Source: an optimization exercise on an open RTL-to-GDS flow (aim: small area). Production flows keep margins and buffers that such runs may drop.
RTL that was checked went through simulation tests only; none was proved equivalent to the original.
Some runs may be left out. An edit can pass the tests and still lose a function that they never use.
Function not checked in runs 7 and 14: the RTL went through the layout flow alone. The clock port is modelled as an ideal driver; clocking choices that lean on that would not hold on a real chip.

Fig. 1: run 1, register map, names as in the netlist
(1.5 px per um)
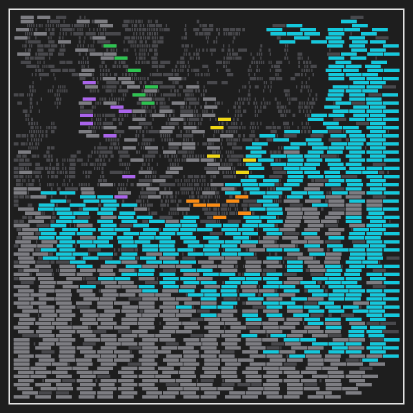
Fig. 2: run 1, routed metal, one colour a layer
(2 px per um)
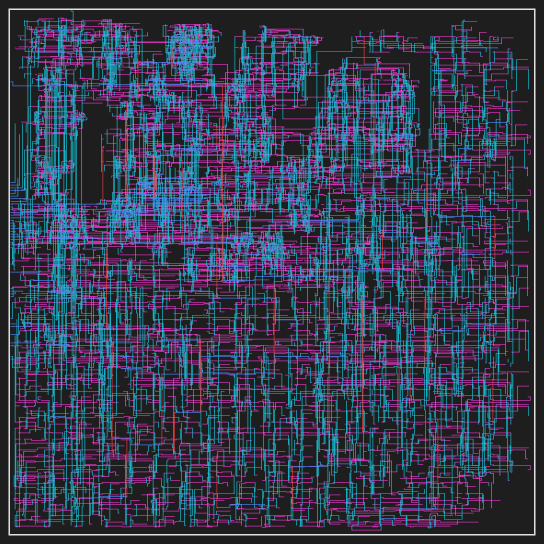
Fig. 3: run 1, congestion heat map
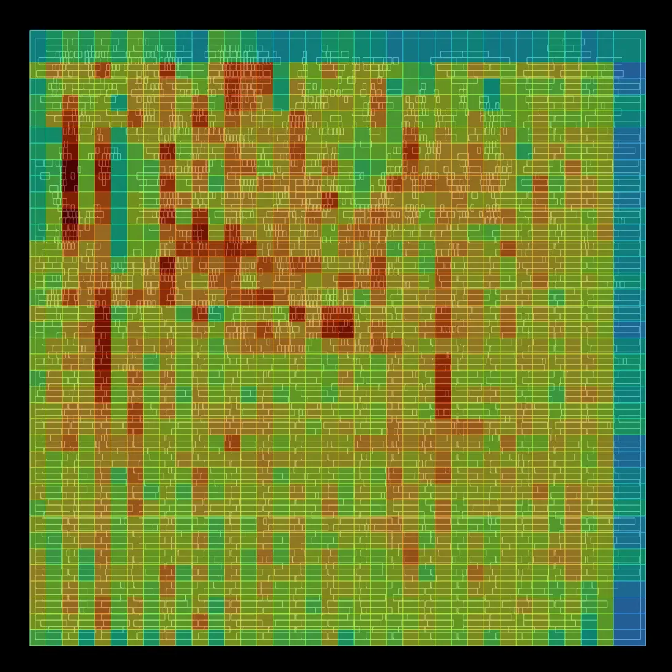
## design/flow/constraint.sdc

```tcl
create_clock -name core_clock -period 125.0 [get_ports {clk}]
set_input_delay 25.0000 -clock core_clock [delete_from_list [all_inputs] [get_ports {clk}]]
set_output_delay 25.0000 -clock core_clock [all_outputs]
set_load 0.01 [all_outputs]
```

## design/flow/run.sh

```bash
#!/bin/bash
# synth_recipe.tcl (not shown) runs the flow's synth.tcl, then flattens the netlist and writes it again
# the make line also repeats each setting of config.mk as NAME=value (left out here)
make -C /OpenROAD-flow-scripts/flow DESIGN_CONFIG=/design/flow/config.mk WORK_HOME=/design/flow/orfs CLKGATE_MAP_FILE= SYNTH_SCRIPT=/design/flow/synth_recipe.tcl finish
```

## design/flow/config.mk

```make
export PLATFORM = sky130hd
export DESIGN_NAME = FanController
export DESIGN_NICKNAME = FanController
export VERILOG_FILES = /design/flow/design.v
export SDC_FILE = /design/flow/constraint.sdc
export NUM_CORES = 4
export LEC_CHECK = 0
export ABC_AREA = 1
export CAP_MARGIN = 20
export CORE_MARGIN = 2
export CORE_UTILIZATION = 60
export PLACE_DENSITY = 0.7
export SLEW_MARGIN = 20
```

## design/flow/design.v

```verilog
module FanController #(parameter CLOCK_FREQUENCY = 100) (
    input wire clk,
    input wire reset,
    input wire [3:0] microupcode,
    input wire signed [7:0] set_point,
    input wire signed [7:0] sensor1_temp,
    input wire signed [7:0] sensor2_temp,
    output wire [1:0] fan_status,
    output wire cooler_status,
    output wire [7:0] user_output
);
    localparam [3:0] ST_START = 0, ST_S1 = 1, ST_S2 = 2, ST_P3 = 3, ST_P4 = 4, ST_P5 = 5,
        ST_P6 = 6, ST_P7 = 7, ST_P8 = 8, ST_P9 = 11, ST_CHECK = 9, ST_COOL = 10;
    localparam CW = 7;  
    localparam [CW-1:0] FM1 = CLOCK_FREQUENCY - 1;
    reg [3:0] state;
    reg [CW-1:0] ccnt;
    wire ready = ccnt >= CLOCK_FREQUENCY;
    wire take = (state == ST_START) && ready;
    wire op_zero = (microupcode == 4'b0000);
    wire clr = (state == ST_CHECK) && op_zero;
    wire st_s1 = (state == ST_S1), st_s2 = (state == ST_S2);
    wire [CW-1:0] ccnt_inc;
    Inc #(CW) ccnt_adder (.a(ccnt), .s(ccnt_inc));
    wire [CW-1:0] ccnt_wrap;
    AddC #(CW) ccnt_sub (.a(ccnt), .b(~FM1), .cin(1'b1), .s(ccnt_wrap));  
    always @(posedge clk or posedge reset) begin
        if (reset) begin
            state <= ST_START;
            ccnt <= 0;
        end else begin
            ccnt <= take ? ccnt_wrap : ccnt_inc;
            case (state)
                ST_START: state <= ready ? ST_S1 : ST_CHECK;
                ST_S1: state <= ST_S2;
                ST_S2: state <= ST_P3;
                ST_P3: state <= ST_P4;
                ST_P4: state <= ST_P5;
                ST_P5: state <= ST_P6;
                ST_P6: state <= ST_P7;
                ST_P7: state <= ST_P8;
                ST_P8: state <= ST_P9;
                ST_P9: state <= ST_CHECK;
                ST_CHECK: state <= op_zero ? ST_START : ST_COOL;
                default: state <= ST_START;
            endcase
        end
    end
    reg [8*61-1:0] h1, h2;
    always @(posedge clk) begin
        if (st_s1) h1 <= {h1[8*60-1:0], sensor1_temp};
        if (st_s2) h2 <= {h2[8*60-1:0], sensor2_temp};
    end
    reg [5:0] vcnt;
    wire [5:0] vcnt_inc;
    Inc #(6) vcnt_adder (.a(vcnt), .s(vcnt_inc));
    always @(posedge clk or posedge reset) begin
        if (reset) vcnt <= 0;
        else if (clr) vcnt <= 0;
        else if (st_s2 && vcnt != 61) vcnt <= vcnt_inc;
    end
    wire v20 = vcnt >= 21, v40 = vcnt >= 41, v60 = vcnt == 61;
    wire l1_valid = (vcnt != 0) || st_s2;
    wire l2_valid = (vcnt != 0);
    reg [7:0] opnd;
    reg sub, ss;
    always @(*) begin
        sub = 1'b1;
        ss = 1'b0;
        case (state)
            ST_S1: begin opnd = sensor1_temp; sub = 1'b0; end
            ST_S2: begin opnd = sensor2_temp; sub = 1'b0; ss = 1'b1; end
            ST_P4: opnd = ~h1[8*20 +: 8];
            ST_P5: begin opnd = ~h2[8*20 +: 8]; ss = 1'b1; end
            ST_P6: opnd = ~h1[8*40 +: 8];
            ST_P7: begin opnd = ~h2[8*40 +: 8]; ss = 1'b1; end
            ST_P8: opnd = ~h1[8*60 +: 8];
            default: begin opnd = ~h2[8*60 +: 8]; ss = 1'b1; end
        endcase
    end
    wire [8:0] y = {opnd[7], opnd};
    reg [8:0] q1_20, q2_20, q1_40, q2_40, q1_60, q2_60;
    reg [4:0] r1_20, r2_20;
    reg [5:0] r1_40, r2_40, r1_60, r2_60;
    wire [8:0] n_q20, n_q40, n_q60;
    wire [4:0] n_r20;
    wire [5:0] n_r40, n_r60;
    Upd20 u20 (.q(ss ? q2_20 : q1_20), .r(ss ? r2_20 : r1_20), .y(y), .cin(sub), .qn(n_q20), .rn(n_r20));
    Upd40 u40 (.q(ss ? q2_40 : q1_40), .r(ss ? r2_40 : r1_40), .y(y), .cin(sub), .qn(n_q40), .rn(n_r40));
    Upd60 u60 (.q(ss ? q2_60 : q1_60), .r(ss ? r2_60 : r1_60), .y(y), .cin(sub), .qn(n_q60), .rn(n_r60));
    wire ld1_20 = st_s1 || (state == ST_P4 && v20);
    wire ld2_20 = st_s2 || (state == ST_P5 && v20);
    wire ld1_40 = st_s1 || (state == ST_P6 && v40);
    wire ld2_40 = st_s2 || (state == ST_P7 && v40);
    wire ld1_60 = st_s1 || (state == ST_P8 && v60);
    wire ld2_60 = st_s2 || (state == ST_P9 && v60);
    always @(posedge clk or posedge reset) begin
        if (reset) begin
            q1_20 <= 0; q2_20 <= 0; q1_40 <= 0; q2_40 <= 0; q1_60 <= 0; q2_60 <= 0;
            r1_20 <= 0; r2_20 <= 0; r1_40 <= 0; r2_40 <= 0; r1_60 <= 0; r2_60 <= 0;
        end else if (clr) begin
            q1_20 <= 0; q2_20 <= 0; q1_40 <= 0; q2_40 <= 0; q1_60 <= 0; q2_60 <= 0;
            r1_20 <= 0; r2_20 <= 0; r1_40 <= 0; r2_40 <= 0; r1_60 <= 0; r2_60 <= 0;
        end else begin
            if (ld1_20) begin q1_20 <= n_q20; r1_20 <= n_r20; end
            if (ld2_20) begin q2_20 <= n_q20; r2_20 <= n_r20; end
            if (ld1_40) begin q1_40 <= n_q40; r1_40 <= n_r40; end
            if (ld2_40) begin q2_40 <= n_q40; r2_40 <= n_r40; end
            if (ld1_60) begin q1_60 <= n_q60; r1_60 <= n_r60; end
            if (ld2_60) begin q2_60 <= n_q60; r2_60 <= n_r60; end
        end
    end
    wire signed [7:0] a1, a2;
    Inc8If a1_inc (.a(q1_60[7:0]), .c(q1_60[8] && r1_60 != 0), .s(a1));
    Inc8If a2_inc (.a(q2_60[7:0]), .c(q2_60[8] && r2_60 != 0), .s(a2));
    reg [2:0] sel_held;
    wire [2:0] sel = (state == ST_CHECK && microupcode[3]) ? {microupcode[1:0], microupcode[2]} : sel_held;
    reg [7:0] dq;
    reg dc;
    always @(*) begin
        case (sel[1:0])
            2'd0: begin dq = q1_40[7:0]; dc = q1_40[8] && r1_40 != 0; end
            2'd1: begin dq = q2_40[7:0]; dc = q2_40[8] && r2_40 != 0; end
            2'd2: begin dq = q1_20[7:0]; dc = q1_20[8] && r1_20 != 0; end
            default: begin dq = q2_20[7:0]; dc = q2_20[8] && r2_20 != 0; end
        endcase
    end
    wire [7:0] avg_mid;
    Inc8If mid_inc (.a(dq), .c(dc), .s(avg_mid));
    reg [7:0] uo;
    always @(*) begin
        case (sel)
            3'd0: uo = l1_valid ? h1[7:0] : 8'd0;
            3'd1: uo = l2_valid ? h2[7:0] : 8'd0;
            3'd6: uo = a1;
            3'd7: uo = a2;
            default: uo = avg_mid;
        endcase
    end
    assign user_output = uo;
    wire a2_lt_s = SLt8(a2, set_point);
    wire a2_gt_s = SLt8(set_point, a2);
    wire a1_lt_s = SLt8(a1, set_point);
    wire a1_gt_s = SLt8(set_point, a1);
    wire [7:0] d;
    AddC #(8) dsub (.a(a2), .b(~a1), .cin(1'b1), .s(d));
    wire close = (d[7:2] == 6'b000000) || (d[7:2] == 6'b111111 && d[1:0] != 2'b00);
    reg [1:0] res_held;
    reg [1:0] res;
    always @(*) begin
        res = res_held;
        if (a2_lt_s) res = 0;
        else if (a2_gt_s && a1_gt_s) res = 1;
        else if (a2_gt_s && a1_lt_s) res = close ? 2 : 3;
    end
    reg [1:0] fan_held;
    reg cool_held;
    wire cool_state = (state == ST_COOL);
    assign fan_status = cool_state ? {res != 2'd2 && res != 2'd0, res == 2'd2} : fan_held;
    assign cooler_status = cool_state ? (res == 2'd1) : cool_held;
    always @(posedge clk or posedge reset) begin
        if (reset) begin
            sel_held <= 0; res_held <= 0; fan_held <= 0; cool_held <= 0;
        end else begin
            sel_held <= sel; res_held <= res; fan_held <= fan_status; cool_held <= cooler_status;
        end
    end
    function SLt8(input [7:0] a, input [7:0] b);
        integer i;
        reg c;
        begin
            c = 1'b1;
            for (i = 0; i < 7; i = i + 1)
                c = (a[i] & ~b[i]) | (a[i] & c) | (~b[i] & c);
            c = (~a[7] & b[7]) | (~a[7] & c) | (b[7] & c);
            SLt8 = ~c;
        end
    endfunction
endmodule
module AddC #(parameter W = 8) (
    input wire [W-1:0] a,
    input wire [W-1:0] b,
    input wire cin,
    output wire [W-1:0] s
);
    wire [W:0] c;
    assign c[0] = cin;
    genvar i;
    generate
        for (i = 0; i < W; i = i + 1) begin : bit_
            assign s[i] = a[i] ^ b[i] ^ c[i];
            assign c[i+1] = (a[i] & b[i]) | (c[i] & (a[i] ^ b[i]));
        end
    endgenerate
endmodule
module Inc #(parameter W = 8) (
    input wire [W-1:0] a,
    output wire [W-1:0] s
);
    wire [W:0] c;
    assign c[0] = 1'b1;
    genvar i;
    generate
        for (i = 0; i < W; i = i + 1) begin : bit_
            assign s[i] = a[i] ^ c[i];
            assign c[i+1] = a[i] & c[i];
        end
    endgenerate
endmodule
module Inc8If (
    input wire [7:0] a,
    input wire c,
    output wire [7:0] s
);
    wire [8:0] k;
    assign k[0] = c;
    genvar i;
    generate
        for (i = 0; i < 8; i = i + 1) begin : bit_
            assign s[i] = a[i] ^ k[i];
            assign k[i+1] = a[i] & k[i];
        end
    endgenerate
endmodule
module Upd20 (
    input wire [8:0] q,
    input wire [4:0] r,
    input wire [8:0] y,
    input wire cin,
    output wire [8:0] qn,
    output wire [4:0] rn
);
    wire [8:0] t;
    AddC #(9) add_r (.a({4'b0, r}), .b(y), .cin(cin), .s(t));
    wire signed [6:0] u = t[8:2];
    reg signed [3:0] k;
    reg [2:0] m;
    always @(*) begin
        if (u >= 35) begin k = 7; m = u - 35; end
        else if (u >= 30) begin k = 6; m = u - 30; end
        else if (u >= 25) begin k = 5; m = u - 25; end
        else if (u >= 20) begin k = 4; m = u - 20; end
        else if (u >= 15) begin k = 3; m = u - 15; end
        else if (u >= 10) begin k = 2; m = u - 10; end
        else if (u >= 5) begin k = 1; m = u - 5; end
        else if (u >= 0) begin k = 0; m = u; end
        else if (u >= -5) begin k = -1; m = u + 5; end
        else if (u >= -10) begin k = -2; m = u + 10; end
        else if (u >= -15) begin k = -3; m = u + 15; end
        else if (u >= -20) begin k = -4; m = u + 20; end
        else if (u >= -25) begin k = -5; m = u + 25; end
        else if (u >= -30) begin k = -6; m = u + 30; end
        else begin k = -7; m = u + 35; end
    end
    assign rn = {m, t[1:0]};
    AddC #(9) add_q (.a(q), .b({{5{k[3]}}, k}), .cin(1'b0), .s(qn));
endmodule
module Upd40 (
    input wire [8:0] q,
    input wire [5:0] r,
    input wire [8:0] y,
    input wire cin,
    output wire [8:0] qn,
    output wire [5:0] rn
);
    wire [8:0] t;
    AddC #(9) add_r (.a({3'b0, r}), .b(y), .cin(cin), .s(t));
    wire signed [5:0] u = t[8:3];
    reg signed [3:0] k;
    reg [2:0] m;
    always @(*) begin
        if (u >= 20) begin k = 4; m = u - 20; end
        else if (u >= 15) begin k = 3; m = u - 15; end
        else if (u >= 10) begin k = 2; m = u - 10; end
        else if (u >= 5) begin k = 1; m = u - 5; end
        else if (u >= 0) begin k = 0; m = u; end
        else if (u >= -5) begin k = -1; m = u + 5; end
        else if (u >= -10) begin k = -2; m = u + 10; end
        else if (u >= -15) begin k = -3; m = u + 15; end
        else begin k = -4; m = u + 20; end
    end
    assign rn = {m, t[2:0]};
    AddC #(9) add_q (.a(q), .b({{5{k[3]}}, k}), .cin(1'b0), .s(qn));
endmodule
module Upd60 (
    input wire [8:0] q,
    input wire [5:0] r,
    input wire [8:0] y,
    input wire cin,
    output wire [8:0] qn,
    output wire [5:0] rn
);
    wire [8:0] t;
    AddC #(9) add_r (.a({3'b0, r}), .b(y), .cin(cin), .s(t));
    wire signed [6:0] u = t[8:2];
    reg signed [3:0] k;
    reg [3:0] m;
    always @(*) begin
        if (u >= 45) begin k = 3; m = u - 45; end
        else if (u >= 30) begin k = 2; m = u - 30; end
        else if (u >= 15) begin k = 1; m = u - 15; end
        else if (u >= 0) begin k = 0; m = u; end
        else if (u >= -15) begin k = -1; m = u + 15; end
        else if (u >= -30) begin k = -2; m = u + 30; end
        else begin k = -3; m = u + 45; end
    end
    assign rn = {m, t[1:0]};
    AddC #(9) add_q (.a(q), .b({{5{k[3]}}, k}), .cin(1'b0), .s(qn));
endmodule
```

==> summary.md, run 1 <==
| Metric | Value |
|---|---|
| Outcome | `complete, no violations` |
| Largest net degree at the start of global routing | `210` |
| Total negative slack | `0 ns` |
| CP startpoint | `microupcode[3]` |
| CTS Buf Count | `101` |
| Clock root cell | `clkbuf_16` |
| Largest area contributor in the netlist | `edfxtp_1` |
| Slew HR | `23.9%` |
| Share of post-route cells with drive strength above 1 | `8.77%` |
| Vias in the first global route | `19308` |
| Setup bufs post-CTS | `0` |
| Via Count | `19515` |
| Worst-Margin Slew | `1.14 ns` |
| Yosys reg bits | `1089` |
| Finished Cell Area | `44700 um2` |
| Period utilisation layout | `43.1%` |
| CP Cell Sequence | `clkdlybuf4s50_1, nand2_4, o21ai_4, inv_2, nor2_1, inv_1, o221ai_1, o21ai_0, inv_1, ha_1, ha_1, ha_1, ha_1, ha_1, ha_1, ha_1, xor2_1, nand2_1, o2111ai_1, clkdlybuf4s50_1` |
| PostCTS Resize Cnt | `0` |
| Reg clk slew, reported paths | `0.06 ns` |
| Drc violations | `0` |
| Min Tclk post-route | `53.87 ns` |
| First-pass GRT wire length | `110 mm` |
| Synth cell count leaders | `edfxtp_1, nand2_1, inv_1` |
| Htree depth | `3` |
| MaxCap Viol Count | `0` |
| Fmax | `18.6 MHz` |
| Worst endpoint required time | `100.00 ns` |
| CTS tree | `yes` |
| CP top delay family | `buffers and inverters` |
| I/O Pins | `41` |
| Die Span Y | `262 um` |
| Dpl cells | `3367` |
| DP HPWL | `41.7 mm` |
| Fin util | `67.9%` |
| Syn Area/Cell | `16.1 um2` |
| Initial antenna violation count | `0` |
| Final setup margin | `71.13 ns` |
| Initial DRC count | `2037` |
| Post-Syn Nets | `2635` |
| CTS Hold Bufs | `0` |
| Core outline area | `65900 um2` |
| Slew Viols, Final | `0` |
| Sequential element share of the synthesized area | `80.5%` |
| Clk latency of the worst-skew pair | `0.67 ns` |
| Post-DRT Antenna Nets | `0` |
| Worst hold path endpoint | `h2[18]` |
| Asr flop ratio synth | `10.4%` |
| Dpl cell area | `41400 um2` |
| Most common cell after layout, fill and taps aside | `edfxtp_1` |
| Setup CP Type | `in2out` |
| CP max FO | `10` |
| Finished Layout Cells | `3554` |
| Post-Syn Area | `39900 um2` |
| Area contributors post-synth | `edfxtp_1, dfrtp_1, nand2_1` |
| Met2 Wirelength | `33.3 mm` |
| Fin Hold WS | `0.399 ns` |
| Die area | `68600 um2` |
Notes on Fig. 1 above:
Key: h2 = cyan [placed flops 488]; r2_20 = yellow [placed flops 5]; ccnt = orange [placed flops 7, where centre]; q1_40 = purple [placed flops 9, where north-west]; r2_60 = green [placed flops 6]
Another 574 sequential cells are not coloured.

Notes on Fig. 2 above:
Key: M1 = magenta [wire length 32.8 mm]; M2 = cyan [wire length 33.3 mm]; M4 = red [wire length 1710 um]; M3 = blue [wire length 3550 um]

Notes on Fig. 3 above:
DR WL/cell: 20.1 um
GRT met3 Usage: 3.83%
busiest grt layer: met2
met2 Use GR: 32.9%

-- run 1: layer usage --
layer,vias to the layer above,track usage [%]
met2,578,32.9
met4,0,6.14
li1,9142,-
met5,-,0
met3,120,3.83
met1,9675,31.6
-- run 1: kinds of logic (layout without fill, tap and decap cells) --
group / Yosys count / in the layout / synth area share (%)
adder cells (fa/ha/maj): 120 / 120 / 4.59
buffers and inverters: 300 / 505 / 3.00
multiplexers: 5 / 5 / 0.132
XOR/XNOR: 15 / 15 / 0.329
AO/OA/AOI/OAI: 330 / 330 / 4.95
AND/OR/NAND/NOR: 626 / 626 / 6.53
flip-flops: 1089 / 1089 / 80.5
-- run 1: layout make-up --
class / instances / area [um2]
sequential: 1089 / 32100
multi-input combinational: 1096 / 6620
tap: 864 / 1080
clock inverter: 68 / 682
fill: 4267 / 21200
clock buffer: 119 / 2640
timing repair buffer: 57 / 564
inverter: 261 / 996
==> inputs of run 2 (changes only) <==
--- a/design/flow/design.v
+++ b/design/flow/design.v
@@ -46,37 +46,66 @@
             endcase
         end
     end
-    reg [8*61-1:0] h1, h2;
-    always @(posedge clk) begin
-        if (st_s1) h1 <= {h1[8*60-1:0], sensor1_temp};
-        if (st_s2) h2 <= {h2[8*60-1:0], sensor2_temp};
-    end
-    reg [5:0] vcnt;
-    wire [5:0] vcnt_inc;
-    Inc #(6) vcnt_adder (.a(vcnt), .s(vcnt_inc));
+    reg [7:0] l1, l2;
     always @(posedge clk or posedge reset) begin
-        if (reset) vcnt <= 0;
-        else if (clr) vcnt <= 0;
-        else if (st_s2 && vcnt != 61) vcnt <= vcnt_inc;
-    end
-    wire v20 = vcnt >= 21, v40 = vcnt >= 41, v60 = vcnt == 61;
-    wire l1_valid = (vcnt != 0) || st_s2;
-    wire l2_valid = (vcnt != 0);
+        if (reset) begin
+            l1 <= 0; l2 <= 0;
+        end else if (clr) begin
+            l1 <= 0; l2 <= 0;
+        end else begin
+            if (st_s1) l1 <= sensor1_temp;
+            if (st_s2) l2 <= sensor2_temp;
+        end
+    end
+    reg [8*122-1:0] ring;
+    wire wr1 = (ccnt == 50), wr2 = (ccnt == 51);
+    always @(posedge clk)
+        ring <= {ring[8*121-1:0], wr1 ? l1 : wr2 ? l2 : ring[8*121 +: 8]};
+    reg [5:0] wcnt;
+    wire [5:0] wcnt_inc;
+    Inc #(6) wcnt_adder (.a(wcnt), .s(wcnt_inc));
+    always @(posedge clk or posedge reset) begin
+        if (reset) wcnt <= 0;
+        else if (clr) wcnt <= 0;
+        else if (wr1 && wcnt != 60) wcnt <= wcnt_inc;
+    end
+    wire v20 = wcnt >= 20, v40 = wcnt >= 40, v60 = wcnt == 60;
     reg [7:0] opnd;
     reg sub, ss;
+    reg [1:0] grp, koff;
     always @(*) begin
         sub = 1'b1;
         ss = 1'b0;
+        grp = 2'd0;
+        koff = 2'd0;
         case (state)
-            ST_S1: begin opnd = sensor1_temp; sub = 1'b0; end
-            ST_S2: begin opnd = sensor2_temp; sub = 1'b0; ss = 1'b1; end
-            ST_P4: opnd = ~h1[8*20 +: 8];
-            ST_P5: begin opnd = ~h2[8*20 +: 8]; ss = 1'b1; end
-            ST_P6: opnd = ~h1[8*40 +: 8];
-            ST_P7: begin opnd = ~h2[8*40 +: 8]; ss = 1'b1; end
-            ST_P8: opnd = ~h1[8*60 +: 8];
-            default: begin opnd = ~h2[8*60 +: 8]; ss = 1'b1; end
+            ST_S1: sub = 1'b0;
+            ST_S2: begin sub = 1'b0; ss = 1'b1; end
+            ST_P4: begin grp = 2'd0; koff = 2'd0; end
+            ST_P5: begin grp = 2'd0; koff = 2'd1; ss = 1'b1; end
+            ST_P6: begin grp = 2'd1; koff = 2'd2; end
+            ST_P7: begin grp = 2'd1; koff = 2'd3; ss = 1'b1; end
+            ST_P8: begin grp = 2'd2; koff = 2'd0; end
+            default: begin grp = 2'd2; koff = 2'd1; ss = 1'b1; end
+        endcase
+    end
+    wire [1:0] jit = ccnt[1:0] - koff;
+    reg [7:0] tap;
+    always @(*) begin
+        case ({grp, jit})
+            4'b0000: tap = ring[8*1 +: 8];
+            4'b0001: tap = ring[8*2 +: 8];
+            4'b0010: tap = ring[8*3 +: 8];
+            4'b0100: tap = ring[8*51 +: 8];
+            4'b0101: tap = ring[8*52 +: 8];
+            4'b0110: tap = ring[8*53 +: 8];
+            4'b1000: tap = ring[8*101 +: 8];
+            4'b1001: tap = ring[8*102 +: 8];
+            default: tap = ring[8*103 +: 8];
         endcase
+        if (state == ST_S1) opnd = sensor1_temp;
+        else if (state == ST_S2) opnd = sensor2_temp;
+        else opnd = ~tap;
     end
     wire [8:0] y = {opnd[7], opnd};
     reg [8:0] q1_20, q2_20, q1_40, q2_40, q1_60, q2_60;
@@ -130,8 +159,8 @@
     reg [7:0] uo;
     always @(*) begin
         case (sel)
-            3'd0: uo = l1_valid ? h1[7:0] : 8'd0;
-            3'd1: uo = l2_valid ? h2[7:0] : 8'd0;
+            3'd0: uo = l1;
+            3'd1: uo = l2;
             3'd6: uo = a1;
             3'd7: uo = a2;
             default: uo = avg_mid;
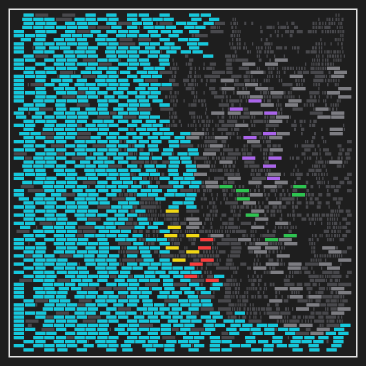
Fig. 4. Register map, names as in the netlist (run 2).
(1.5 px per um)
Key: ccnt = yellow [placed flops 7]; l1 = green [placed flops 8, where east]; ring = cyan [placed flops 976]; wcnt = red [placed flops 6, where south]; q1_40 = purple [placed flops 9]

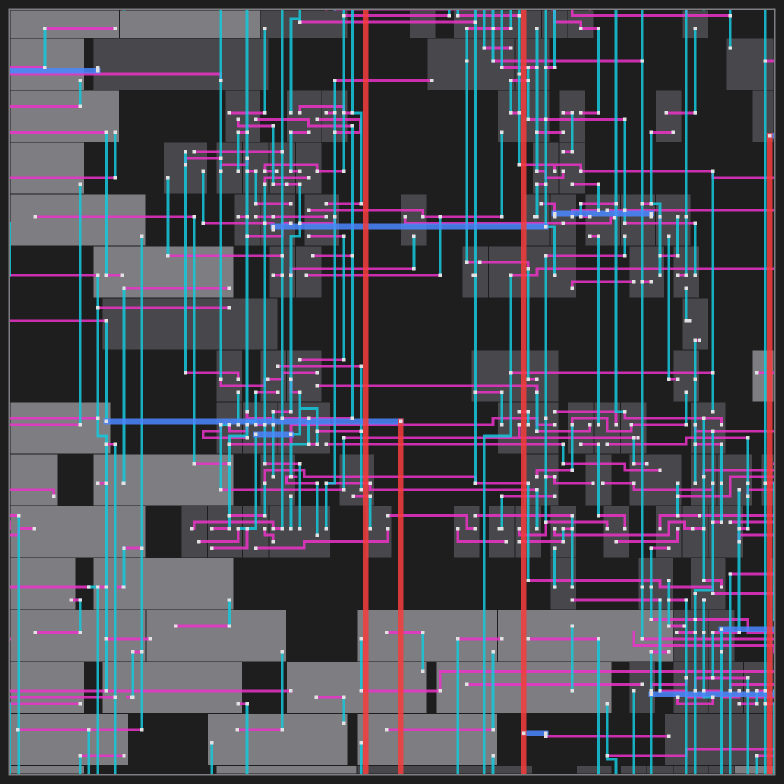
Fig. 5. A small window of the routed layout (run 2).
Window x 95 to 135, y 141 to 181 um. Cells in grey, sequential cells in the stronger grey; small squares are vias.
Key: M4 = red; M3 = blue; M2 = cyan; M1 = magenta
Most frequent: nand2_1 (21), dfxtp_1 (20), inv_1 (14). Sequential cells in the window: 22. Netlist names of flops here include ring (20), r1_40 (2). 106 logic cells have their middle in the window.

==> summary.md, run 2 <==
| Metric | Value |
|---|---|
| Total negative slack | `0 ns (unchanged)` |
| DR WL/cell | `18.2 um (-9.6%)` |
| Main combinational cell family by area after synthesis | `simple AND/OR/NAND/NOR gates` |
| Initial antenna violation count | `2 (+2)` |
| Via Count | `17263 (-12%)` |
| Post-Syn Area | `30800 um2 (-23%)` |
| CTS Buf Count | `98 (-3.0%)` |
| DP HPWL | `36.2 mm (-13%)` |
| Min Tclk post-route | `53.60 ns (-0.270 ns)` |
| Syn Area/Cell | `12.3 um2 (-23%)` |
| CP Cell Sequence | `clkdlybuf4s50_1, nand2_2, nand2_1, o21ai_2, inv_2, nor2_1, o311ai_0, o2111ai_1, ha_1, ha_1, ha_1, ha_1, ha_1, ha_1, ha_1, xor2_1, nand2_1, nand2_1, clkdlybuf4s50_1` |
| Largest area contributor in the netlist | `dfxtp_1` |
| CTS tree | `yes` |
| Reg clk slew, reported paths | `0.07 ns (about the same)` |
| Largest net degree at the start of global routing | `78 (-63%)` |
| Post-Syn Nets | `2650 (+0.57%)` |
| M1 GR Usage | `32.3% (+0.76 points)` |
| Synth cell count leaders | `dfxtp_1, nand2_1, inv_1` |
| CP max FO | `10 (unchanged)` |
| Outcome | `complete, no violations` |
| Most common cell after layout, fill and taps aside | `dfxtp_1` |
| Setup CP Type | `in2out` |
| Fin Hold WS | `0.314 ns (-0.0843 ns)` |
| Vias in the first global route | `17871 (-7.4%)` |
| Sequential element share of the synthesized area | `73.9% (-6.6 points)` |
| Met2 Use GR | `37.7% (+4.8 points)` |
| Slew Viols, Final | `0 (unchanged)` |
| Drc violations | `0 (unchanged)` |
| Busiest grt layer | `met2` |
| Fin util | `69.3% (+1.4 points)` |
| I/O Pins | `41 (unchanged)` |
| Clk latency of the worst-skew pair | `0.64 ns (-0.03 ns)` |
| Share of post-route cells with drive strength above 1 | `9.26% (+0.49 points)` |
| Area contributors post-synth | `dfxtp_1, dfrtp_1, nand2_1` |
| First-pass GRT wire length | `98.4 mm (-11%)` |
| Asr flop ratio synth | `11.7% (+1.3 points)` |
| Finished Layout Cells | `3370 (-5.2%)` |
| Setup bufs post-CTS | `0 (unchanged)` |
| Period utilisation layout | `42.9% (-0.22 points)` |
| Die area | `53200 um2 (-23%)` |
| Fill count | `3434 (-20%)` |
| Core outline area | `51000 um2 (-23%)` |
| Xor-xnor portion of the synthesized cell area | `0.540% (+0.21 points)` |
| Yosys reg bits | `1105 (+1.5%)` |
| Simple-gate portion of the synthesized area | `8.14% (+1.6 points)` |
| Die Span Y | `231 um (-12%)` |
-- run 2: how the worst min path moves through the flow --
stage                         start        end  slack [ns]  cells after the start
final                     ring[917]  ring[925]        0.31                      0
after global routing      ring[845]  ring[853]        0.32                      0
after detailed placement  ring[145]  ring[153]        0.31                      0
after floorplan            ring[92]  ring[100]        0.31                      0
after CTS                 ring[399]  ring[407]        0.31                      0
after global placement    ring[930]  ring[938]        0.31                      0
-- run 2: final cells by class --
type	instances	area [um2]	share of cell area, %
diodes	1	2.50	0.00708
inverters	230	866	2.45
repair buffers	47	473	1.34
clock inverters	35	468	1.32
well taps	680	851	2.41
flip-flops and latches	1105	22800	64.5
multi-input cells	1126	7010	19.8
clock buffers	146	2890	8.17
-- run 2: layer usage --
layer	vias up	wire length (um)
met1	8306	27600
met3	124	3340
met5	-	24
li1	8318	-
met4	4	1790
met2	511	28400
==> run 3: a larger rewrite; changed files in full <==
==> design/flow/design.v <==
module FanController #(parameter CLOCK_FREQUENCY = 100) (
    input wire clk,
    input wire reset,
    input wire [3:0] microupcode,
    input wire signed [7:0] set_point,
    input wire signed [7:0] sensor1_temp,
    input wire signed [7:0] sensor2_temp,
    output wire [1:0] fan_status,
    output wire cooler_status,
    output wire [7:0] user_output
);
    localparam [3:0] ST_START = 0, ST_S1 = 1, ST_S2 = 2, ST_P3 = 3, ST_P4 = 4, ST_P5 = 5,
        ST_P6 = 6, ST_P7 = 7, ST_P8 = 8, ST_P9 = 11, ST_CHECK = 9, ST_COOL = 10;
    localparam CW = 7;  
    localparam [CW-1:0] FM1 = CLOCK_FREQUENCY - 1;
    reg [3:0] state;
    reg [CW-1:0] ccnt;
    wire ready = ccnt >= CLOCK_FREQUENCY;
    wire take = (state == ST_START) && ready;
    wire op_zero = (microupcode == 4'b0000);
    wire clr = (state == ST_CHECK) && op_zero;
    wire st_s1 = (state == ST_S1), st_s2 = (state == ST_S2);
    wire [CW-1:0] ccnt_inc;
    Inc #(CW) ccnt_adder (.a(ccnt), .s(ccnt_inc));
    wire [CW-1:0] ccnt_wrap;
    AddC #(CW) ccnt_sub (.a(ccnt), .b(~FM1), .cin(1'b1), .s(ccnt_wrap));  
    always @(posedge clk or posedge reset) begin
        if (reset) begin
            state <= ST_START;
            ccnt <= 0;
        end else begin
            ccnt <= take ? ccnt_wrap : ccnt_inc;
            case (state)
                ST_START: state <= ready ? ST_S1 : ST_CHECK;
                ST_S1: state <= ST_S2;
                ST_S2: state <= ST_P3;
                ST_P3: state <= ST_P4;
                ST_P4: state <= ST_P5;
                ST_P5: state <= ST_P6;
                ST_P6: state <= ST_P7;
                ST_P7: state <= ST_P8;
                ST_P8: state <= ST_P9;
                ST_P9: state <= ST_CHECK;
                ST_CHECK: state <= op_zero ? ST_START : ST_COOL;
                default: state <= ST_START;
            endcase
        end
    end
    reg [7:0] l1, l2;
    always @(posedge clk or posedge reset) begin
        if (reset) begin
            l1 <= 0; l2 <= 0;
        end else if (clr) begin
            l1 <= 0; l2 <= 0;
        end else begin
            if (st_s1) l1 <= sensor1_temp;
            if (st_s2) l2 <= sensor2_temp;
        end
    end
    reg [8*122-1:0] ring;
    wire wr1 = (ccnt == 50), wr2 = (ccnt == 51);
    always @(posedge clk)
        ring <= {ring[8*121-1:0], wr1 ? l1 : wr2 ? l2 : ring[8*121 +: 8]};
    reg [5:0] wcnt;
    wire [5:0] wcnt_inc;
    Inc #(6) wcnt_adder (.a(wcnt), .s(wcnt_inc));
    always @(posedge clk or posedge reset) begin
        if (reset) wcnt <= 0;
        else if (clr) wcnt <= 0;
        else if (wr1 && wcnt != 60) wcnt <= wcnt_inc;
    end
    wire v20 = wcnt >= 20, v40 = wcnt >= 40, v60 = wcnt == 60;
    reg [7:0] opnd;
    reg sub, ss;
    reg [1:0] grp, koff;
    always @(*) begin
        sub = 1'b1;
        ss = 1'b0;
        grp = 2'd0;
        koff = 2'd0;
        case (state)
            ST_S1: sub = 1'b0;
            ST_S2: begin sub = 1'b0; ss = 1'b1; end
            ST_P4: begin grp = 2'd0; koff = 2'd0; end
            ST_P5: begin grp = 2'd0; koff = 2'd1; ss = 1'b1; end
            ST_P6: begin grp = 2'd1; koff = 2'd2; end
            ST_P7: begin grp = 2'd1; koff = 2'd3; ss = 1'b1; end
            ST_P8: begin grp = 2'd2; koff = 2'd0; end
            default: begin grp = 2'd2; koff = 2'd1; ss = 1'b1; end
        endcase
    end
    wire [1:0] jit = ccnt[1:0] - koff;
    reg [7:0] tap;
    always @(*) begin
        case ({grp, jit})
            4'b0000: tap = ring[8*1 +: 8];
            4'b0001: tap = ring[8*2 +: 8];
            4'b0010: tap = ring[8*3 +: 8];
            4'b0100: tap = ring[8*51 +: 8];
            4'b0101: tap = ring[8*52 +: 8];
            4'b0110: tap = ring[8*53 +: 8];
            4'b1000: tap = ring[8*101 +: 8];
            4'b1001: tap = ring[8*102 +: 8];
            default: tap = ring[8*103 +: 8];
        endcase
        if (state == ST_S1) opnd = sensor1_temp;
        else if (state == ST_S2) opnd = sensor2_temp;
        else opnd = ~tap;
    end
    wire [8:0] y = {opnd[7], opnd};
    reg [7:0] q1_20, q2_20, q1_40, q2_40, q1_60, q2_60;
    reg [6:0] r1_20, r2_20, r1_40, r2_40, r1_60, r2_60;
    wire [7:0] n_q20, n_q40, n_q60;
    wire [6:0] n_r20, n_r40, n_r60;
    Upd120 u20 (.q(ss ? q2_20 : q1_20), .r(ss ? r2_20 : r1_20), .y(y), .cin(sub), .qn(n_q20), .rn(n_r20));
    Upd120 u40 (.q(ss ? q2_40 : q1_40), .r(ss ? r2_40 : r1_40), .y(y), .cin(sub), .qn(n_q40), .rn(n_r40));
    Upd120 u60 (.q(ss ? q2_60 : q1_60), .r(ss ? r2_60 : r1_60), .y(y), .cin(sub), .qn(n_q60), .rn(n_r60));
    wire ld1_20 = st_s1 || (state == ST_P4 && v20);
    wire ld2_20 = st_s2 || (state == ST_P5 && v20);
    wire ld1_40 = st_s1 || (state == ST_P6 && v40);
    wire ld2_40 = st_s2 || (state == ST_P7 && v40);
    wire ld1_60 = st_s1 || (state == ST_P8 && v60);
    wire ld2_60 = st_s2 || (state == ST_P9 && v60);
    always @(posedge clk or posedge reset) begin
        if (reset) begin
            q1_20 <= 0; q2_20 <= 0; q1_40 <= 0; q2_40 <= 0; q1_60 <= 0; q2_60 <= 0;
            r1_20 <= 0; r2_20 <= 0; r1_40 <= 0; r2_40 <= 0; r1_60 <= 0; r2_60 <= 0;
        end else if (clr) begin
            q1_20 <= 0; q2_20 <= 0; q1_40 <= 0; q2_40 <= 0; q1_60 <= 0; q2_60 <= 0;
            r1_20 <= 0; r2_20 <= 0; r1_40 <= 0; r2_40 <= 0; r1_60 <= 0; r2_60 <= 0;
        end else begin
            if (ld1_20) begin q1_20 <= n_q20; r1_20 <= n_r20; end
            if (ld2_20) begin q2_20 <= n_q20; r2_20 <= n_r20; end
            if (ld1_40) begin q1_40 <= n_q40; r1_40 <= n_r40; end
            if (ld2_40) begin q2_40 <= n_q40; r2_40 <= n_r40; end
            if (ld1_60) begin q1_60 <= n_q60; r1_60 <= n_r60; end
            if (ld2_60) begin q2_60 <= n_q60; r2_60 <= n_r60; end
        end
    end
    wire signed [7:0] a1, a2;
    Inc8If a1_inc (.a({q1_60[6:0], r1_60 >= 7'd60}), .c(q1_60[7] && r1_60 != 7'd0 && r1_60 != 7'd60), .s(a1));
    Inc8If a2_inc (.a({q2_60[6:0], r2_60 >= 7'd60}), .c(q2_60[7] && r2_60 != 7'd0 && r2_60 != 7'd60), .s(a2));
    reg [2:0] sel_held;
    wire [2:0] sel = (state == ST_CHECK && microupcode[3]) ? {microupcode[1:0], microupcode[2]} : sel_held;
    reg [7:0] dq;
    reg [6:0] dr;
    always @(*) begin
        case (sel[1:0])
            2'd0: begin dq = q1_40; dr = r1_40; end
            2'd1: begin dq = q2_40; dr = r2_40; end
            2'd2: begin dq = q1_20; dr = r1_20; end
            default: begin dq = q2_20; dr = r2_20; end
        endcase
    end
    wire is20 = sel[1];
    reg [2:0] df;
    reg dnz;
    always @(*) begin
        if (is20) begin
            df = (dr >= 100) ? 3'd5 : (dr >= 80) ? 3'd4 : (dr >= 60) ? 3'd3 : (dr >= 40) ? 3'd2 : (dr >= 20) ? 3'd1 : 3'd0;
            dnz = !(dr == 0 || dr == 20 || dr == 40 || dr == 60 || dr == 80 || dr == 100);
        end else begin
            df = (dr >= 80) ? 3'd2 : (dr >= 40) ? 3'd1 : 3'd0;
            dnz = !(dr == 0 || dr == 40 || dr == 80);
        end
    end
    wire [7:0] dq3;
    AddC #(8) dq3_add (.a(dq), .b({dq[6:0], 1'b0}), .cin(1'b0), .s(dq3));
    wire [7:0] avg_mid;
    AddC #(8) mid_add (.a(is20 ? {dq3[6:0], 1'b0} : dq3), .b({5'd0, df}), .cin(dq[7] && dnz), .s(avg_mid));
    reg [7:0] uo;
    always @(*) begin
        case (sel)
            3'd0: uo = l1;
            3'd1: uo = l2;
            3'd6: uo = a1;
            3'd7: uo = a2;
            default: uo = avg_mid;
        endcase
    end
    assign user_output = uo;
    wire a2_lt_s = SLt8(a2, set_point);
    wire a2_gt_s = SLt8(set_point, a2);
    wire a1_lt_s = SLt8(a1, set_point);
    wire a1_gt_s = SLt8(set_point, a1);
    wire [7:0] d;
    AddC #(8) dsub (.a(a2), .b(~a1), .cin(1'b1), .s(d));
    wire close = (d[7:2] == 6'b000000) || (d[7:2] == 6'b111111 && d[1:0] != 2'b00);
    reg [1:0] res_held;
    reg [1:0] res;
    always @(*) begin
        res = res_held;
        if (a2_lt_s) res = 0;
        else if (a2_gt_s && a1_gt_s) res = 1;
        else if (a2_gt_s && a1_lt_s) res = close ? 2 : 3;
    end
    reg [1:0] fan_held;
    reg cool_held;
    wire cool_state = (state == ST_COOL);
    assign fan_status = cool_state ? {res != 2'd2 && res != 2'd0, res == 2'd2} : fan_held;
    assign cooler_status = cool_state ? (res == 2'd1) : cool_held;
    always @(posedge clk or posedge reset) begin
        if (reset) begin
            sel_held <= 0; res_held <= 0; fan_held <= 0; cool_held <= 0;
        end else begin
            sel_held <= sel; res_held <= res; fan_held <= fan_status; cool_held <= cooler_status;
        end
    end
    function SLt8(input [7:0] a, input [7:0] b);
        integer i;
        reg c;
        begin
            c = 1'b1;
            for (i = 0; i < 7; i = i + 1)
                c = (a[i] & ~b[i]) | (a[i] & c) | (~b[i] & c);
            c = (~a[7] & b[7]) | (~a[7] & c) | (b[7] & c);
            SLt8 = ~c;
        end
    endfunction
endmodule
module AddC #(parameter W = 8) (
    input wire [W-1:0] a,
    input wire [W-1:0] b,
    input wire cin,
    output wire [W-1:0] s
);
    wire [W:0] c;
    assign c[0] = cin;
    genvar i;
    generate
        for (i = 0; i < W; i = i + 1) begin : bit_
            assign s[i] = a[i] ^ b[i] ^ c[i];
            assign c[i+1] = (a[i] & b[i]) | (c[i] & (a[i] ^ b[i]));
        end
    endgenerate
endmodule
module Inc #(parameter W = 8) (
    input wire [W-1:0] a,
    output wire [W-1:0] s
);
    wire [W:0] c;
    assign c[0] = 1'b1;
    genvar i;
    generate
        for (i = 0; i < W; i = i + 1) begin : bit_
            assign s[i] = a[i] ^ c[i];
            assign c[i+1] = a[i] & c[i];
        end
    endgenerate
endmodule
module Inc8If (
    input wire [7:0] a,
    input wire c,
    output wire [7:0] s
);
    wire [8:0] k;
    assign k[0] = c;
    genvar i;
    generate
        for (i = 0; i < 8; i = i + 1) begin : bit_
            assign s[i] = a[i] ^ k[i];
            assign k[i+1] = a[i] & k[i];
        end
    endgenerate
endmodule
module Upd120 (
    input wire [7:0] q,
    input wire [6:0] r,
    input wire [8:0] y,
    input wire cin,
    output wire [7:0] qn,
    output wire [6:0] rn
);
    wire [8:0] t;
    AddC #(9) add_r (.a({2'b0, r}), .b(y), .cin(cin), .s(t));
    wire neg = t[8];
    wire lt_m120 = (t[8:3] == 6'b110000);              
    wire ge_120 = !neg && (t[7] || t[6:3] == 4'b1111);  
    wire ge_240 = !neg && (t[7:4] == 4'b1111);          
    reg [2:0] k;
    always @(*) begin
        if (lt_m120) k = 3'b110;
        else if (neg) k = 3'b111;
        else if (ge_240) k = 3'b010;
        else if (ge_120) k = 3'b001;
        else k = 3'b000;
    end
    wire [3:0] rh;
    AddC #(4) add_rh (.a(t[6:3]), .b({k[2], k}), .cin(1'b0), .s(rh));
    assign rn = {rh, t[2:0]};
    AddC #(8) add_q (.a(q), .b({{5{k[2]}}, k}), .cin(1'b0), .s(qn));
endmodule
==> design/flow/config.mk <==
export PLATFORM = sky130hd
export DESIGN_NAME = FanController
export DESIGN_NICKNAME = FanController
export VERILOG_FILES = /design/flow/design.v
export SDC_FILE = /design/flow/constraint.sdc
export NUM_CORES = 4
export LEC_CHECK = 0
export ABC_AREA = 1
export CAP_MARGIN = 20
export CORE_MARGIN = 2
export CORE_UTILIZATION = 60
export CTS_BUF_LIST = sky130_fd_sc_hd__clkbuf_16
export CTS_CLUSTER_DIAMETER = 50
export CTS_CLUSTER_SIZE = 30
export PLACE_DENSITY = 0.7
export SLEW_MARGIN = 20
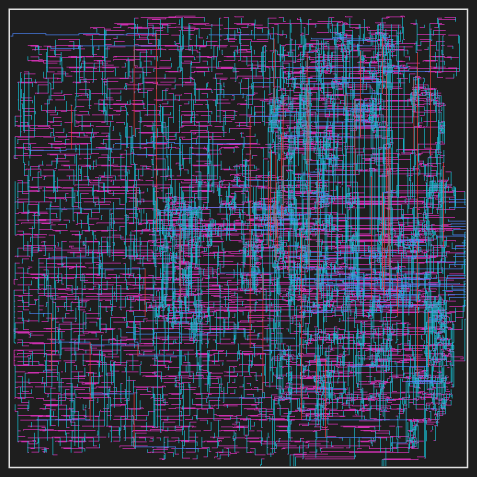
Fig. 6. Routed metal, one colour a layer (run 3).
(2 px per um)
Key: M1 = magenta [wire length 24.5 mm]; M4 = red [wire length 1960 um]; M2 = cyan [wire length 22.8 mm]; M3 = blue [wire length 3060 um]

==> summary.md, run 3 <==
| Metric | Value |
|---|---|
| Area contributors post-synth | `dfxtp_1, dfrtp_1, nand2_1` |
| Die Span Y | `228 um (-0.98%)` |
| Clk latency of the worst-skew pair | `0.66 ns (+0.02 ns)` |
| Busiest grt layer | `met2` |
| Reg clk slew, reported paths | `0.10 ns (+0.03 ns)` |
| Sequential standard cell area | `22800 um2 (+0.22%)` |
| Ant diodes | `0 (-1)` |
| DP HPWL | `34.6 mm (-4.5%)` |
| Synth cell count leaders | `dfxtp_1, nand2_1, inv_1` |
| NonClk Buf Share | `1.26% (-0.076 points)` |
| Footprint of the multi-input gates | `6340 um2 (-9.5%)` |
| Period utilisation layout | `44.3% (+1.4 points)` |
| CTS tree | `yes` |
| Setup CP Type | `in2out` |
| Max layer used | `met4` |
| Drc violations | `0 (unchanged)` |
| Invs w/o clock | `217 (-5.7%)` |
| First-pass GRT wire length | `85.1 mm (-13%)` |
| Fin Hold WS | `0.323 ns (+0.00865 ns)` |
| Largest net degree at the start of global routing | `70 (-10%)` |
| Fin util | `67.0% (-2.2 points)` |
| Post-Syn Area | `30200 um2 (-2.0%)` |
| Most frequent cells in the layout | `dfxtp_1, nand2_1, inv_1` |
| Clock network area share | `6.70% (-2.8 points)` |
| Share of post-route cells with drive strength above 1 | `8.21% (-1.1 points)` |
| Die area | `52100 um2 (-2.0%)` |
| Multi-input combinational area share | `18.9% (-0.91 points)` |
| Met2 Use GR | `31.5% (-6.2 points)` |
| CLK BUF | `60 (-59%)` |
| Total grt overflow | `0` |
| Arrival @ worst endpoint | `30.33 ns` |
| Outcome | `complete, no violations` |
| Top class by area | `sequential cells` |
| M1 GR Usage | `29.7% (-2.6 points)` |
| Yosys reg bits | `1107 (+0.18%)` |
| Min Tclk post-route | `55.33 ns (+1.73 ns)` |
| Multi-input gates | `1001 (-11%)` |
| Most common cell after layout, fill and taps aside | `dfxtp_1` |
| Initial antenna violation count | `0 (-2)` |
| CP max FO | `27 (+17)` |
| Slew Viols, Final | `0 (unchanged)` |
| Finished Layout Cells | `3146 (-6.6%)` |
| Syn Area/Cell | `12.8 um2 (+3.5%)` |
| Largest area contributor in the netlist | `dfxtp_1` |
| Sequential element share of the synthesized area | `75.6% (+1.7 points)` |
| Met3 wire len | `3.06 mm (-8.2%)` |
| Fill count | `3569 (+3.9%)` |
| Core outline area | `50000 um2 (-2.0%)` |
| Setup bufs post-CTS | `0 (unchanged)` |
| Bufs w/o clock | `43 (-8.5%)` |
| Asr flop ratio synth | `11.8% (+0.16 points)` |
| CP Cell Sequence | `clkdlybuf4s50_1, nand3_2, nand2_1, nand2_4, nand2_4, inv_4, nand2_1, o2111ai_1, ha_1, fa_1, inv_1, fa_1, inv_1, fa_1, fa_1, fa_1, inv_1, o21ai_0, ha_1, nand3_1, nand2_1, nand2_1, nand2_1, clkdlybuf4s50_1` |
| Worst Clk Skew | `0.0393 ns` |
| Count of flip-flops and latches | `1107 (+0.18%)` |
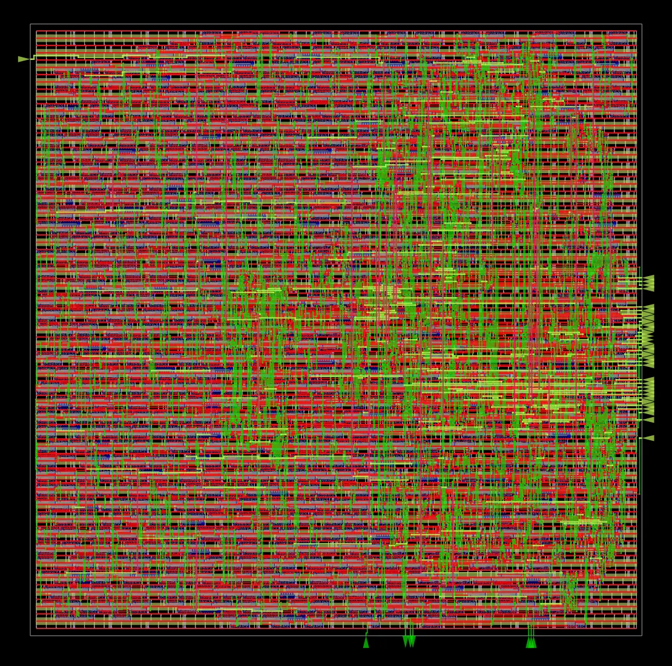
Fig. 7. Wires after detailed routing (run 3).
Met1 Routed Length: 24.5 mm
Via Count: 15522
Met2 Wirelength: 22.8 mm
DR WL/cell: 16.6 um

[run 3: cell count changes in the layout (fill, tap and decap cells not counted), moves of 25 or more]
cell | before | now
clkbuf_1 | 25 | 0
nor2_1 | 102 | 74
clkbuf_16 | 100 | 60
a21oi_1 | 70 | 30
ha_1 | 76 | 42
[run 3: worst min path at each step]
stage | slack (ns) | cells past startpoint | to | from
floorplan | 0.31 | 0 | ring[100] | ring[92]
global placement | 0.31 | 0 | ring[540] | ring[532]
detailed placement | 0.31 | 0 | ring[207] | ring[199]
CTS | 0.32 | 0 | ring[470] | ring[462]
global route | 0.33 | 0 | ring[588] | ring[580]
finish | 0.32 | 0 | ring[470] | ring[462]
[run 3: cells by family (layout without fill, tap and decap cells)]
group	Yosys count	in the layout	synth area share (%)
DFF	1107	1107	75.6
muxes	26	26	0.936
buffers and inverters	259	366	3.45
and+or+nand+nor	594	594	8.85
adders and majority gates	101	101	5.65
xor gates and xnor gates	14	14	0.406
AOI/OAI and AO/OA	266	266	5.15
==> inputs of run 4 (changes only) <==
--- a/design/flow/config.mk
+++ b/design/flow/config.mk
@@ -10,7 +10,7 @@
 export CORE_MARGIN = 2
 export CORE_UTILIZATION = 60
 export CTS_BUF_LIST = sky130_fd_sc_hd__clkbuf_16
-export CTS_CLUSTER_DIAMETER = 50
+export CTS_CLUSTER_DIAMETER = 100
 export CTS_CLUSTER_SIZE = 30
 export PLACE_DENSITY = 0.7
 export SLEW_MARGIN = 20
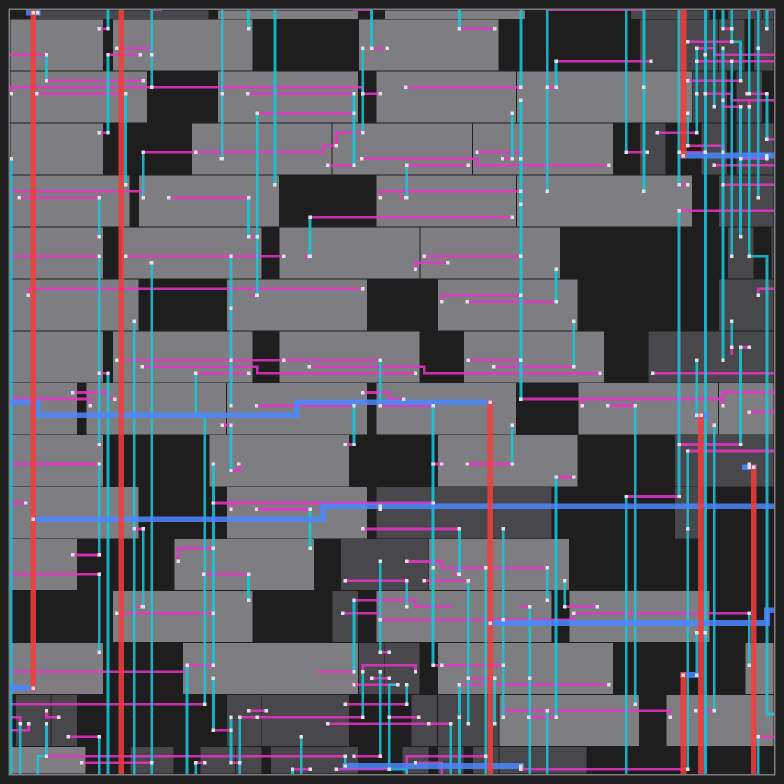
Fig. 8. A small window of the routed layout (run 4).
Window x 94 to 134, y 140 to 180 um. Cells in grey, sequential cells in the stronger grey; small squares are vias.
Key: M2 = cyan; M3 = blue; M1 = magenta; M4 = red
Sequential cells in the window: 46. Most frequent: dfxtp_1 (41), inv_1 (5), dfrtp_1 (5). Netlist names of flops here include ring (41), ccnt (3), r2_20 (2). 77 logic cells have their middle in the window.

==> summary.md, run 4 <==
| Metric | Value |
|---|---|
| Outcome | `complete, no violations` |
| Worst Hold Depth | `0 (unchanged)` |
| Period utilisation layout | `44.3% (about the same)` |
| Yosys reg bits | `1107 (unchanged)` |
| Synth cell count leaders | `dfxtp_1, nand2_1, inv_1` |
| Largest area contributor in the netlist | `dfxtp_1` |
| Worst Clk Skew | `0.0357 ns (-0.00362 ns)` |
| CP max FO | `27 (unchanged)` |
| Simple-gate portion of the synthesized area | `8.85% (unchanged)` |
| Slew Viols, Final | `0 (unchanged)` |
| Arrival @ worst endpoint | `30.33 ns (about the same)` |
| CP Cell Sequence | `clkdlybuf4s50_1, nand3_2, nand2_1, nand2_4, nand2_4, inv_4, nand2_1, o2111ai_1, ha_1, fa_1, inv_1, fa_1, inv_1, fa_1, fa_1, fa_1, inv_1, o21ai_0, ha_1, nand3_1, nand2_1, nand2_1, nand2_1, clkdlybuf4s50_1` |
| Share of post-route cells with drive strength above 1 | `6.22% (-2.0 points)` |
| Fill count | `3712 (+4.0%)` |
| Total grt overflow | `0 (unchanged)` |
| Setup CP Type | `in2out` |
| CTS tree | `yes` |
| Syn Area/Cell | `12.8 um2 (unchanged)` |
| Initial antenna violation count | `1 (+1)` |
| Asr flop ratio synth | `11.8% (unchanged)` |
| Mux cell area share after synthesis | `0.936% (unchanged)` |
| Largest net degree at the start of global routing | `70 (unchanged)` |
| Most common cell after layout, fill and taps aside | `dfxtp_1` |
| Drc violations | `0 (unchanged)` |
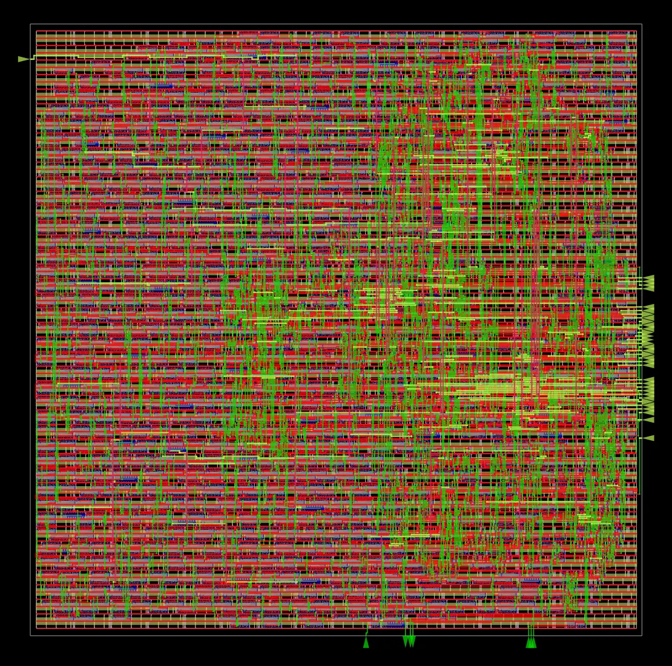
Fig. 9. Wires after detailed routing (run 4).
Met1 Routed Length: 24.2 mm
max layer used: met4
Via Count: 15305

==> run 4: logic make-up after synthesis <==
kind of cell	count (synthesis)
simple gates	594
mux	26
xor+xnor	14
flops	1107
fa+ha+maj	101
buf+inv	259
compound gates	266
==> run 4: final timing paths <==
path | startpoint | end
worst max-delay path | microupcode[3] | user_output[7]
worst min-delay path | ring[836] | ring[844]
worst max register to register | state[0] | q2_20[7]
worst min register to register | ring[836] | ring[844]
max in group asynchronous | reset | q2_20[0]
min in group asynchronous | reset | r1_60[1]
==> run 4: final cells by class <==
type	instances	area (um2)	share of cell area [%]
sequential	1107	22800	70.4
multi-input combinational	1001	6340	19.6
clock buffer	43	1080	3.32
tap	672	841	2.59
inverter	217	822	2.54
timing repair buffer	43	423	1.30
clock inverter	15	105	0.324
==> run 4: routing by layer <==
layer	vias to the layer above	track usage, %	share of wire, %
met2	364	30.9	43
li1	7555	-	-
met4	0	7.43	3.8
met3	113	4.20	5.7
met1	7273	29.4	47
met5	-	0	0
==> inputs of run 5 (changes only) <==
--- a/design/flow/config.mk
+++ b/design/flow/config.mk
@@ -10,7 +10,7 @@
 export CORE_MARGIN = 2
 export CORE_UTILIZATION = 60
 export CTS_BUF_LIST = sky130_fd_sc_hd__clkbuf_16
-export CTS_CLUSTER_DIAMETER = 100
-export CTS_CLUSTER_SIZE = 30
+export CTS_CLUSTER_DIAMETER = 40
+export CTS_CLUSTER_SIZE = 22
 export PLACE_DENSITY = 0.7
 export SLEW_MARGIN = 20
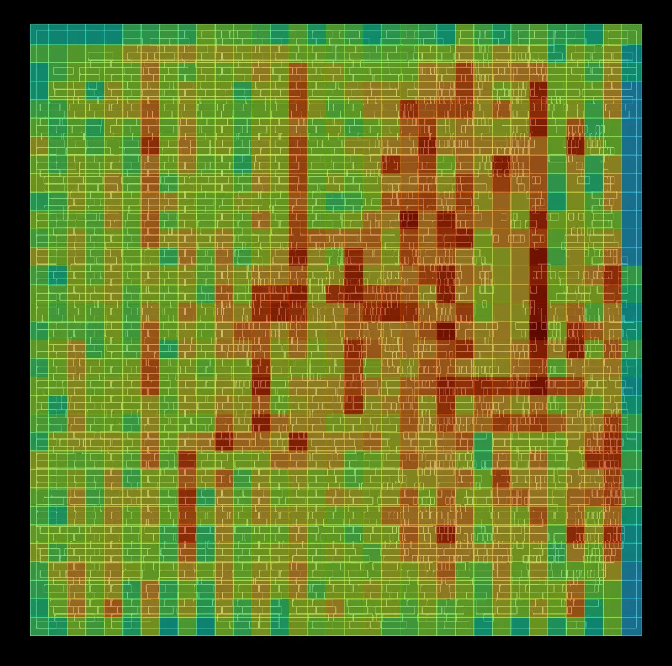
Fig. 10. Congestion heat map (run 5).
total track usage: 22.7%
DR WL/cell: 17.6 um
fin util: 69.9%
met2 Use GR: 36.5%
M1 GR Usage: 30.2%

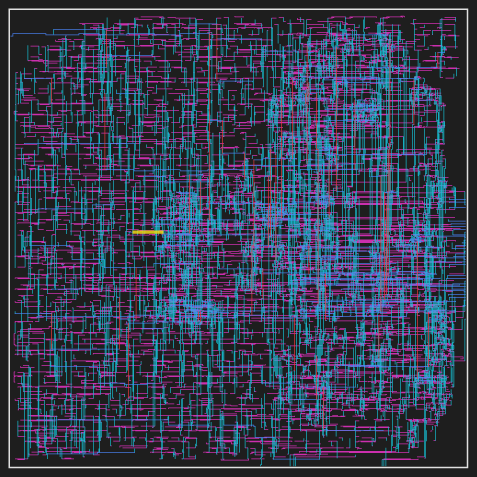
Fig. 11. Routed metal, one colour a layer (run 5).
(2 px per um)
Key: M1 = magenta [wire length 25.0 mm]; M4 = red [wire length 1580 um]; M2 = cyan [wire length 26.5 mm]; M3 = blue [wire length 3630 um]; M5 = yellow [wire length 13.8 um]

==> summary.md, run 5 <==
| Metric | Value |
|---|---|
| CP Cell Sequence | `clkdlybuf4s50_1, nand3_2, nand2_1, nand2_4, nand2_4, inv_4, nand2_1, o2111ai_1, ha_1, fa_1, inv_1, fa_1, inv_1, fa_1, fa_1, fa_1, inv_1, o21ai_0, ha_1, nand3_1, nand2_1, nand2_1, nand2_1, clkdlybuf4s50_1` |
| Synth cell count leaders | `dfxtp_1, nand2_1, inv_1` |
| Bufs w/o clock | `43 (unchanged)` |
| Met1 Routed Length | `25.0 mm (+3.1%)` |
| Seq area share | `65.3% (-5.0 points)` |
| Outcome | `complete, no violations` |
| Share of post-route cells with drive strength above 1 | `11.0% (+4.7 points)` |
| Via Count | `15939 (+4.1%)` |
| Clock network area share | `10.5% (+6.9 points)` |
| Max layer used | `met5` |
| Arrival @ worst endpoint | `30.35 ns (+0.02 ns)` |
| Top class by area | `sequential cells` |
| Multi-input combinational area share | `18.2% (-1.4 points)` |
| Drc violations | `0 (unchanged)` |
| Largest net degree at the start of global routing | `70 (unchanged)` |
| Largest area contributor in the netlist | `dfxtp_1` |
| Initial antenna violation count | `3 (+2)` |
| CP max FO | `27 (unchanged)` |
| Met2 Wirelength | `26.5 mm (+18%)` |
| NonClk Buf Share | `1.21% (-0.093 points)` |
| Fill count | `3363 (-9.4%)` |
| Setup CP Type | `in2out` |
| Busiest grt layer | `met2` |
| N_taps | `672 (unchanged)` |
| Sequential standard cell area | `22800 um2 (unchanged)` |
| Syn Area/Cell | `12.8 um2 (unchanged)` |
| Multi-input gates | `1001 (unchanged)` |
| Count of flip-flops and latches | `1107 (unchanged)` |
| Yosys reg bits | `1107 (unchanged)` |
| Most common cell after layout, fill and taps aside | `dfxtp_1` |
| Asr flop ratio synth | `11.8% (unchanged)` |
| Met3 wire len | `3.63 mm (+24%)` |
| CLK BUF | `103 (+140%)` |
run 5: cell types whose count changed in the layout (fill, tap and decap cells not counted), moves of 5 or more:
cell,previous run,this run
inv_12,0,14
bufinv_16,0,6
inv_6,2,15
clkinvlp_4,0,5
clkbuf_16,43,103
inv_16,1,8
clkinv_8,1,9
inv_8,1,10
clkinv_4,0,6
run 5: path summary, 6_finish.rpt:
kind / to / startpoint / slack (ns)
max: user_output[7] / microupcode[3] / 69.65
min: ring[452] / ring[444] / 0.31
max reg2reg: q2_20[7] / state[0] / 114.76
min reg2reg: ring[452] / ring[444] / 0.31
max in group asynchronous: r2_20[2] / reset / 98.64
min in group asynchronous: r1_60[1] / reset / 24.88
run 5: worst register-to-register path: cells and delay by family (launching register included):
kind	cells	cell delay, ns
compound gates	4	0.72
buf+inv	9	1.00
fa+ha+maj	16	5.27
xor+xnor	2	0.35
flops	1	0.61
simple gates	15	2.13
run 5: logic make-up after synthesis:
group           after synthesis  synth area share [%]
mux                          26                 0.936
buf+inv                     259                  3.45
simple gates                594                  8.85
flops                      1107                  75.6
compound gates              266                  5.15
fa+ha+maj                   101                  5.65
xor+xnor                     14                 0.406
==> inputs of run 6 (changes only) <==
==> design/flow/flow/run.sh (new file) <==
#!/bin/bash
# Own flow: the standard layout, except that Yosys's technology mapping step runs ABC
# with an area-oriented script (flow/abc_area.script: dc2, dch, amap) in place of ORFS's
# abc_area.script. Everything else, including the registers, is the standard synthesis.
set -euo pipefail
W=$PWD

# Synthesis script: synth_recipe.tcl sourcing a copy of ORFS's synth.tcl whose abc call uses
# our ABC script
sed 's|^  log_cmd abc {\*}\$abc_args$|  set abc_args [lreplace $abc_args 1 1 '"$W"'/flow/abc_area.script]\n  log_cmd abc {*}$abc_args|' \
    "$FLOW_HOME/scripts/synth.tcl" > "$W/abc_synth.tcl"
grep -q 'flow/abc_area.script' "$W/abc_synth.tcl"
sed 's|^source \$::env(SCRIPTS_DIR)/synth.tcl$|source '"$W"'/abc_synth.tcl|' "$W/synth_recipe.tcl" > "$W/own_synth.tcl"
grep -q 'abc_synth.tcl' "$W/own_synth.tcl"
sed "s|SYNTH_SCRIPT=[^ ]*|SYNTH_SCRIPT=$W/own_synth.tcl|" "$W/standard.sh" > "$W/own_standard.sh"
grep -q 'own_synth.tcl' "$W/own_standard.sh"

bash "$W/own_standard.sh" synth > "$W/synth.log" 2>&1
bash "$W/standard.sh" > "$W/layout.log" 2>&1
test -f "$W/out/final.def"
==> design/flow/flow/abc_area.script (new file) <==
strash
dc2
dch -f
amap
topo
dnsize -c
==> design/flow/standard.sh (new file) <==
#!/bin/bash
# synth_recipe.tcl (not shown) runs the flow's synth.tcl, then flattens the netlist and writes it again
# the make line also repeats each setting of config.mk as NAME=value (left out here)
make -C /OpenROAD-flow-scripts/flow DESIGN_CONFIG=/design/flow/config.mk WORK_HOME=/design/flow/orfs CLKGATE_MAP_FILE= SYNTH_SCRIPT=/design/flow/synth_recipe.tcl "${@:-finish}"
--- a/design/flow/config.mk
+++ b/design/flow/config.mk
@@ -10,7 +10,7 @@
 export CORE_MARGIN = 2
 export CORE_UTILIZATION = 60
 export CTS_BUF_LIST = sky130_fd_sc_hd__clkbuf_16
-export CTS_CLUSTER_DIAMETER = 40
-export CTS_CLUSTER_SIZE = 22
+export CTS_CLUSTER_DIAMETER = 100
+export CTS_CLUSTER_SIZE = 30
 export PLACE_DENSITY = 0.7
 export SLEW_MARGIN = 20
removed: design/flow/run.sh
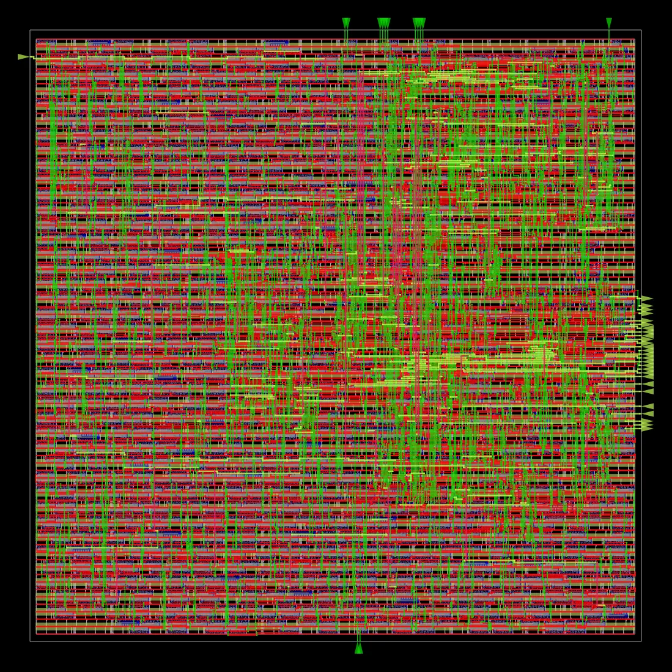
Fig. 12. Wires after detailed routing (run 6).
Routed WL: 51.5 mm
met3 wire len: 2.84 mm

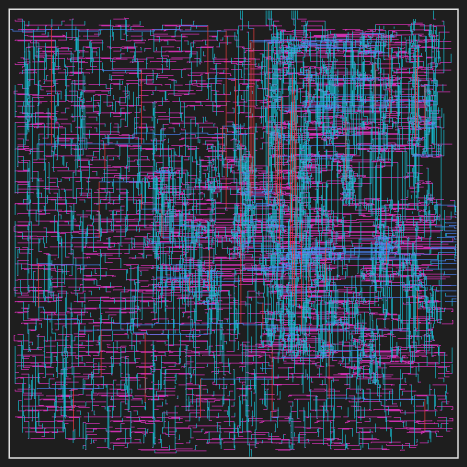
Fig. 13. Routed metal, one colour a layer (run 6).
(2 px per um)
Key: M3 = blue [wire length 2840 um]; M1 = magenta [wire length 23.3 mm]; M2 = cyan [wire length 23.6 mm]; M4 = red [wire length 1800 um]

==> summary.md, run 6 <==
| Metric | Value |
|---|---|
| Worst R2R Start | `state[3]` |
| DR WL/cell | `18.5 um (+5.0%)` |
| Count of flip-flops and latches | `1107 (unchanged)` |
| Drc violations | `0 (unchanged)` |
| Seq area share | `72.4% (+7.1 points)` |
| Syn Area/Cell | `14.1 um2 (+10%)` |
| Outcome | `complete, no violations` |
| HP Start | `ring[920]` |
| Simple-gate portion of the synthesized area | `4.26% (-4.6 points)` |
| Fill count | `3448 (+2.5%)` |
| Worst hold path endpoint | `ring[928]` |
| Total track usage | `21.1% (-1.6 points)` |
| Arrival @ worst endpoint | `32.16 ns (+1.81 ns)` |
| Multi-input gates | `764 (-24%)` |
| Largest net degree at the start of global routing | `75 (+7.1%)` |
| CP startpoint | `microupcode[3]` |
| NonClk Buf Share | `1.75% (+0.54 points)` |
| Synth cell count leaders | `dfxtp_1, clkinv_1, o22ai_1` |
| Compound-cell area share of the yosys netlist | `8.61% (+3.5 points)` |
| Asr flop ratio synth | `11.8% (unchanged)` |
| Yosys reg bits | `1107 (unchanged)` |
| Largest area contributor in the netlist | `dfxtp_1` |
| N_taps | `615 (-8.5%)` |
| Adder-cell area share of the yosys netlist | `5.89% (+0.24 points)` |
| Share of post-route cells with drive strength above 1 | `3.41% (-7.5 points)` |
| Worst R2R End | `q1_20[7]` |
| Most common cell after layout, fill and taps aside | `dfxtp_1` |
| Xor-xnor portion of the synthesized cell area | `0.0302% (-0.38 points)` |
| Via Count | `14702 (-7.8%)` |
| Setup CP Type | `in2out` |
| CLK BUF | `44 (-57%)` |
==> run 6: kinds of logic after synthesis <==
group                    after synthesis
adder cells (fa/ha/maj)              101
XOR/XNOR                               1
buffers and inverters                186
AO/OA/AOI/OAI                        385
AND/OR/NAND/NOR                      277
flip-flops                          1107
==> run 6: stage by stage <==
stage          hold slack, ns  util (%)  area [um2]  setup slack [ns]
3_3_place_gp            0.310      63.6       30300             68.22
4_1_cts                 0.317      66.1       31500             67.92
6_report                0.312      66.1       31500             67.84
3_5_place_dp            0.312      63.6       30300             67.94
5_1_grt                 0.329      66.1       31500             67.24
2_1_floorplan           0.310         -       29000             69.20
==> run 6: routing by layer <==
layer	global-route usage (%)	wire (um)	vias up
met1	29.4	23300	7101
met5	0	0	-
met2	33.6	23600	413
li1	-	-	7090
met4	7.85	1800	0
met3	3.69	2840	98
Fig. 14: run 6, register map, names as in the netlist
(1.5 px per um)
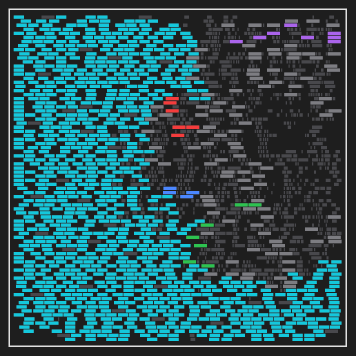

==> inputs of run 7 (changes only) <==
--- a/design/flow/design.v
+++ b/design/flow/design.v
@@ -108,13 +108,17 @@
         else opnd = ~tap;
     end
     wire [8:0] y = {opnd[7], opnd};
-    reg [7:0] q1_20, q2_20, q1_40, q2_40, q1_60, q2_60;
+    reg [5:0] q1_20, q2_20;
+    reg [6:0] q1_40, q2_40;
+    reg [7:0] q1_60, q2_60;
     reg [6:0] r1_20, r2_20, r1_40, r2_40, r1_60, r2_60;
-    wire [7:0] n_q20, n_q40, n_q60;
+    wire [5:0] n_q20;
+    wire [6:0] n_q40;
+    wire [7:0] n_q60;
     wire [6:0] n_r20, n_r40, n_r60;
-    Upd120 u20 (.q(ss ? q2_20 : q1_20), .r(ss ? r2_20 : r1_20), .y(y), .cin(sub), .qn(n_q20), .rn(n_r20));
-    Upd120 u40 (.q(ss ? q2_40 : q1_40), .r(ss ? r2_40 : r1_40), .y(y), .cin(sub), .qn(n_q40), .rn(n_r40));
-    Upd120 u60 (.q(ss ? q2_60 : q1_60), .r(ss ? r2_60 : r1_60), .y(y), .cin(sub), .qn(n_q60), .rn(n_r60));
+    Upd120 #(6) u20 (.q(ss ? q2_20 : q1_20), .r(ss ? r2_20 : r1_20), .y(y), .cin(sub), .qn(n_q20), .rn(n_r20));
+    Upd120 #(7) u40 (.q(ss ? q2_40 : q1_40), .r(ss ? r2_40 : r1_40), .y(y), .cin(sub), .qn(n_q40), .rn(n_r40));
+    Upd120 #(8) u60 (.q(ss ? q2_60 : q1_60), .r(ss ? r2_60 : r1_60), .y(y), .cin(sub), .qn(n_q60), .rn(n_r60));
     wire ld1_20 = st_s1 || (state == ST_P4 && v20);
     wire ld2_20 = st_s2 || (state == ST_P5 && v20);
     wire ld1_40 = st_s1 || (state == ST_P6 && v40);
@@ -146,10 +150,10 @@
     reg [6:0] dr;
     always @(*) begin
         case (sel[1:0])
-            2'd0: begin dq = q1_40; dr = r1_40; end
-            2'd1: begin dq = q2_40; dr = r2_40; end
-            2'd2: begin dq = q1_20; dr = r1_20; end
-            default: begin dq = q2_20; dr = r2_20; end
+            2'd0: begin dq = {q1_40[6], q1_40}; dr = r1_40; end
+            2'd1: begin dq = {q2_40[6], q2_40}; dr = r2_40; end
+            2'd2: begin dq = {{2{q1_20[5]}}, q1_20}; dr = r1_20; end
+            default: begin dq = {{2{q2_20[5]}}, q2_20}; dr = r2_20; end
         endcase
     end
     wire is20 = sel[1];
@@ -263,12 +267,12 @@
         end
     endgenerate
 endmodule
-module Upd120 (
-    input wire [7:0] q,
+module Upd120 #(parameter QW = 8) (
+    input wire [QW-1:0] q,
     input wire [6:0] r,
     input wire [8:0] y,
     input wire cin,
-    output wire [7:0] qn,
+    output wire [QW-1:0] qn,
     output wire [6:0] rn
 );
     wire [8:0] t;
@@ -288,5 +292,5 @@
     wire [3:0] rh;
     AddC #(4) add_rh (.a(t[6:3]), .b({k[2], k}), .cin(1'b0), .s(rh));
     assign rn = {rh, t[2:0]};
-    AddC #(8) add_q (.a(q), .b({{5{k[2]}}, k}), .cin(1'b0), .s(qn));
-endmodule
+    AddC #(QW) add_q (.a(q), .b({{(QW-3){k[2]}}, k}), .cin(1'b0), .s(qn));
+endmodule
--- a/design/flow/flow/run.sh
+++ b/design/flow/flow/run.sh
@@ -16,5 +16,6 @@
 grep -q 'own_synth.tcl' "$W/own_standard.sh"
 
 bash "$W/own_standard.sh" synth > "$W/synth.log" 2>&1
+export CTS_ARGS="-sink_clustering_enable -repair_clock_nets -buf_list sky130_fd_sc_hd__clkbuf_16 -sink_clustering_size 30 -sink_clustering_max_diameter 100 -dont_use_dummy_load"
 bash "$W/standard.sh" > "$W/layout.log" 2>&1
 test -f "$W/out/final.def"
==> design/flow/flow/abc_area.script (replaced) <==
strash
dc2
dch -f
amap -F 20 -A 20
topo
dnsize -c
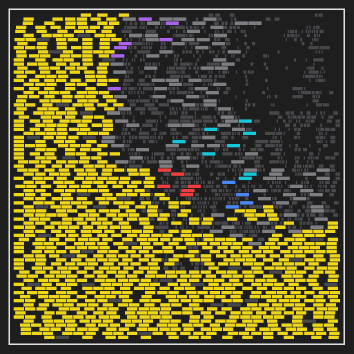
Fig. 15. Register map, names as in the netlist (run 7).
(1.5 px per um)
Key: ring = yellow [placed flops 976, where spread over the die]; q1_40 = purple [placed flops 7]; q1_60 = cyan [placed flops 8]; wcnt = red [placed flops 6, where centre]; state = blue [placed flops 4]
Another 100 sequential cells are not coloured.

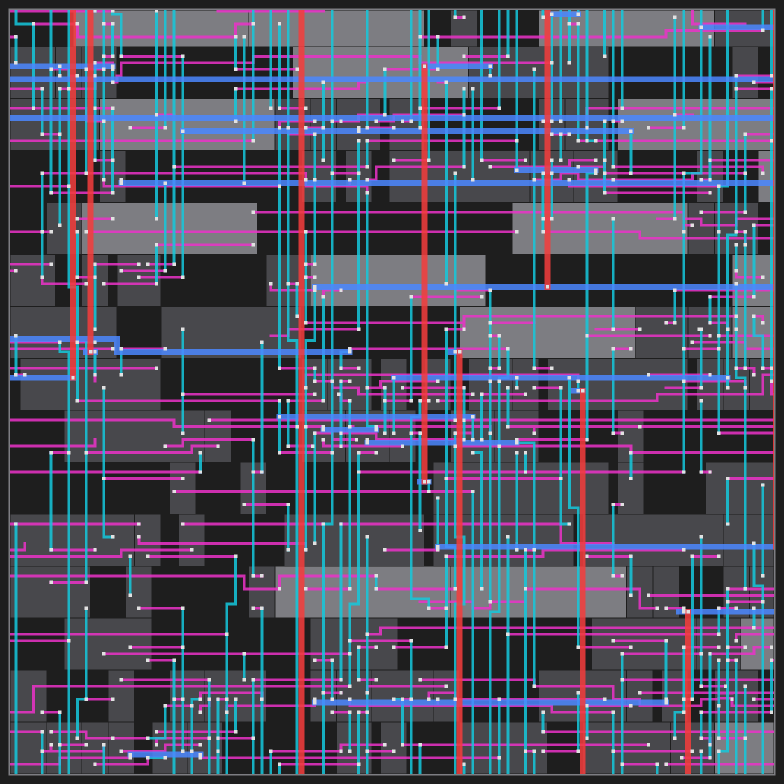
Fig. 16. A small window of the routed layout (run 7).
Window x 91 to 131, y 136 to 176 um. Cells in grey, sequential cells in the stronger grey; small squares are vias.
Key: M2 = cyan; M4 = red; M3 = blue; M1 = magenta
Sequential cells in the window: 12. Netlist names of flops here include r1_40 (5), r2_40 (4), r2_20 (2). Most frequent: clkinv_1 (24), o22ai_1 (17), nand2_1 (14). 102 logic cells have their middle in the window.

==> summary.md, run 7 <==
| Metric | Value |
|---|---|
| Outcome | `complete, no violations` |
| Asr flop ratio synth | `11.4% (-0.48 points)` |
| Synth Warn # | `4` |
| Met3 wire len | `3.56 mm (+26%)` |
| Busiest grt layer | `met1` |
| RePlAce Congestion | `0.909` |
| M1 GR Usage | `31.5% (+2.1 points)` |
| GRT met3 Usage | `4.32% (+0.64 points)` |
| Met2 Wirelength | `21.2 mm (-9.9%)` |
| Sequential standard cell area | `22700 um2` |
| Met1 Routed Length | `25.0 mm (+7.4%)` |
| Largest Register | `ring` |
| Worst hold path endpoint | `ring[868]` |
| Syn-to-layout area delta | `8.37%` |
| Worst Clk Skew | `0.0730 ns` |
| Clk latency of the worst-skew pair | `0.60 ns` |
| Fill count | `3456 (+0.23%)` |
| Max FFs per register | `976` |
| Share of post-route cells with drive strength above 1 | `2.96% (-0.44 points)` |
| Max layer used | `met4` |
| HP Start | `ring[860]` |
| Worst R2R Start | `state[0]` |
| Max incr delay on CP | `0.60 ns` |
| Yosys reg bits | `1101 (-0.54%)` |
| Clock root cell | `clkbuf_16` |
| CTS Hold Bufs | `0` |
| Setup CP Type | `in2out` |
| Syn Area/Cell | `14.1 um2 (+0.26%)` |
| Dpl ws | `67.58 ns (-0.360 ns)` |
| CP startpoint | `microupcode[3]` |
| Worst R2R End | `q1_60[7]` |
| Post-Syn Area | `28600 um2` |
| Met2 Use GR | `30.3% (-3.3 points)` |
| Total track usage | `20.9% (-0.21 points)` |
| Final Net Count | `2257` |
| Synth cell count leaders | `dfxtp_1, clkinv_1, o22ai_1` |
| Total negative slack | `0 ns` |
| Largest net degree at the start of global routing | `71 (-5.3%)` |
| Largest area contributor in the netlist | `dfxtp_1` |
| Routed WL | `51.2 mm (-0.42%)` |
| Final setup margin | `67.50 ns (-0.338 ns)` |
| Via Count | `14447 (-1.7%)` |
| Arrival @ worst endpoint | `32.50 ns (+0.34 ns)` |
| Setup bufs post-CTS | `0` |
[run 7: cell count changes after synthesis, sizes merged, moves of 8 or more]
cell,change
a222oi,+11
o21ai,+10
a211oi,-8
nor2,-8
a21oi,+8
o21a,-8
clkinv,+14
nor3,-11
[run 7: cells by family (layout without fill, tap and decap cells)]
family	Yosys count	in the layout	share of synthesized area [%]
fa+ha+maj	99	99	5.80
buf+inv	199	298	2.61
simple gates	247	247	3.74
other cells	0	2	0
compound gates	380	380	8.59
flops	1101	1101	79.2
xor+xnor	1	1	0.0306
[run 7: final cells by class]
cell class	instances	area share, %
Sequential cell	1101	73.1
Tap cell	615	2.48
Inverter	197	2.39
Antenna cell	2	0.0161
Timing Repair Buffer	58	1.75
Multi-Input combinational cell	727	16.8
Clock buffer	43	3.47
[run 7: metrics by stage]
stage               hold WS [ns]  area (um2)  utilization (%)
floorplan                  0.310       28600                -
global placement           0.310       29900             63.0
detailed placement         0.312       29900             63.0
CTS                        0.290       31000             65.3
global route               0.292       31000             65.3
finish                     0.296       31000             65.3
Fig. 17: run 7, congestion heat map
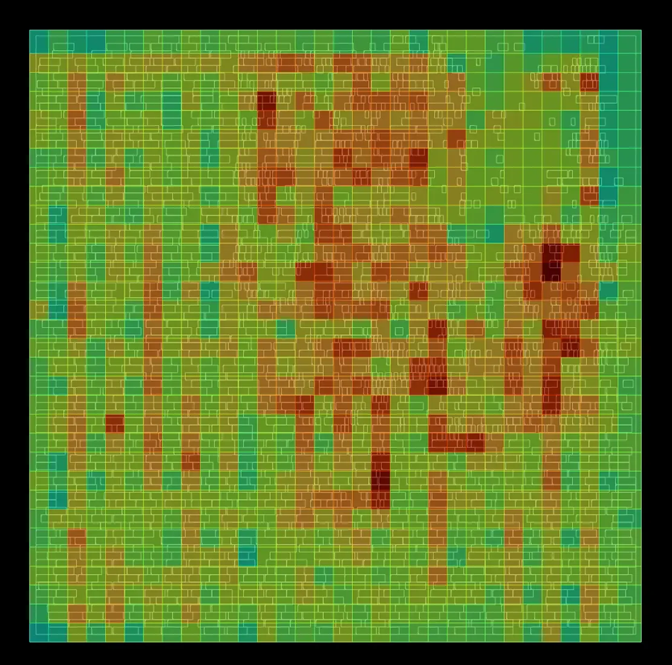

==> inputs of run 8 (changes only) <==
--- a/design/flow/design.v
+++ b/design/flow/design.v
@@ -10,7 +10,7 @@
     output wire [7:0] user_output
 );
     localparam [3:0] ST_START = 0, ST_S1 = 1, ST_S2 = 2, ST_P3 = 3, ST_P4 = 4, ST_P5 = 5,
-        ST_P6 = 6, ST_P7 = 7, ST_P8 = 8, ST_P9 = 11, ST_CHECK = 9, ST_COOL = 10;
+        ST_P6 = 6, ST_P7 = 7, ST_P8 = 8, ST_P9 = 9, ST_CHECK = 10, ST_COOL = 11;
     localparam CW = 7;  
     localparam [CW-1:0] FM1 = CLOCK_FREQUENCY - 1;
     reg [3:0] state;
--- a/design/flow/flow/run.sh
+++ b/design/flow/flow/run.sh
@@ -2,6 +2,7 @@
 # Own flow: the standard layout, except that Yosys's technology mapping step runs ABC
 # with an area-oriented script (flow/abc_area.script: dc2, dch, amap) in place of ORFS's
 # abc_area.script. Everything else, including the registers, is the standard synthesis.
+# Clock tree synthesis takes the same settings as config.mk gives it, without dummy loads.
 set -euo pipefail
 W=$PWD
 
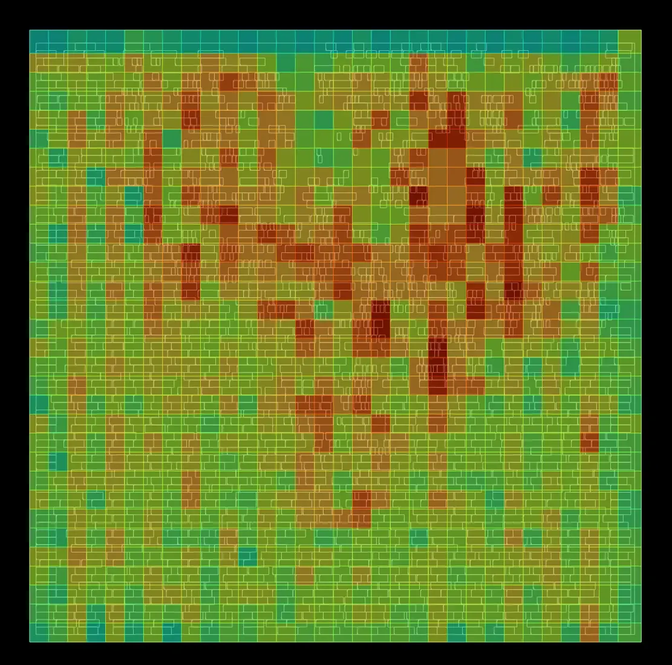
Fig. 18. Congestion heat map (run 8).
total track usage: 21.5%
GRT met3 Usage: 3.03%
M1 GR Usage: 31.7%

==> summary.md, run 8 <==
| Metric | Value |
|---|---|
| Max incr delay on CP | `0.74 ns (+0.14 ns)` |
| Setup CP Type | `in2out` |
| Finished Cell Area | `31000 um2 (about the same)` |
| Fill count | `3326 (-3.8%)` |
| Die area | `49400 um2` |
| Sequential standard cell area | `22700 um2 (unchanged)` |
| Fin util | `66.3% (+0.91 points)` |
| Worst R2R End | `q2_60[7]` |
| Setup bufs post-CTS | `0 (unchanged)` |
| CP max-delay cell | `o21ai_0` |
| Via Count | `14421 (-0.18%)` |
| Outcome | `complete, no violations` |
| Syn Area/Cell | `14.2 um2 (+0.41%)` |
| Worst R2R Start | `state[1]` |
| Fin Hold WS | `0.259 ns (-0.0367 ns)` |
| Largest area contributor in the netlist | `dfxtp_1` |
| Largest net degree at the start of global routing | `83 (+17%)` |
| Yosys reg bits | `1101 (unchanged)` |
| Max FFs per register | `976 (unchanged)` |
| Clock root cell | `clkbuf_16` |
| Asr flop ratio synth | `11.4% (unchanged)` |
| Syn-to-layout area delta | `8.31% (about the same)` |
| Ant diodes | `0 (-2)` |
| Post-Syn Area | `28600 um2 (about the same)` |
| Worst hold path endpoint | `ring[613]` |
| Synth cell count leaders | `dfxtp_1, clkinv_1, o22ai_1` |
| Routed WL | `52.0 mm (+1.4%)` |
| Arrival @ worst endpoint | `32.10 ns (-0.40 ns)` |
| Dpl cell area | `29900 um2 (about the same)` |
| CP startpoint | `microupcode[3]` |
| Final Net Count | `2249 (-0.35%)` |
| Clk latency of the worst-skew pair | `0.63 ns (+0.03 ns)` |
| CTS Hold Bufs | `0 (unchanged)` |
| Initial Util | `61.2%` |
| Worst Clk Skew | `0.0832 ns (+0.0102 ns)` |
| Share of post-route cells with drive strength above 1 | `2.97% (+0.011 points)` |
| Synth Warn # | `4 (unchanged)` |
| RePlAce Congestion | `0.898 (-1.2%)` |
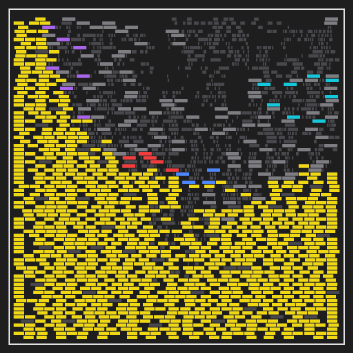
Fig. 19. Register map, names as in the netlist (run 8).
(1.5 px per um)
Key: wcnt = red [placed flops 6, where centre]; q1_40 = purple [placed flops 7, where north-west]; ring = yellow [placed flops 976]; q1_60 = cyan [placed flops 8, where north-east]; state = blue [placed flops 4, where centre]

## run 8: stage by stage
stage,cells,setup slack [ns]
global route,2725,67.39
floorplan,2018,69.42
CTS,2725,67.88
detailed placement,2682,67.87
global placement,2682,68.01
finish,2725,67.90
## run 8: layer usage
layer	track usage [%]	up-vias	share of wire, %
met5	0	-	0
met4	6.87	0	2.8
met3	3.03	80	4.9
met2	33.3	359	45
met1	31.7	7026	48
li1	-	6956	-
## run 8: kinds of logic (layout without fill, tap and decap cells)
| kind of cell | Yosys count | count (layout) | synth area share (%) |
|---|---|---|---|
| simple gates | 249 | 249 | 3.80 |
| fa+ha+maj | 99 | 99 | 5.80 |
| flops | 1101 | 1101 | 79.3 |
| buf+inv | 196 | 296 | 2.57 |
| compound gates | 373 | 373 | 8.57 |
## run 8: layout make-up
type                       count  area share, %
sequential                  1101           73.2
multi-input combinational    721           16.8
clock buffer                  43           3.47
tap                          607           2.45
inverter                     194           2.36
timing repair buffer          59           1.77
==> inputs of run 9 (changes only) <==
--- a/design/flow/config.mk
+++ b/design/flow/config.mk
@@ -8,9 +8,9 @@
 export ABC_AREA = 1
 export CAP_MARGIN = 20
 export CORE_MARGIN = 2
-export CORE_UTILIZATION = 60
+export CORE_UTILIZATION = 50
 export CTS_BUF_LIST = sky130_fd_sc_hd__clkbuf_16
 export CTS_CLUSTER_DIAMETER = 100
 export CTS_CLUSTER_SIZE = 30
-export PLACE_DENSITY = 0.7
+export PLACE_DENSITY = 0.6
 export SLEW_MARGIN = 20
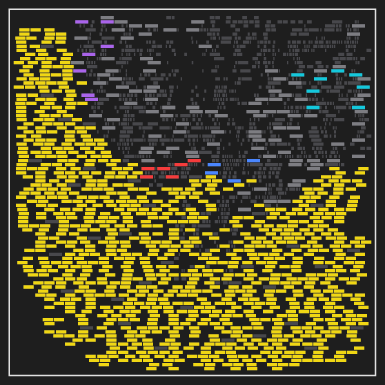
Fig. 20. Register map, names as in the netlist (run 9).
(1.5 px per um)
Key: q1_60 = cyan [placed flops 8, where north-east]; ring = yellow [placed flops 976]; state = blue [placed flops 4, where centre]; q1_40 = purple [placed flops 7, where north-west]; wcnt = red [placed flops 6, where centre]
Another 100 sequential cells are not coloured.

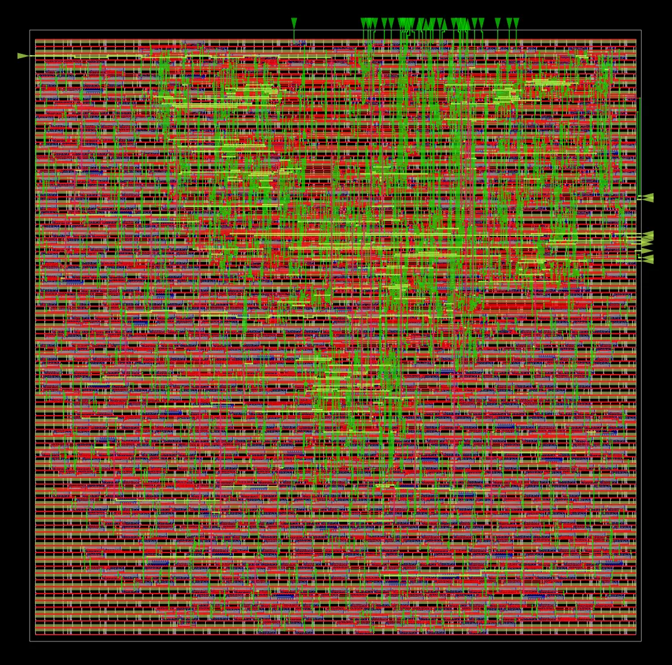
Fig. 21. Wires after detailed routing (run 9).
Via Count: 14234
total track usage: 16.5%

==> summary.md, run 9 <==
| Metric | Value |
|---|---|
| Ant diodes | `0 (unchanged)` |
| Met1 Routed Length | `23.7 mm (-4.5%)` |
| Count of flip-flops and latches | `1101 (unchanged)` |
| Multi-input gates | `721 (unchanged)` |
| N_taps | `756 (+25%)` |
| Bufs w/o clock | `59 (unchanged)` |
| Clock network area share | `3.53% (+0.056 points)` |
| Largest area contributor in the netlist | `dfxtp_1` |
| Post-Syn Area | `28600 um2 (unchanged)` |
| Seq area share | `72.7% (-0.51 points)` |
| Fin Hold WS | `0.289 ns (+0.0303 ns)` |
| Max layer used | `met4` |
| Asr flop ratio synth | `11.4% (unchanged)` |
| CTS Hold Bufs | `0 (unchanged)` |
| Met2 Use GR | `24.3% (-9.0 points)` |
| Arrival @ worst endpoint | `32.04 ns (-0.06 ns)` |
| Setup bufs post-CTS | `0 (unchanged)` |
| Fin util | `55.2% (-11 points)` |
| Synth Warn # | `4 (unchanged)` |
| Worst hold path endpoint | `ring[939]` |
| Worst R2R End | `q2_60[7]` |
| Clock root cell | `clkbuf_16` |
| Final Net Count | `2250 (+0.044%)` |
| CLK BUF | `44 (+2.3%)` |
| GRT met3 Usage | `2.96% (-0.065 points)` |
| Busiest grt layer | `met1` |
| Largest net degree at the start of global routing | `64 (-23%)` |
| Share of post-route cells with drive strength above 1 | `3.07% (+0.093 points)` |
| CP max-delay cell | `o21ai_0` |
| Syn Area/Cell | `14.2 um2 (unchanged)` |
| Met3 wire len | `2.74 mm (+8.5%)` |
| Outcome | `complete, no violations` |
| M1 GR Usage | `24.5% (-7.2 points)` |
run 9: changes by cell type in the layout (fill, tap and decap cells not counted):
| cell | delta |
|---|---|
| a21oi_4 | +1 |
| buf_6 | -1 |
| buf_4 | +1 |
| clkbuf_16 | +1 |
| a21oi_1 | -1 |
run 9: worst max-delay path by stage:
stage,from,to,slack (ns),cells past startpoint
floorplan,microupcode[3],user_output[6],69.42,21
global placement,microupcode[3],user_output[7],68.22,25
detailed placement,microupcode[3],user_output[7],67.99,25
CTS,microupcode[3],user_output[7],67.98,25
global route,microupcode[3],user_output[7],67.51,25
finish,microupcode[3],user_output[7],67.96,25
run 9: through the flow:
| step | cell area, um2 | cells |
|---|---|---|
| finish | 31200 | 2875 |
| detailed placement | 30100 | 2831 |
| global placement | 30100 | 2831 |
| floorplan | 28600 | 2018 |
| CTS | 31200 | 2875 |
| global route | 31200 | 2875 |
run 9: kinds of logic (layout without fill, tap and decap cells):
family	Yosys count	in the layout	share of synthesized area (%)
AOI/OAI and AO/OA	373	373	8.57
adders and majority gates	99	99	5.80
buffers and inverters	196	297	2.57
DFF	1101	1101	79.3
and+or+nand+nor	249	249	3.80
Fig. 22: run 9, routed metal, one colour a layer
(2 px per um)
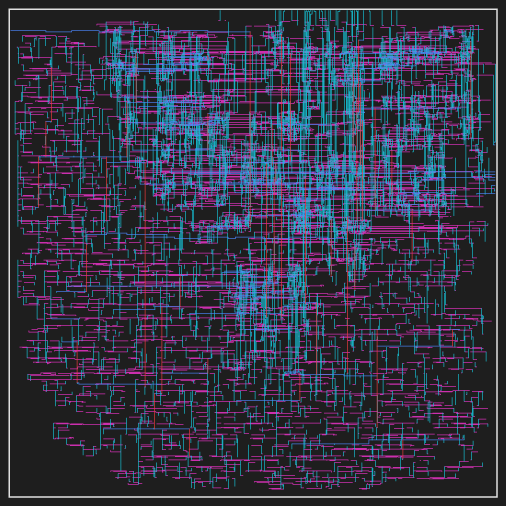

==> inputs of run 10 (changes only) <==
--- a/design/flow/flow/run.sh
+++ b/design/flow/flow/run.sh
@@ -2,7 +2,8 @@
 # Own flow: the standard layout, except that Yosys's technology mapping step runs ABC
 # with an area-oriented script (flow/abc_area.script: dc2, dch, amap) in place of ORFS's
 # abc_area.script. Everything else, including the registers, is the standard synthesis.
-# Clock tree synthesis takes the same settings as config.mk gives it, without dummy loads.
+# Clock tree synthesis takes the same settings as config.mk gives it, without dummy loads,
+# and the port buffers are the smallest buffer, buf_1.
 set -euo pipefail
 W=$PWD
 
@@ -18,5 +19,6 @@
 
 bash "$W/own_standard.sh" synth > "$W/synth.log" 2>&1
 export CTS_ARGS="-sink_clustering_enable -repair_clock_nets -buf_list sky130_fd_sc_hd__clkbuf_16 -sink_clustering_size 30 -sink_clustering_max_diameter 100 -dont_use_dummy_load"
+export BUFFER_PORTS_ARGS="-buffer_cell sky130_fd_sc_hd__buf_1"
 bash "$W/standard.sh" > "$W/layout.log" 2>&1
 test -f "$W/out/final.def"
--- a/design/flow/config.mk
+++ b/design/flow/config.mk
@@ -8,9 +8,9 @@
 export ABC_AREA = 1
 export CAP_MARGIN = 20
 export CORE_MARGIN = 2
-export CORE_UTILIZATION = 50
+export CORE_UTILIZATION = 60
 export CTS_BUF_LIST = sky130_fd_sc_hd__clkbuf_16
 export CTS_CLUSTER_DIAMETER = 100
 export CTS_CLUSTER_SIZE = 30
-export PLACE_DENSITY = 0.6
+export PLACE_DENSITY = 0.7
 export SLEW_MARGIN = 20
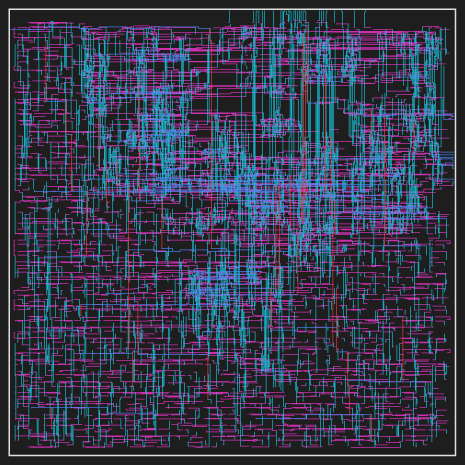
Fig. 23. Routed metal, one colour a layer (run 10).
(2 px per um)
Key: M4 = red [wire length 1320 um]; M3 = blue [wire length 2930 um]; M1 = magenta [wire length 24.0 mm]; M2 = cyan [wire length 22.6 mm]

==> summary.md, run 10 <==
| Metric | Value |
|---|---|
| Worst hold path endpoint | `ring[894]` |
| Initial Util | `61.2%` |
| Syn-to-layout area delta | `7.37%` |
| Worst R2R End | `q2_60[7]` |
| Compound-cell area share of the yosys netlist | `8.57% (unchanged)` |
| Via Count | `14282 (+0.34%)` |
| Outcome | `complete, no violations` |
| Finished Layout Cells | `2722 (-5.3%)` |
| Main combinational cell family by area after synthesis | `compound AO/OA/AOI/OAI gates` |
| Routed WL | `50.9 mm` |
| Largest area contributor in the netlist | `dfxtp_1` |
| Synth Warn # | `4 (unchanged)` |
| CTS Hold Bufs | `0 (unchanged)` |
| Dpl cells | `2679 (-5.4%)` |
| Worst Path Buf+Inv | `6` |
| Largest net degree at the start of global routing | `77 (+20%)` |
| Final Net Count | `2246 (-0.18%)` |
| Post-Syn Area | `28600 um2 (unchanged)` |
| Total track usage | `21.1% (+4.6 points)` |
| Adder-cell area share of the yosys netlist | `5.80% (unchanged)` |
| Setup bufs post-CTS | `0 (unchanged)` |
| Syn Area/Cell | `14.2 um2 (unchanged)` |
| CTS Buf Count | `43` |
| Arrival @ worst endpoint | `31.37 ns (-0.67 ns)` |
| Finished Cell Area | `30700 um2 (-1.6%)` |
| Clock root cell | `clkbuf_16` |
| Fin util | `65.7% (+10 points)` |
| Dpl cell area | `29600 um2 (-1.5%)` |
| CP max-delay cell | `nor2_1` |
| Post-DRT Antenna Nets | `0` |
| HP Start | `ring[886]` |
| Mux cell area share after synthesis | `0% (unchanged)` |
| Fin Hold WS | `0.303 ns (+0.0137 ns)` |
| CP startpoint | `microupcode[3]` |
| Simple-gate portion of the synthesized area | `3.80% (unchanged)` |
| Ant diodes | `0 (unchanged)` |
| Asr flop ratio synth | `11.4% (unchanged)` |
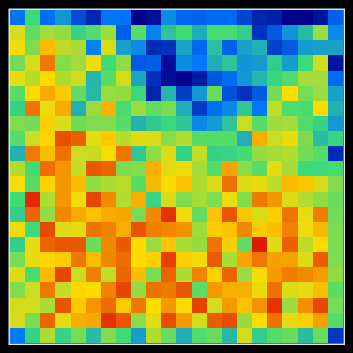
Fig. 24. Placement density heat map (run 10).
(1.5 px per um) The die is cut into 22 by 22 equal tiles; dark blue is low, red is high, 0 to 100% covered.
The fullest tile reaches 97%. The emptiest ninth of the die: north. 31% of the tiles are over 75% full. 0.80% of the tiles are nearly empty. The mean over all tiles is 61%.

==> run 10: routing by layer <==
layer | vias to the layer above | routed length (um) | track usage [%]
met5 | - | 0 | 0
met4 | 0 | 1320 | 6.60
met3 | 85 | 2930 | 3.83
met2 | 377 | 22600 | 32.4
met1 | 6884 | 24000 | 30.9
li1 | 6936 | - | -
==> run 10: worst max path at each step <==
| stage | cells past startpoint | end | slack [ns] |
|---|---|---|---|
| 3_3_place_gp | 23 | user_output[6] | 68.72 |
| 3_5_place_dp | 23 | user_output[6] | 68.64 |
| 2_1_floorplan | 21 | user_output[6] | 69.42 |
| 6_report | 23 | user_output[6] | 68.63 |
| 5_1_grt | 25 | user_output[7] | 67.96 |
| 4_1_cts | 23 | user_output[6] | 68.63 |
==> run 10: final cells by class <==
cell class	count	area (um2)
fill	3341	16000
clock buffer	43	1080
inverter	194	731
tap	607	759
timing repair buffer	56	274
multi-input combinational	721	5200
sequential	1101	22700
Fig. 25: run 10, register map, names as in the netlist
(1.5 px per um)
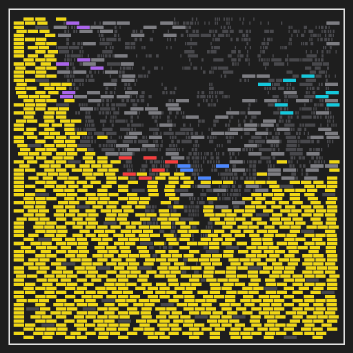

==> inputs of run 11 (changes only) <==
--- a/design/flow/config.mk
+++ b/design/flow/config.mk
@@ -12,5 +12,6 @@
 export CTS_BUF_LIST = sky130_fd_sc_hd__clkbuf_16
 export CTS_CLUSTER_DIAMETER = 100
 export CTS_CLUSTER_SIZE = 30
+export GPL_TIMING_DRIVEN = 0
 export PLACE_DENSITY = 0.7
 export SLEW_MARGIN = 20
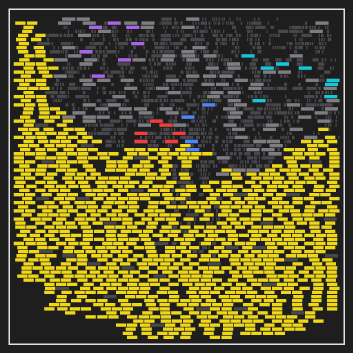
Fig. 26. Register map, names as in the netlist (run 11).
(1.5 px per um)
Key: state = blue [placed flops 4]; wcnt = red [placed flops 6]; q1_60 = cyan [placed flops 8, where north-east]; q1_40 = purple [placed flops 7]; ring = yellow [placed flops 976]
Another 100 sequential cells are not coloured.

==> summary.md, run 11 <==
| Metric | Value |
|---|---|
| Outcome | `complete, no violations` |
| Count of flip-flops and latches | `1101 (unchanged)` |
| Bufs w/o clock | `52 (-7.1%)` |
| Met2 Wirelength | `19.9 mm (-12%)` |
| Fin util | `65.8% (+0.10 points)` |
| Clock network area share | `3.42% (-0.087 points)` |
| Post-DRT Antenna Nets | `0 (unchanged)` |
| Yosys cell types | `41` |
| CP startpoint | `microupcode[3]` |
| Final Net Count | `2241 (-0.22%)` |
| Mux cell area share after synthesis | `0% (unchanged)` |
| Seq area share | `73.7% (-0.11 points)` |
| Multi-input gates | `721 (unchanged)` |
| Asr flop ratio synth | `11.4% (unchanged)` |
| Ant diodes | `0 (unchanged)` |
| Xor-xnor portion of the synthesized cell area | `0%` |
| Max layer used | `met4` |
| Clock root cell | `clkbuf_16` |
| Share of post-route cells with drive strength above 1 | `2.99%` |
| Busiest grt layer | `met1` |
| Finished Cell Area | `30800 um2 (+0.15%)` |
| Worst R2R End | `q2_60[7]` |
| Syn-to-layout area delta | `7.54%` |
| NonClk Buf Share | `0.919% (+0.027 points)` |
| Simple-gate portion of the synthesized area | `3.80% (unchanged)` |
| Sequential standard cell area | `22700 um2 (unchanged)` |
| Footprint of the multi-input gates | `5260 um2 (+1.2%)` |
| Arrival @ worst endpoint | `32.12 ns (+0.75 ns)` |
| CP endpoint | `user_output[6]` |
| Finished Layout Cells | `2717 (-0.18%)` |
| Synth Warn # | `4 (unchanged)` |
| Via Count | `14347 (+0.46%)` |
| Compound-cell area share of the yosys netlist | `8.57% (unchanged)` |
| N_taps | `607 (unchanged)` |
| CTS Buf Count | `42 (-2.3%)` |
| Met1 Routed Length | `23.2 mm (-3.5%)` |
| MaxCap Viol Count | `0` |
| Fill count | `3367 (+0.78%)` |
| Main combinational cell family by area after synthesis | `compound AO/OA/AOI/OAI gates` |
| Dpl ws | `68.02 ns` |
| Total track usage | `19.5% (-1.6 points)` |
| Syn Area/Cell | `14.2 um2 (unchanged)` |
| CTS tree | `yes` |
| Met2 Use GR | `28.6% (-3.9 points)` |
| Post-Syn Area | `28600 um2 (unchanged)` |
| Top class by area | `sequential cells` |
| GRT met3 Usage | `3.60% (-0.24 points)` |
| Adder-cell area share of the yosys netlist | `5.80% (unchanged)` |
| Dpl cells | `2675 (-0.15%)` |
| Initial Util | `61.2% (unchanged)` |
| Largest net degree at the start of global routing | `83 (+7.8%)` |
| CTS Hold Bufs | `0 (unchanged)` |
| Largest area contributor in the netlist | `dfxtp_1` |
| Multi-input combinational area share | `17.1% (+0.17 points)` |
| Fin Hold WS | `0.295 ns (-0.00813 ns)` |
| Dpl cell area | `29700 um2 (+0.24%)` |
| Met3 wire len | `2.94 mm (+0.10%)` |
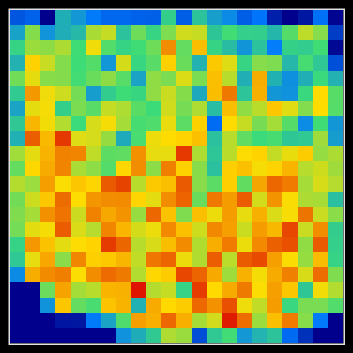
Fig. 27. Placement density heat map (run 11).
(1.5 px per um) The die is cut into 22 by 22 equal tiles; dark blue is low, red is high, 0 to 100% covered.
The mean over all tiles is 61%. The fullest tile reaches 98%. 32% of the tiles are over 75% full. 4.3% of the tiles are nearly empty.

run 11: cell count changes in the layout (fill, tap and decap cells not counted), sizes merged:
cell,delta
buf,-4
clkbuf,-1
clkinv,+1
inv,-1
run 11: critical path: stages:
cell and delay, ns:
buf_1 0.15, nand4_1 0.26, clkinv_1 0.16, o22ai_2 0.26, nor2_1 0.94, clkinv_1 0.81
o21ai_0 0.72, clkinv_1 0.25, or2_0 0.28, nor2b_1 0.21, o21ai_0 0.14, o31ai_1 0.10
nor3_1 0.11, fa_1 0.48, fa_1 0.48, fa_1 0.44, ha_1 0.19, ha_1 0.20
ha_1 0.22, ha_1 0.31, a211o_1 0.26, buf_1 0.13
run 11: worst min path at each step:
stage | start | endpoint | slack, ns | cells past startpoint
final | ring[891] | ring[899] | 0.29 | 0
after global placement | ring[438] | ring[446] | 0.31 | 0
after global routing | ring[931] | ring[939] | 0.29 | 0
after CTS | ring[891] | ring[899] | 0.28 | 0
after floorplan | ring[92] | ring[100] | 0.31 | 0
after detailed placement | ring[100] | ring[108] | 0.31 | 0
Fig. 28: run 11, wires after detailed routing
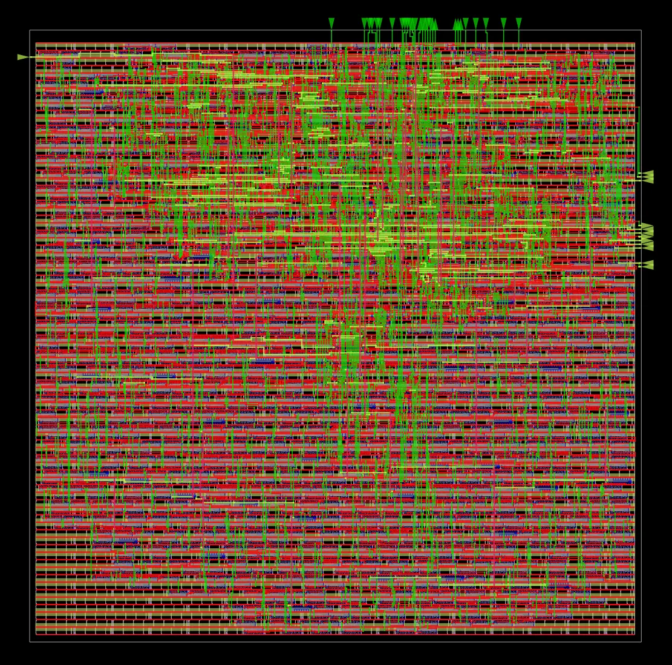

==> inputs of run 12 (changes only) <==
--- a/design/flow/flow/run.sh
+++ b/design/flow/flow/run.sh
@@ -18,7 +18,7 @@
 grep -q 'own_synth.tcl' "$W/own_standard.sh"
 
 bash "$W/own_standard.sh" synth > "$W/synth.log" 2>&1
-export CTS_ARGS="-sink_clustering_enable -repair_clock_nets -buf_list sky130_fd_sc_hd__clkbuf_16 -sink_clustering_size 30 -sink_clustering_max_diameter 100 -dont_use_dummy_load"
+export CTS_ARGS="-sink_clustering_enable -repair_clock_nets -buf_list sky130_fd_sc_hd__clkbuf_8 -sink_clustering_size 20 -sink_clustering_max_diameter 80 -dont_use_dummy_load"
 export BUFFER_PORTS_ARGS="-buffer_cell sky130_fd_sc_hd__buf_1"
 bash "$W/standard.sh" > "$W/layout.log" 2>&1
 test -f "$W/out/final.def"
--- a/design/flow/config.mk
+++ b/design/flow/config.mk
@@ -12,6 +12,5 @@
 export CTS_BUF_LIST = sky130_fd_sc_hd__clkbuf_16
 export CTS_CLUSTER_DIAMETER = 100
 export CTS_CLUSTER_SIZE = 30
-export GPL_TIMING_DRIVEN = 0
 export PLACE_DENSITY = 0.7
 export SLEW_MARGIN = 20
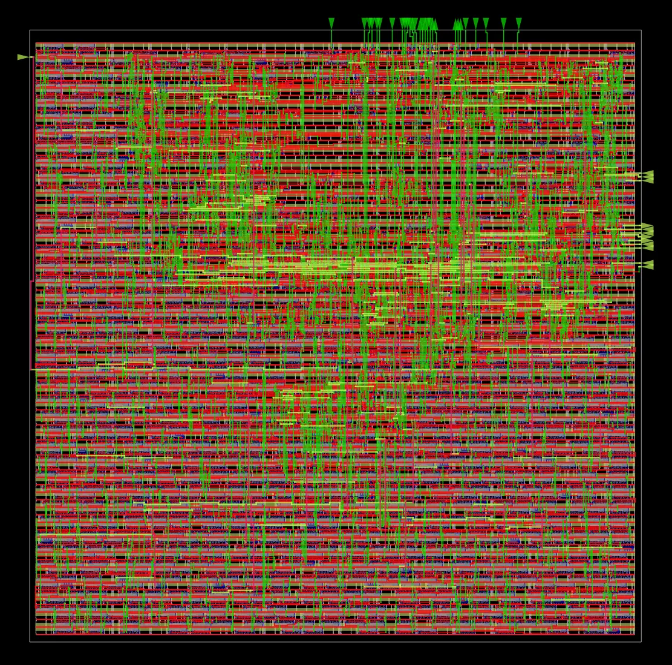
Fig. 29. Wires after detailed routing (run 12).
Via Count: 14457
DR WL/cell: 18.2 um
Met2 Wirelength: 21.6 mm
total track usage: 20.9%
Met1 Routed Length: 24.0 mm

==> summary.md, run 12 <==
| Metric | Value |
|---|---|
| Max incr delay on CP | `0.75 ns (-0.19 ns)` |
| Most repeated library cell on the critical path | `ha_1` |
| Outcome | `complete, no violations` |
| Sequential standard cell area | `22700 um2 (unchanged)` |
| N_taps | `607 (unchanged)` |
| Max layer used | `met4` |
| Initial Util | `61.2% (unchanged)` |
| Dpl cells | `2679 (+0.15%)` |
| Multi-input combinational area share | `17.0% (-0.093 points)` |
| Arrival @ worst endpoint | `31.43 ns (-0.69 ns)` |
| Share of post-route cells with drive strength above 1 | `4.02% (+1.0 points)` |
| MaxCap Viol Count | `0 (unchanged)` |
| Worst Path Buf+Inv | `6 (+1)` |
| Asr flop ratio synth | `11.4% (unchanged)` |
| Largest net degree at the start of global routing | `77 (-7.2%)` |
| Fin Hold WS | `0.275 ns (-0.0196 ns)` |
| Dpl ws | `68.64 ns (+0.620 ns)` |
| Final Net Count | `2271 (+1.3%)` |
| NonClk Buf Share | `0.896% (-0.023 points)` |
| Footprint of the multi-input gates | `5200 um2 (-1.1%)` |
| CP top delay family | `adder cells` |
| Finished Layout Cells | `2748 (+1.1%)` |
| Dpl cell area | `29600 um2 (-0.24%)` |
| CTS Hold Bufs | `0 (unchanged)` |
| Met3 wire len | `2.92 mm (-0.61%)` |
| Count of flip-flops and latches | `1101 (unchanged)` |
| CP Cell Sequence | `buf_1, nand4_1, clkinv_1, o22ai_1, buf_4, nor2_1, clkinv_1, o21ai_0, clkinv_1, or2_0, nor2b_1, o21ai_0, o31ai_1, nor3_1, fa_1, fa_1, fa_1, ha_1, ha_1, ha_1, ha_1, a211o_1, buf_1` |
| Yosys cell types | `41 (unchanged)` |
| Synth Warn # | `4 (unchanged)` |
| Fill count | `3402 (+1.0%)` |
| CTS Buf Count | `68 (+62%)` |
| Clock network area share | `3.06% (-0.36 points)` |
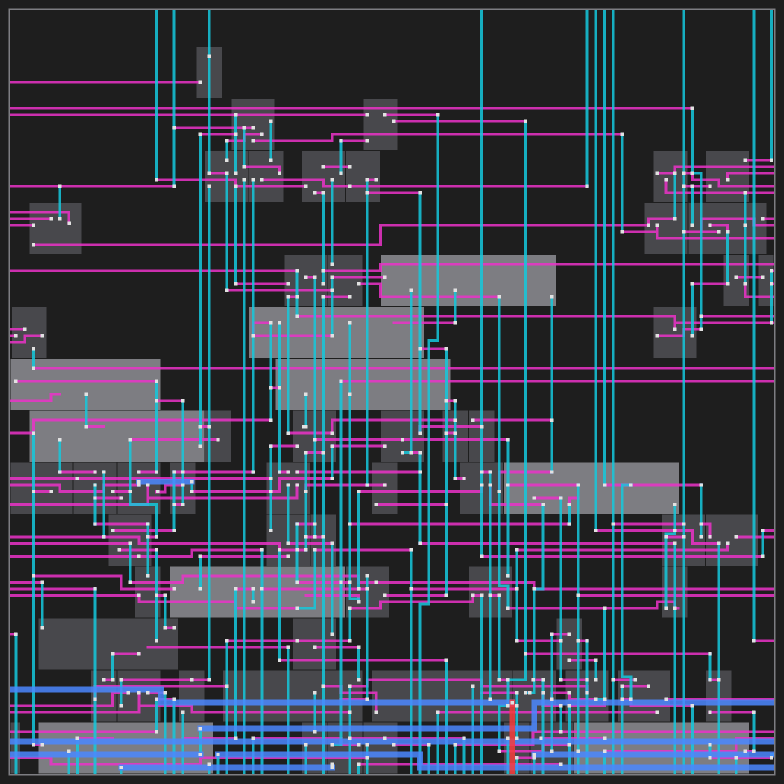
Fig. 30. A small window of the routed layout (run 12).
Window x 91 to 131, y 136 to 176 um. Cells in grey, sequential cells in the stronger grey; small squares are vias.
Key: M2 = cyan; M1 = magenta; M3 = blue; M4 = red
Most frequent: o22ai_1 (15), clkinv_1 (13), dfrtp_1 (9). Sequential cells in the window: 9. 64 logic cells have their middle in the window. Netlist names of flops here include r1_20 (3), r2_20 (3), r1_40 (2).

## run 12: cell counts after synthesis
No cell type changed its count.
## run 12: path summary, 6_finish.rpt
kind                       slack [ns]  cells past startpoint           start             end
setup / recovery                68.57                     23  microupcode[3]  user_output[6]
hold / removal                   0.28                      0       ring[364]       ring[372]
setup reg to reg               113.14                     42        state[1]        q1_60[7]
hold reg to reg                  0.28                      0       ring[364]       ring[372]
max in group asynchronous       99.27                      3           reset           l1[5]
min in group asynchronous       24.39                      2           reset        q2_20[2]
## run 12: per-layer routing
metal	vias up	global-route usage, %
li1	6981	-
met1	7002	30.7
met2	375	30.8
met3	99	4.52
met4	0	7.11
met5	-	0
## run 12: kinds of logic (layout without fill, tap and decap cells)
group                    after synthesis  count (layout)  synth area share, %
other                                  0               1                    0
flip-flops                          1101            1101                 79.3
buffers and inverters                196             318                 2.57
AND/OR/NAND/NOR                      249             249                 3.80
adder cells (fa/ha/maj)               99              99                 5.80
AO/OA/AOI/OAI                        373             373                 8.57
==> inputs of run 13 (changes only) <==
--- a/design/flow/flow/run.sh
+++ b/design/flow/flow/run.sh
@@ -2,8 +2,6 @@
 # Own flow: the standard layout, except that Yosys's technology mapping step runs ABC
 # with an area-oriented script (flow/abc_area.script: dc2, dch, amap) in place of ORFS's
 # abc_area.script. Everything else, including the registers, is the standard synthesis.
-# Clock tree synthesis takes the same settings as config.mk gives it, without dummy loads,
-# and the port buffers are the smallest buffer, buf_1.
 set -euo pipefail
 W=$PWD
 
@@ -18,7 +16,5 @@
 grep -q 'own_synth.tcl' "$W/own_standard.sh"
 
 bash "$W/own_standard.sh" synth > "$W/synth.log" 2>&1
-export CTS_ARGS="-sink_clustering_enable -repair_clock_nets -buf_list sky130_fd_sc_hd__clkbuf_8 -sink_clustering_size 20 -sink_clustering_max_diameter 80 -dont_use_dummy_load"
-export BUFFER_PORTS_ARGS="-buffer_cell sky130_fd_sc_hd__buf_1"
 bash "$W/standard.sh" > "$W/layout.log" 2>&1
 test -f "$W/out/final.def"
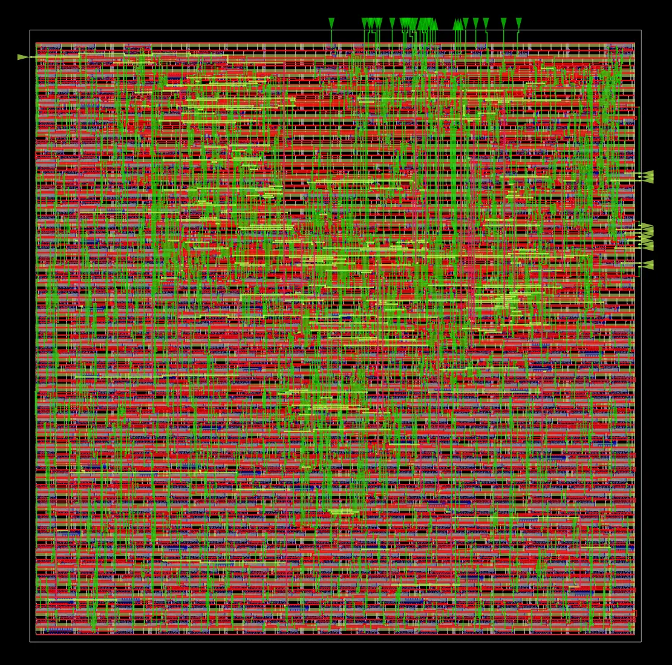
Fig. 31. Wires after detailed routing (run 13).
total track usage: 21.9%
Met2 Wirelength: 23.8 mm
met3 wire len: 2.69 mm

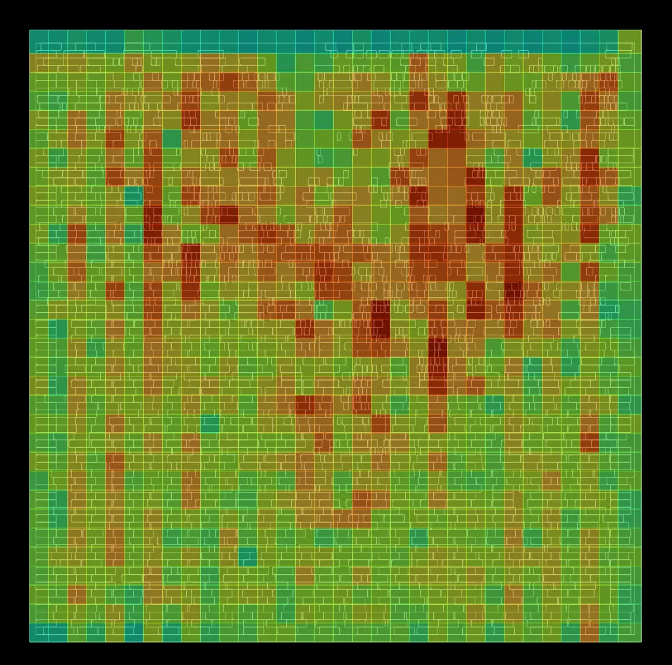
Fig. 32. Congestion heat map (run 13).
met2 Use GR: 34.3%
GRT met3 Usage: 2.98%
fin util: 66.5%

==> summary.md, run 13 <==
| Metric | Value |
|---|---|
| Largest net degree at the start of global routing | `83 (+7.8%)` |
| CP Cell Sequence | `clkdlybuf4s50_1, nand4_1, clkinv_1, o22ai_1, buf_4, nor2_1, clkinv_1, o21ai_0, clkinv_1, or2_0, nor2b_1, o21ai_0, o31ai_1, nor3_1, fa_1, fa_1, fa_1, ha_1, ha_1, ha_1, ha_1, a211o_1, clkdlybuf4s50_1` |
| DR WL/cell | `19.3 um (+6.3%)` |
| Hold Crit Class | `reg2reg` |
| Most repeated library cell on the critical path | `ha_1` |
| Dpl ws | `67.87 ns (-0.767 ns)` |
| Dpl cells | `2682 (+0.11%)` |
| Clock root cell | `clkbuf_16` |
| Yosys cell types | `41 (unchanged)` |
| M1 GR Usage | `32.1% (+1.4 points)` |
| Share of post-route cells with drive strength above 1 | `3.24% (-0.78 points)` |
| Arrival @ worst endpoint | `32.13 ns (+0.70 ns)` |
| Met1 Routed Length | `25.0 mm (+4.2%)` |
| Max layer used | `met4` |
| Most common cell after layout, fill and taps aside | `dfxtp_1` |
| Worst R2R Start | `state[1]` |
| R2r worst-path depth | `43 (+2.4%)` |
| Via Count | `14493 (+0.25%)` |
| Finished Layout Cells | `2738 (-0.36%)` |
| Final Net Count | `2249 (-0.97%)` |
| Worst hold path endpoint | `ring[588]` |
| Dpl cell area | `29900 um2 (+0.91%)` |
| MaxCap Viol Count | `0 (unchanged)` |
| R2R setup slack | `113.35 ns (+0.21 ns)` |
| Final setup margin | `67.87 ns` |
| Initial Util | `61.2% (unchanged)` |
| Area contributors post-synth | `dfxtp_1, dfrtp_1, fa_1` |
| Synth Warn # | `4 (unchanged)` |
| Outcome | `complete, no violations` |
| Worst Path Buf+Inv | `6 (unchanged)` |
| Slew Viols, Final | `0` |
| Clk latency of the worst-skew pair | `0.63 ns` |
| HP Start | `ring[580]` |
| CTS Hold Bufs | `0 (unchanged)` |
| Asr flop ratio synth | `11.4% (unchanged)` |
| Worst Hold Depth | `0 (unchanged)` |
| Max incr delay on CP | `0.74 ns (about the same)` |
| Fin Hold WS | `0.303 ns (+0.0283 ns)` |
| Worst R2R End | `q2_60[7]` |
| Busiest grt layer | `met2` |
| Count leader, synth | `dfxtp_1` |
| CTS Buf Count | `43 (-37%)` |
| CP top delay family | `adder cells` |
| CTS max path bufs | `3` |
-- run 13: cell counts after synthesis --
Identical to the previous run, type by type.
-- run 13: cell families after synthesis --
group | count (synthesis) | share of synthesized area, %
flops | 1101 | 79.3
simple gates | 249 | 3.80
fa+ha+maj | 99 | 5.80
compound gates | 373 | 8.57
buf+inv | 196 | 2.57
-- run 13: area by class of cell --
class | instances | area, um2
Tap cell | 607 | 759
Multi-Input combinational cell | 721 | 5190
Fill cell | 3326 | 15700
Sequential cell | 1101 | 22700
Clock inverter | 13 | 104
Timing Repair Buffer | 59 | 547
Inverter | 194 | 731
Clock buffer | 43 | 1080
-- run 13: worst max-delay path by stage --
stage / to / slack [ns] / cells after the start
5_1_grt: user_output[6] / 67.39 / 23
4_1_cts: user_output[7] / 67.88 / 25
3_3_place_gp: user_output[7] / 68.01 / 25
2_1_floorplan: user_output[6] / 69.42 / 21
6_report: user_output[6] / 67.87 / 23
3_5_place_dp: user_output[7] / 67.87 / 25
==> inputs of run 14 (changes only) <==
--- a/design/flow/design.v
+++ b/design/flow/design.v
@@ -10,7 +10,7 @@
     output wire [7:0] user_output
 );
     localparam [3:0] ST_START = 0, ST_S1 = 1, ST_S2 = 2, ST_P3 = 3, ST_P4 = 4, ST_P5 = 5,
-        ST_P6 = 6, ST_P7 = 7, ST_P8 = 8, ST_P9 = 9, ST_CHECK = 10, ST_COOL = 11;
+        ST_P6 = 6, ST_P7 = 7, ST_P8 = 8, ST_P9 = 11, ST_CHECK = 9, ST_COOL = 10;
     localparam CW = 7;  
     localparam [CW-1:0] FM1 = CLOCK_FREQUENCY - 1;
     reg [3:0] state;
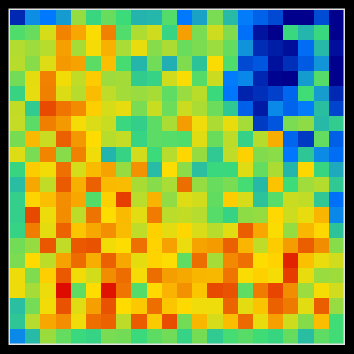
Fig. 33. Placement density heat map (run 14).
(1.5 px per um) The die is cut into 22 by 22 equal tiles; dark blue is low, red is high, 0 to 100% covered.
30% of the tiles are over 75% full. 1.9% of the tiles are nearly empty. The emptiest ninth of the die: north-east. The mean over all tiles is 61%. The fullest tile reaches 99%.

==> summary.md, run 14 <==
| Metric | Value |
|---|---|
| Fin Hold WS | `0.325 ns (+0.0216 ns)` |
| Arrival @ worst endpoint | `32.48 ns (+0.35 ns)` |
| R2R setup slack | `114.07 ns (+0.72 ns)` |
| Fin util | `65.6% (-0.84 points)` |
| Via Count | `14389 (-0.72%)` |
| Yosys cell types | `43 (+4.9%)` |
| Area contributors post-synth | `dfxtp_1, dfrtp_1, fa_1` |
| Outcome | `complete, no violations` |
| R2r worst-path depth | `44 (+2.3%)` |
| Clock root cell | `clkbuf_16` |
| Share of post-route cells with drive strength above 1 | `3.23% (-0.012 points)` |
| Worst Hold Depth | `0 (unchanged)` |
| Largest net degree at the start of global routing | `71 (-14%)` |
| Max incr delay on CP | `0.60 ns (-0.14 ns)` |
| CTS Hold Bufs | `0 (unchanged)` |
| Initial Util | `60.3% (-0.87 points)` |
| Clk latency of the worst-skew pair | `0.61 ns (-0.02 ns)` |
| Count leader, synth | `dfxtp_1` |
| Asr flop ratio synth | `11.4% (unchanged)` |
| Synth Warn # | `4 (unchanged)` |
| Worst R2R End | `q1_60[7]` |
| HP Start | `ring[483]` |
| Fill count | `3440 (+3.4%)` |
| Worst R2R Start | `state[0]` |
| CTS Buf Count | `43 (unchanged)` |
| Most repeated library cell on the critical path | `ha_1` |
| CP endpoint | `user_output[7]` |
| Slew Viols, Final | `0 (unchanged)` |
| DR WL/cell | `18.6 um (-3.5%)` |
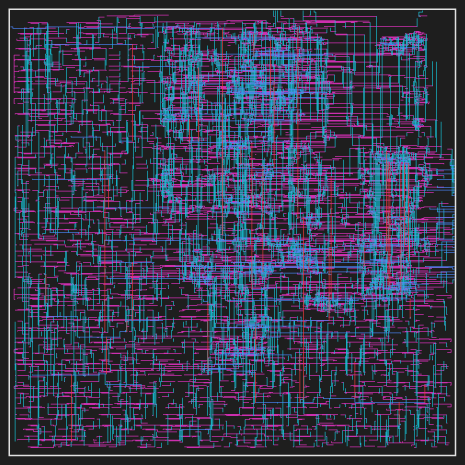
Fig. 34. Routed metal, one colour a layer (run 14).
(2 px per um)
Key: M1 = magenta [wire length 25.2 mm]; M2 = cyan [wire length 21.6 mm]; M4 = red [wire length 1380 um]; M3 = blue [wire length 3250 um]

[run 14: area by class of cell]
cell class	instances	area [um2]	area share, %
Clock inverter	12	101	0.325
Tap cell	615	769	2.47
Antenna cell	2	5.00	0.0161
Inverter	197	742	2.38
Multi-Input combinational cell	727	5200	16.7
Clock buffer	44	1100	3.54
Timing Repair Buffer	58	556	1.78
Sequential cell	1101	22700	72.8
[run 14: worst max-delay path, delay by kind of cell]
family,cells,cell delay (ns)
buf+inv,6,2.20
simple gates,3,1.44
xor+xnor,1,0.14
compound gates,7,1.49
fa+ha+maj,7,2.19
[run 14: kinds of logic after synthesis]
logic type,share of synthesized area [%]
simple gates,3.74
fa+ha+maj,5.80
buf+inv,2.61
flops,79.2
compound gates,8.59
xor+xnor,0.0306
[run 14: routing by layer]
layer  GRT usage, %  routed length, um
met1           31.6              25200
met3           4.19               3250
met2           30.7              21600
met4           7.06               1380
met5              0                  0
[run 14: metrics by stage]
stage,instances,area [um2],setup slack [ns]
floorplan,2027,28600,69.04
global placement,2697,29900,67.68
detailed placement,2697,29900,67.58
CTS,2753,31100,67.54
global route,2754,31100,66.99
finish,2756,31100,67.52

[what the ideal ports hide]
How much do the figures lean on ideal ports? The routed layouts below were timed once more, with nothing changed but the port constraints.
Step 1 sets driving cells, clkbuf_16 on the clock port and buf_2 on the other inputs (assumed; they add their load-dependent delay and slew).
Step 2 also shifts input and output timing later by t, the mid clock arrival at the registers, as if the neighbouring blocks saw the same clock.
a / b / c = ideal ports / drivers / drivers and shift; a / b = the first two.
run | t, ns | setup slack, ns | worst slew at a driven data input, ns
run 1 | 0.714 | 71.132 / 71.108 / 71.108 | 0.05
run 2 | 0.686 | 71.402 / 71.377 / 71.377 | 0.09
run 3 | 0.695 | 69.673 / 69.646 / 69.646 | 0.05
run 4 | 0.655 | 69.671 / 69.644 / 69.644 | 0.05
run 5 | 0.699 | 69.648 / 69.621 / 69.621 | 0.05
run 6 | 0.648 | 67.840 / 67.817 / 67.817 | 0.04
run 7 | 0.625 | 67.502 / 67.474 / 67.474 | 0.04
run 8 | 0.633 | 67.896 / 67.871 / 67.871 | 0.05
run 9 | 0.637 | 67.956 / 67.922 / 67.922 | 0.04
run 10 | 0.623 | 68.630 / 68.606 / 68.606 | 0.04
run 11 | 0.618 | 67.883 / 67.859 / 67.859 | 0.05
run 12 | 0.697 | 68.572 / 68.547 / 68.547 | 0.04
run 13 | 0.649 | 67.875 / 67.850 / 67.850 | 0.04
run 14 | 0.659 | 67.524 / 67.496 / 67.496 | 0.04
After both steps every run listed still meets setup and hold. The setup slack of run 9, which loses most, moves by -0.034 ns with the drivers and by -0.034 ns with both steps.
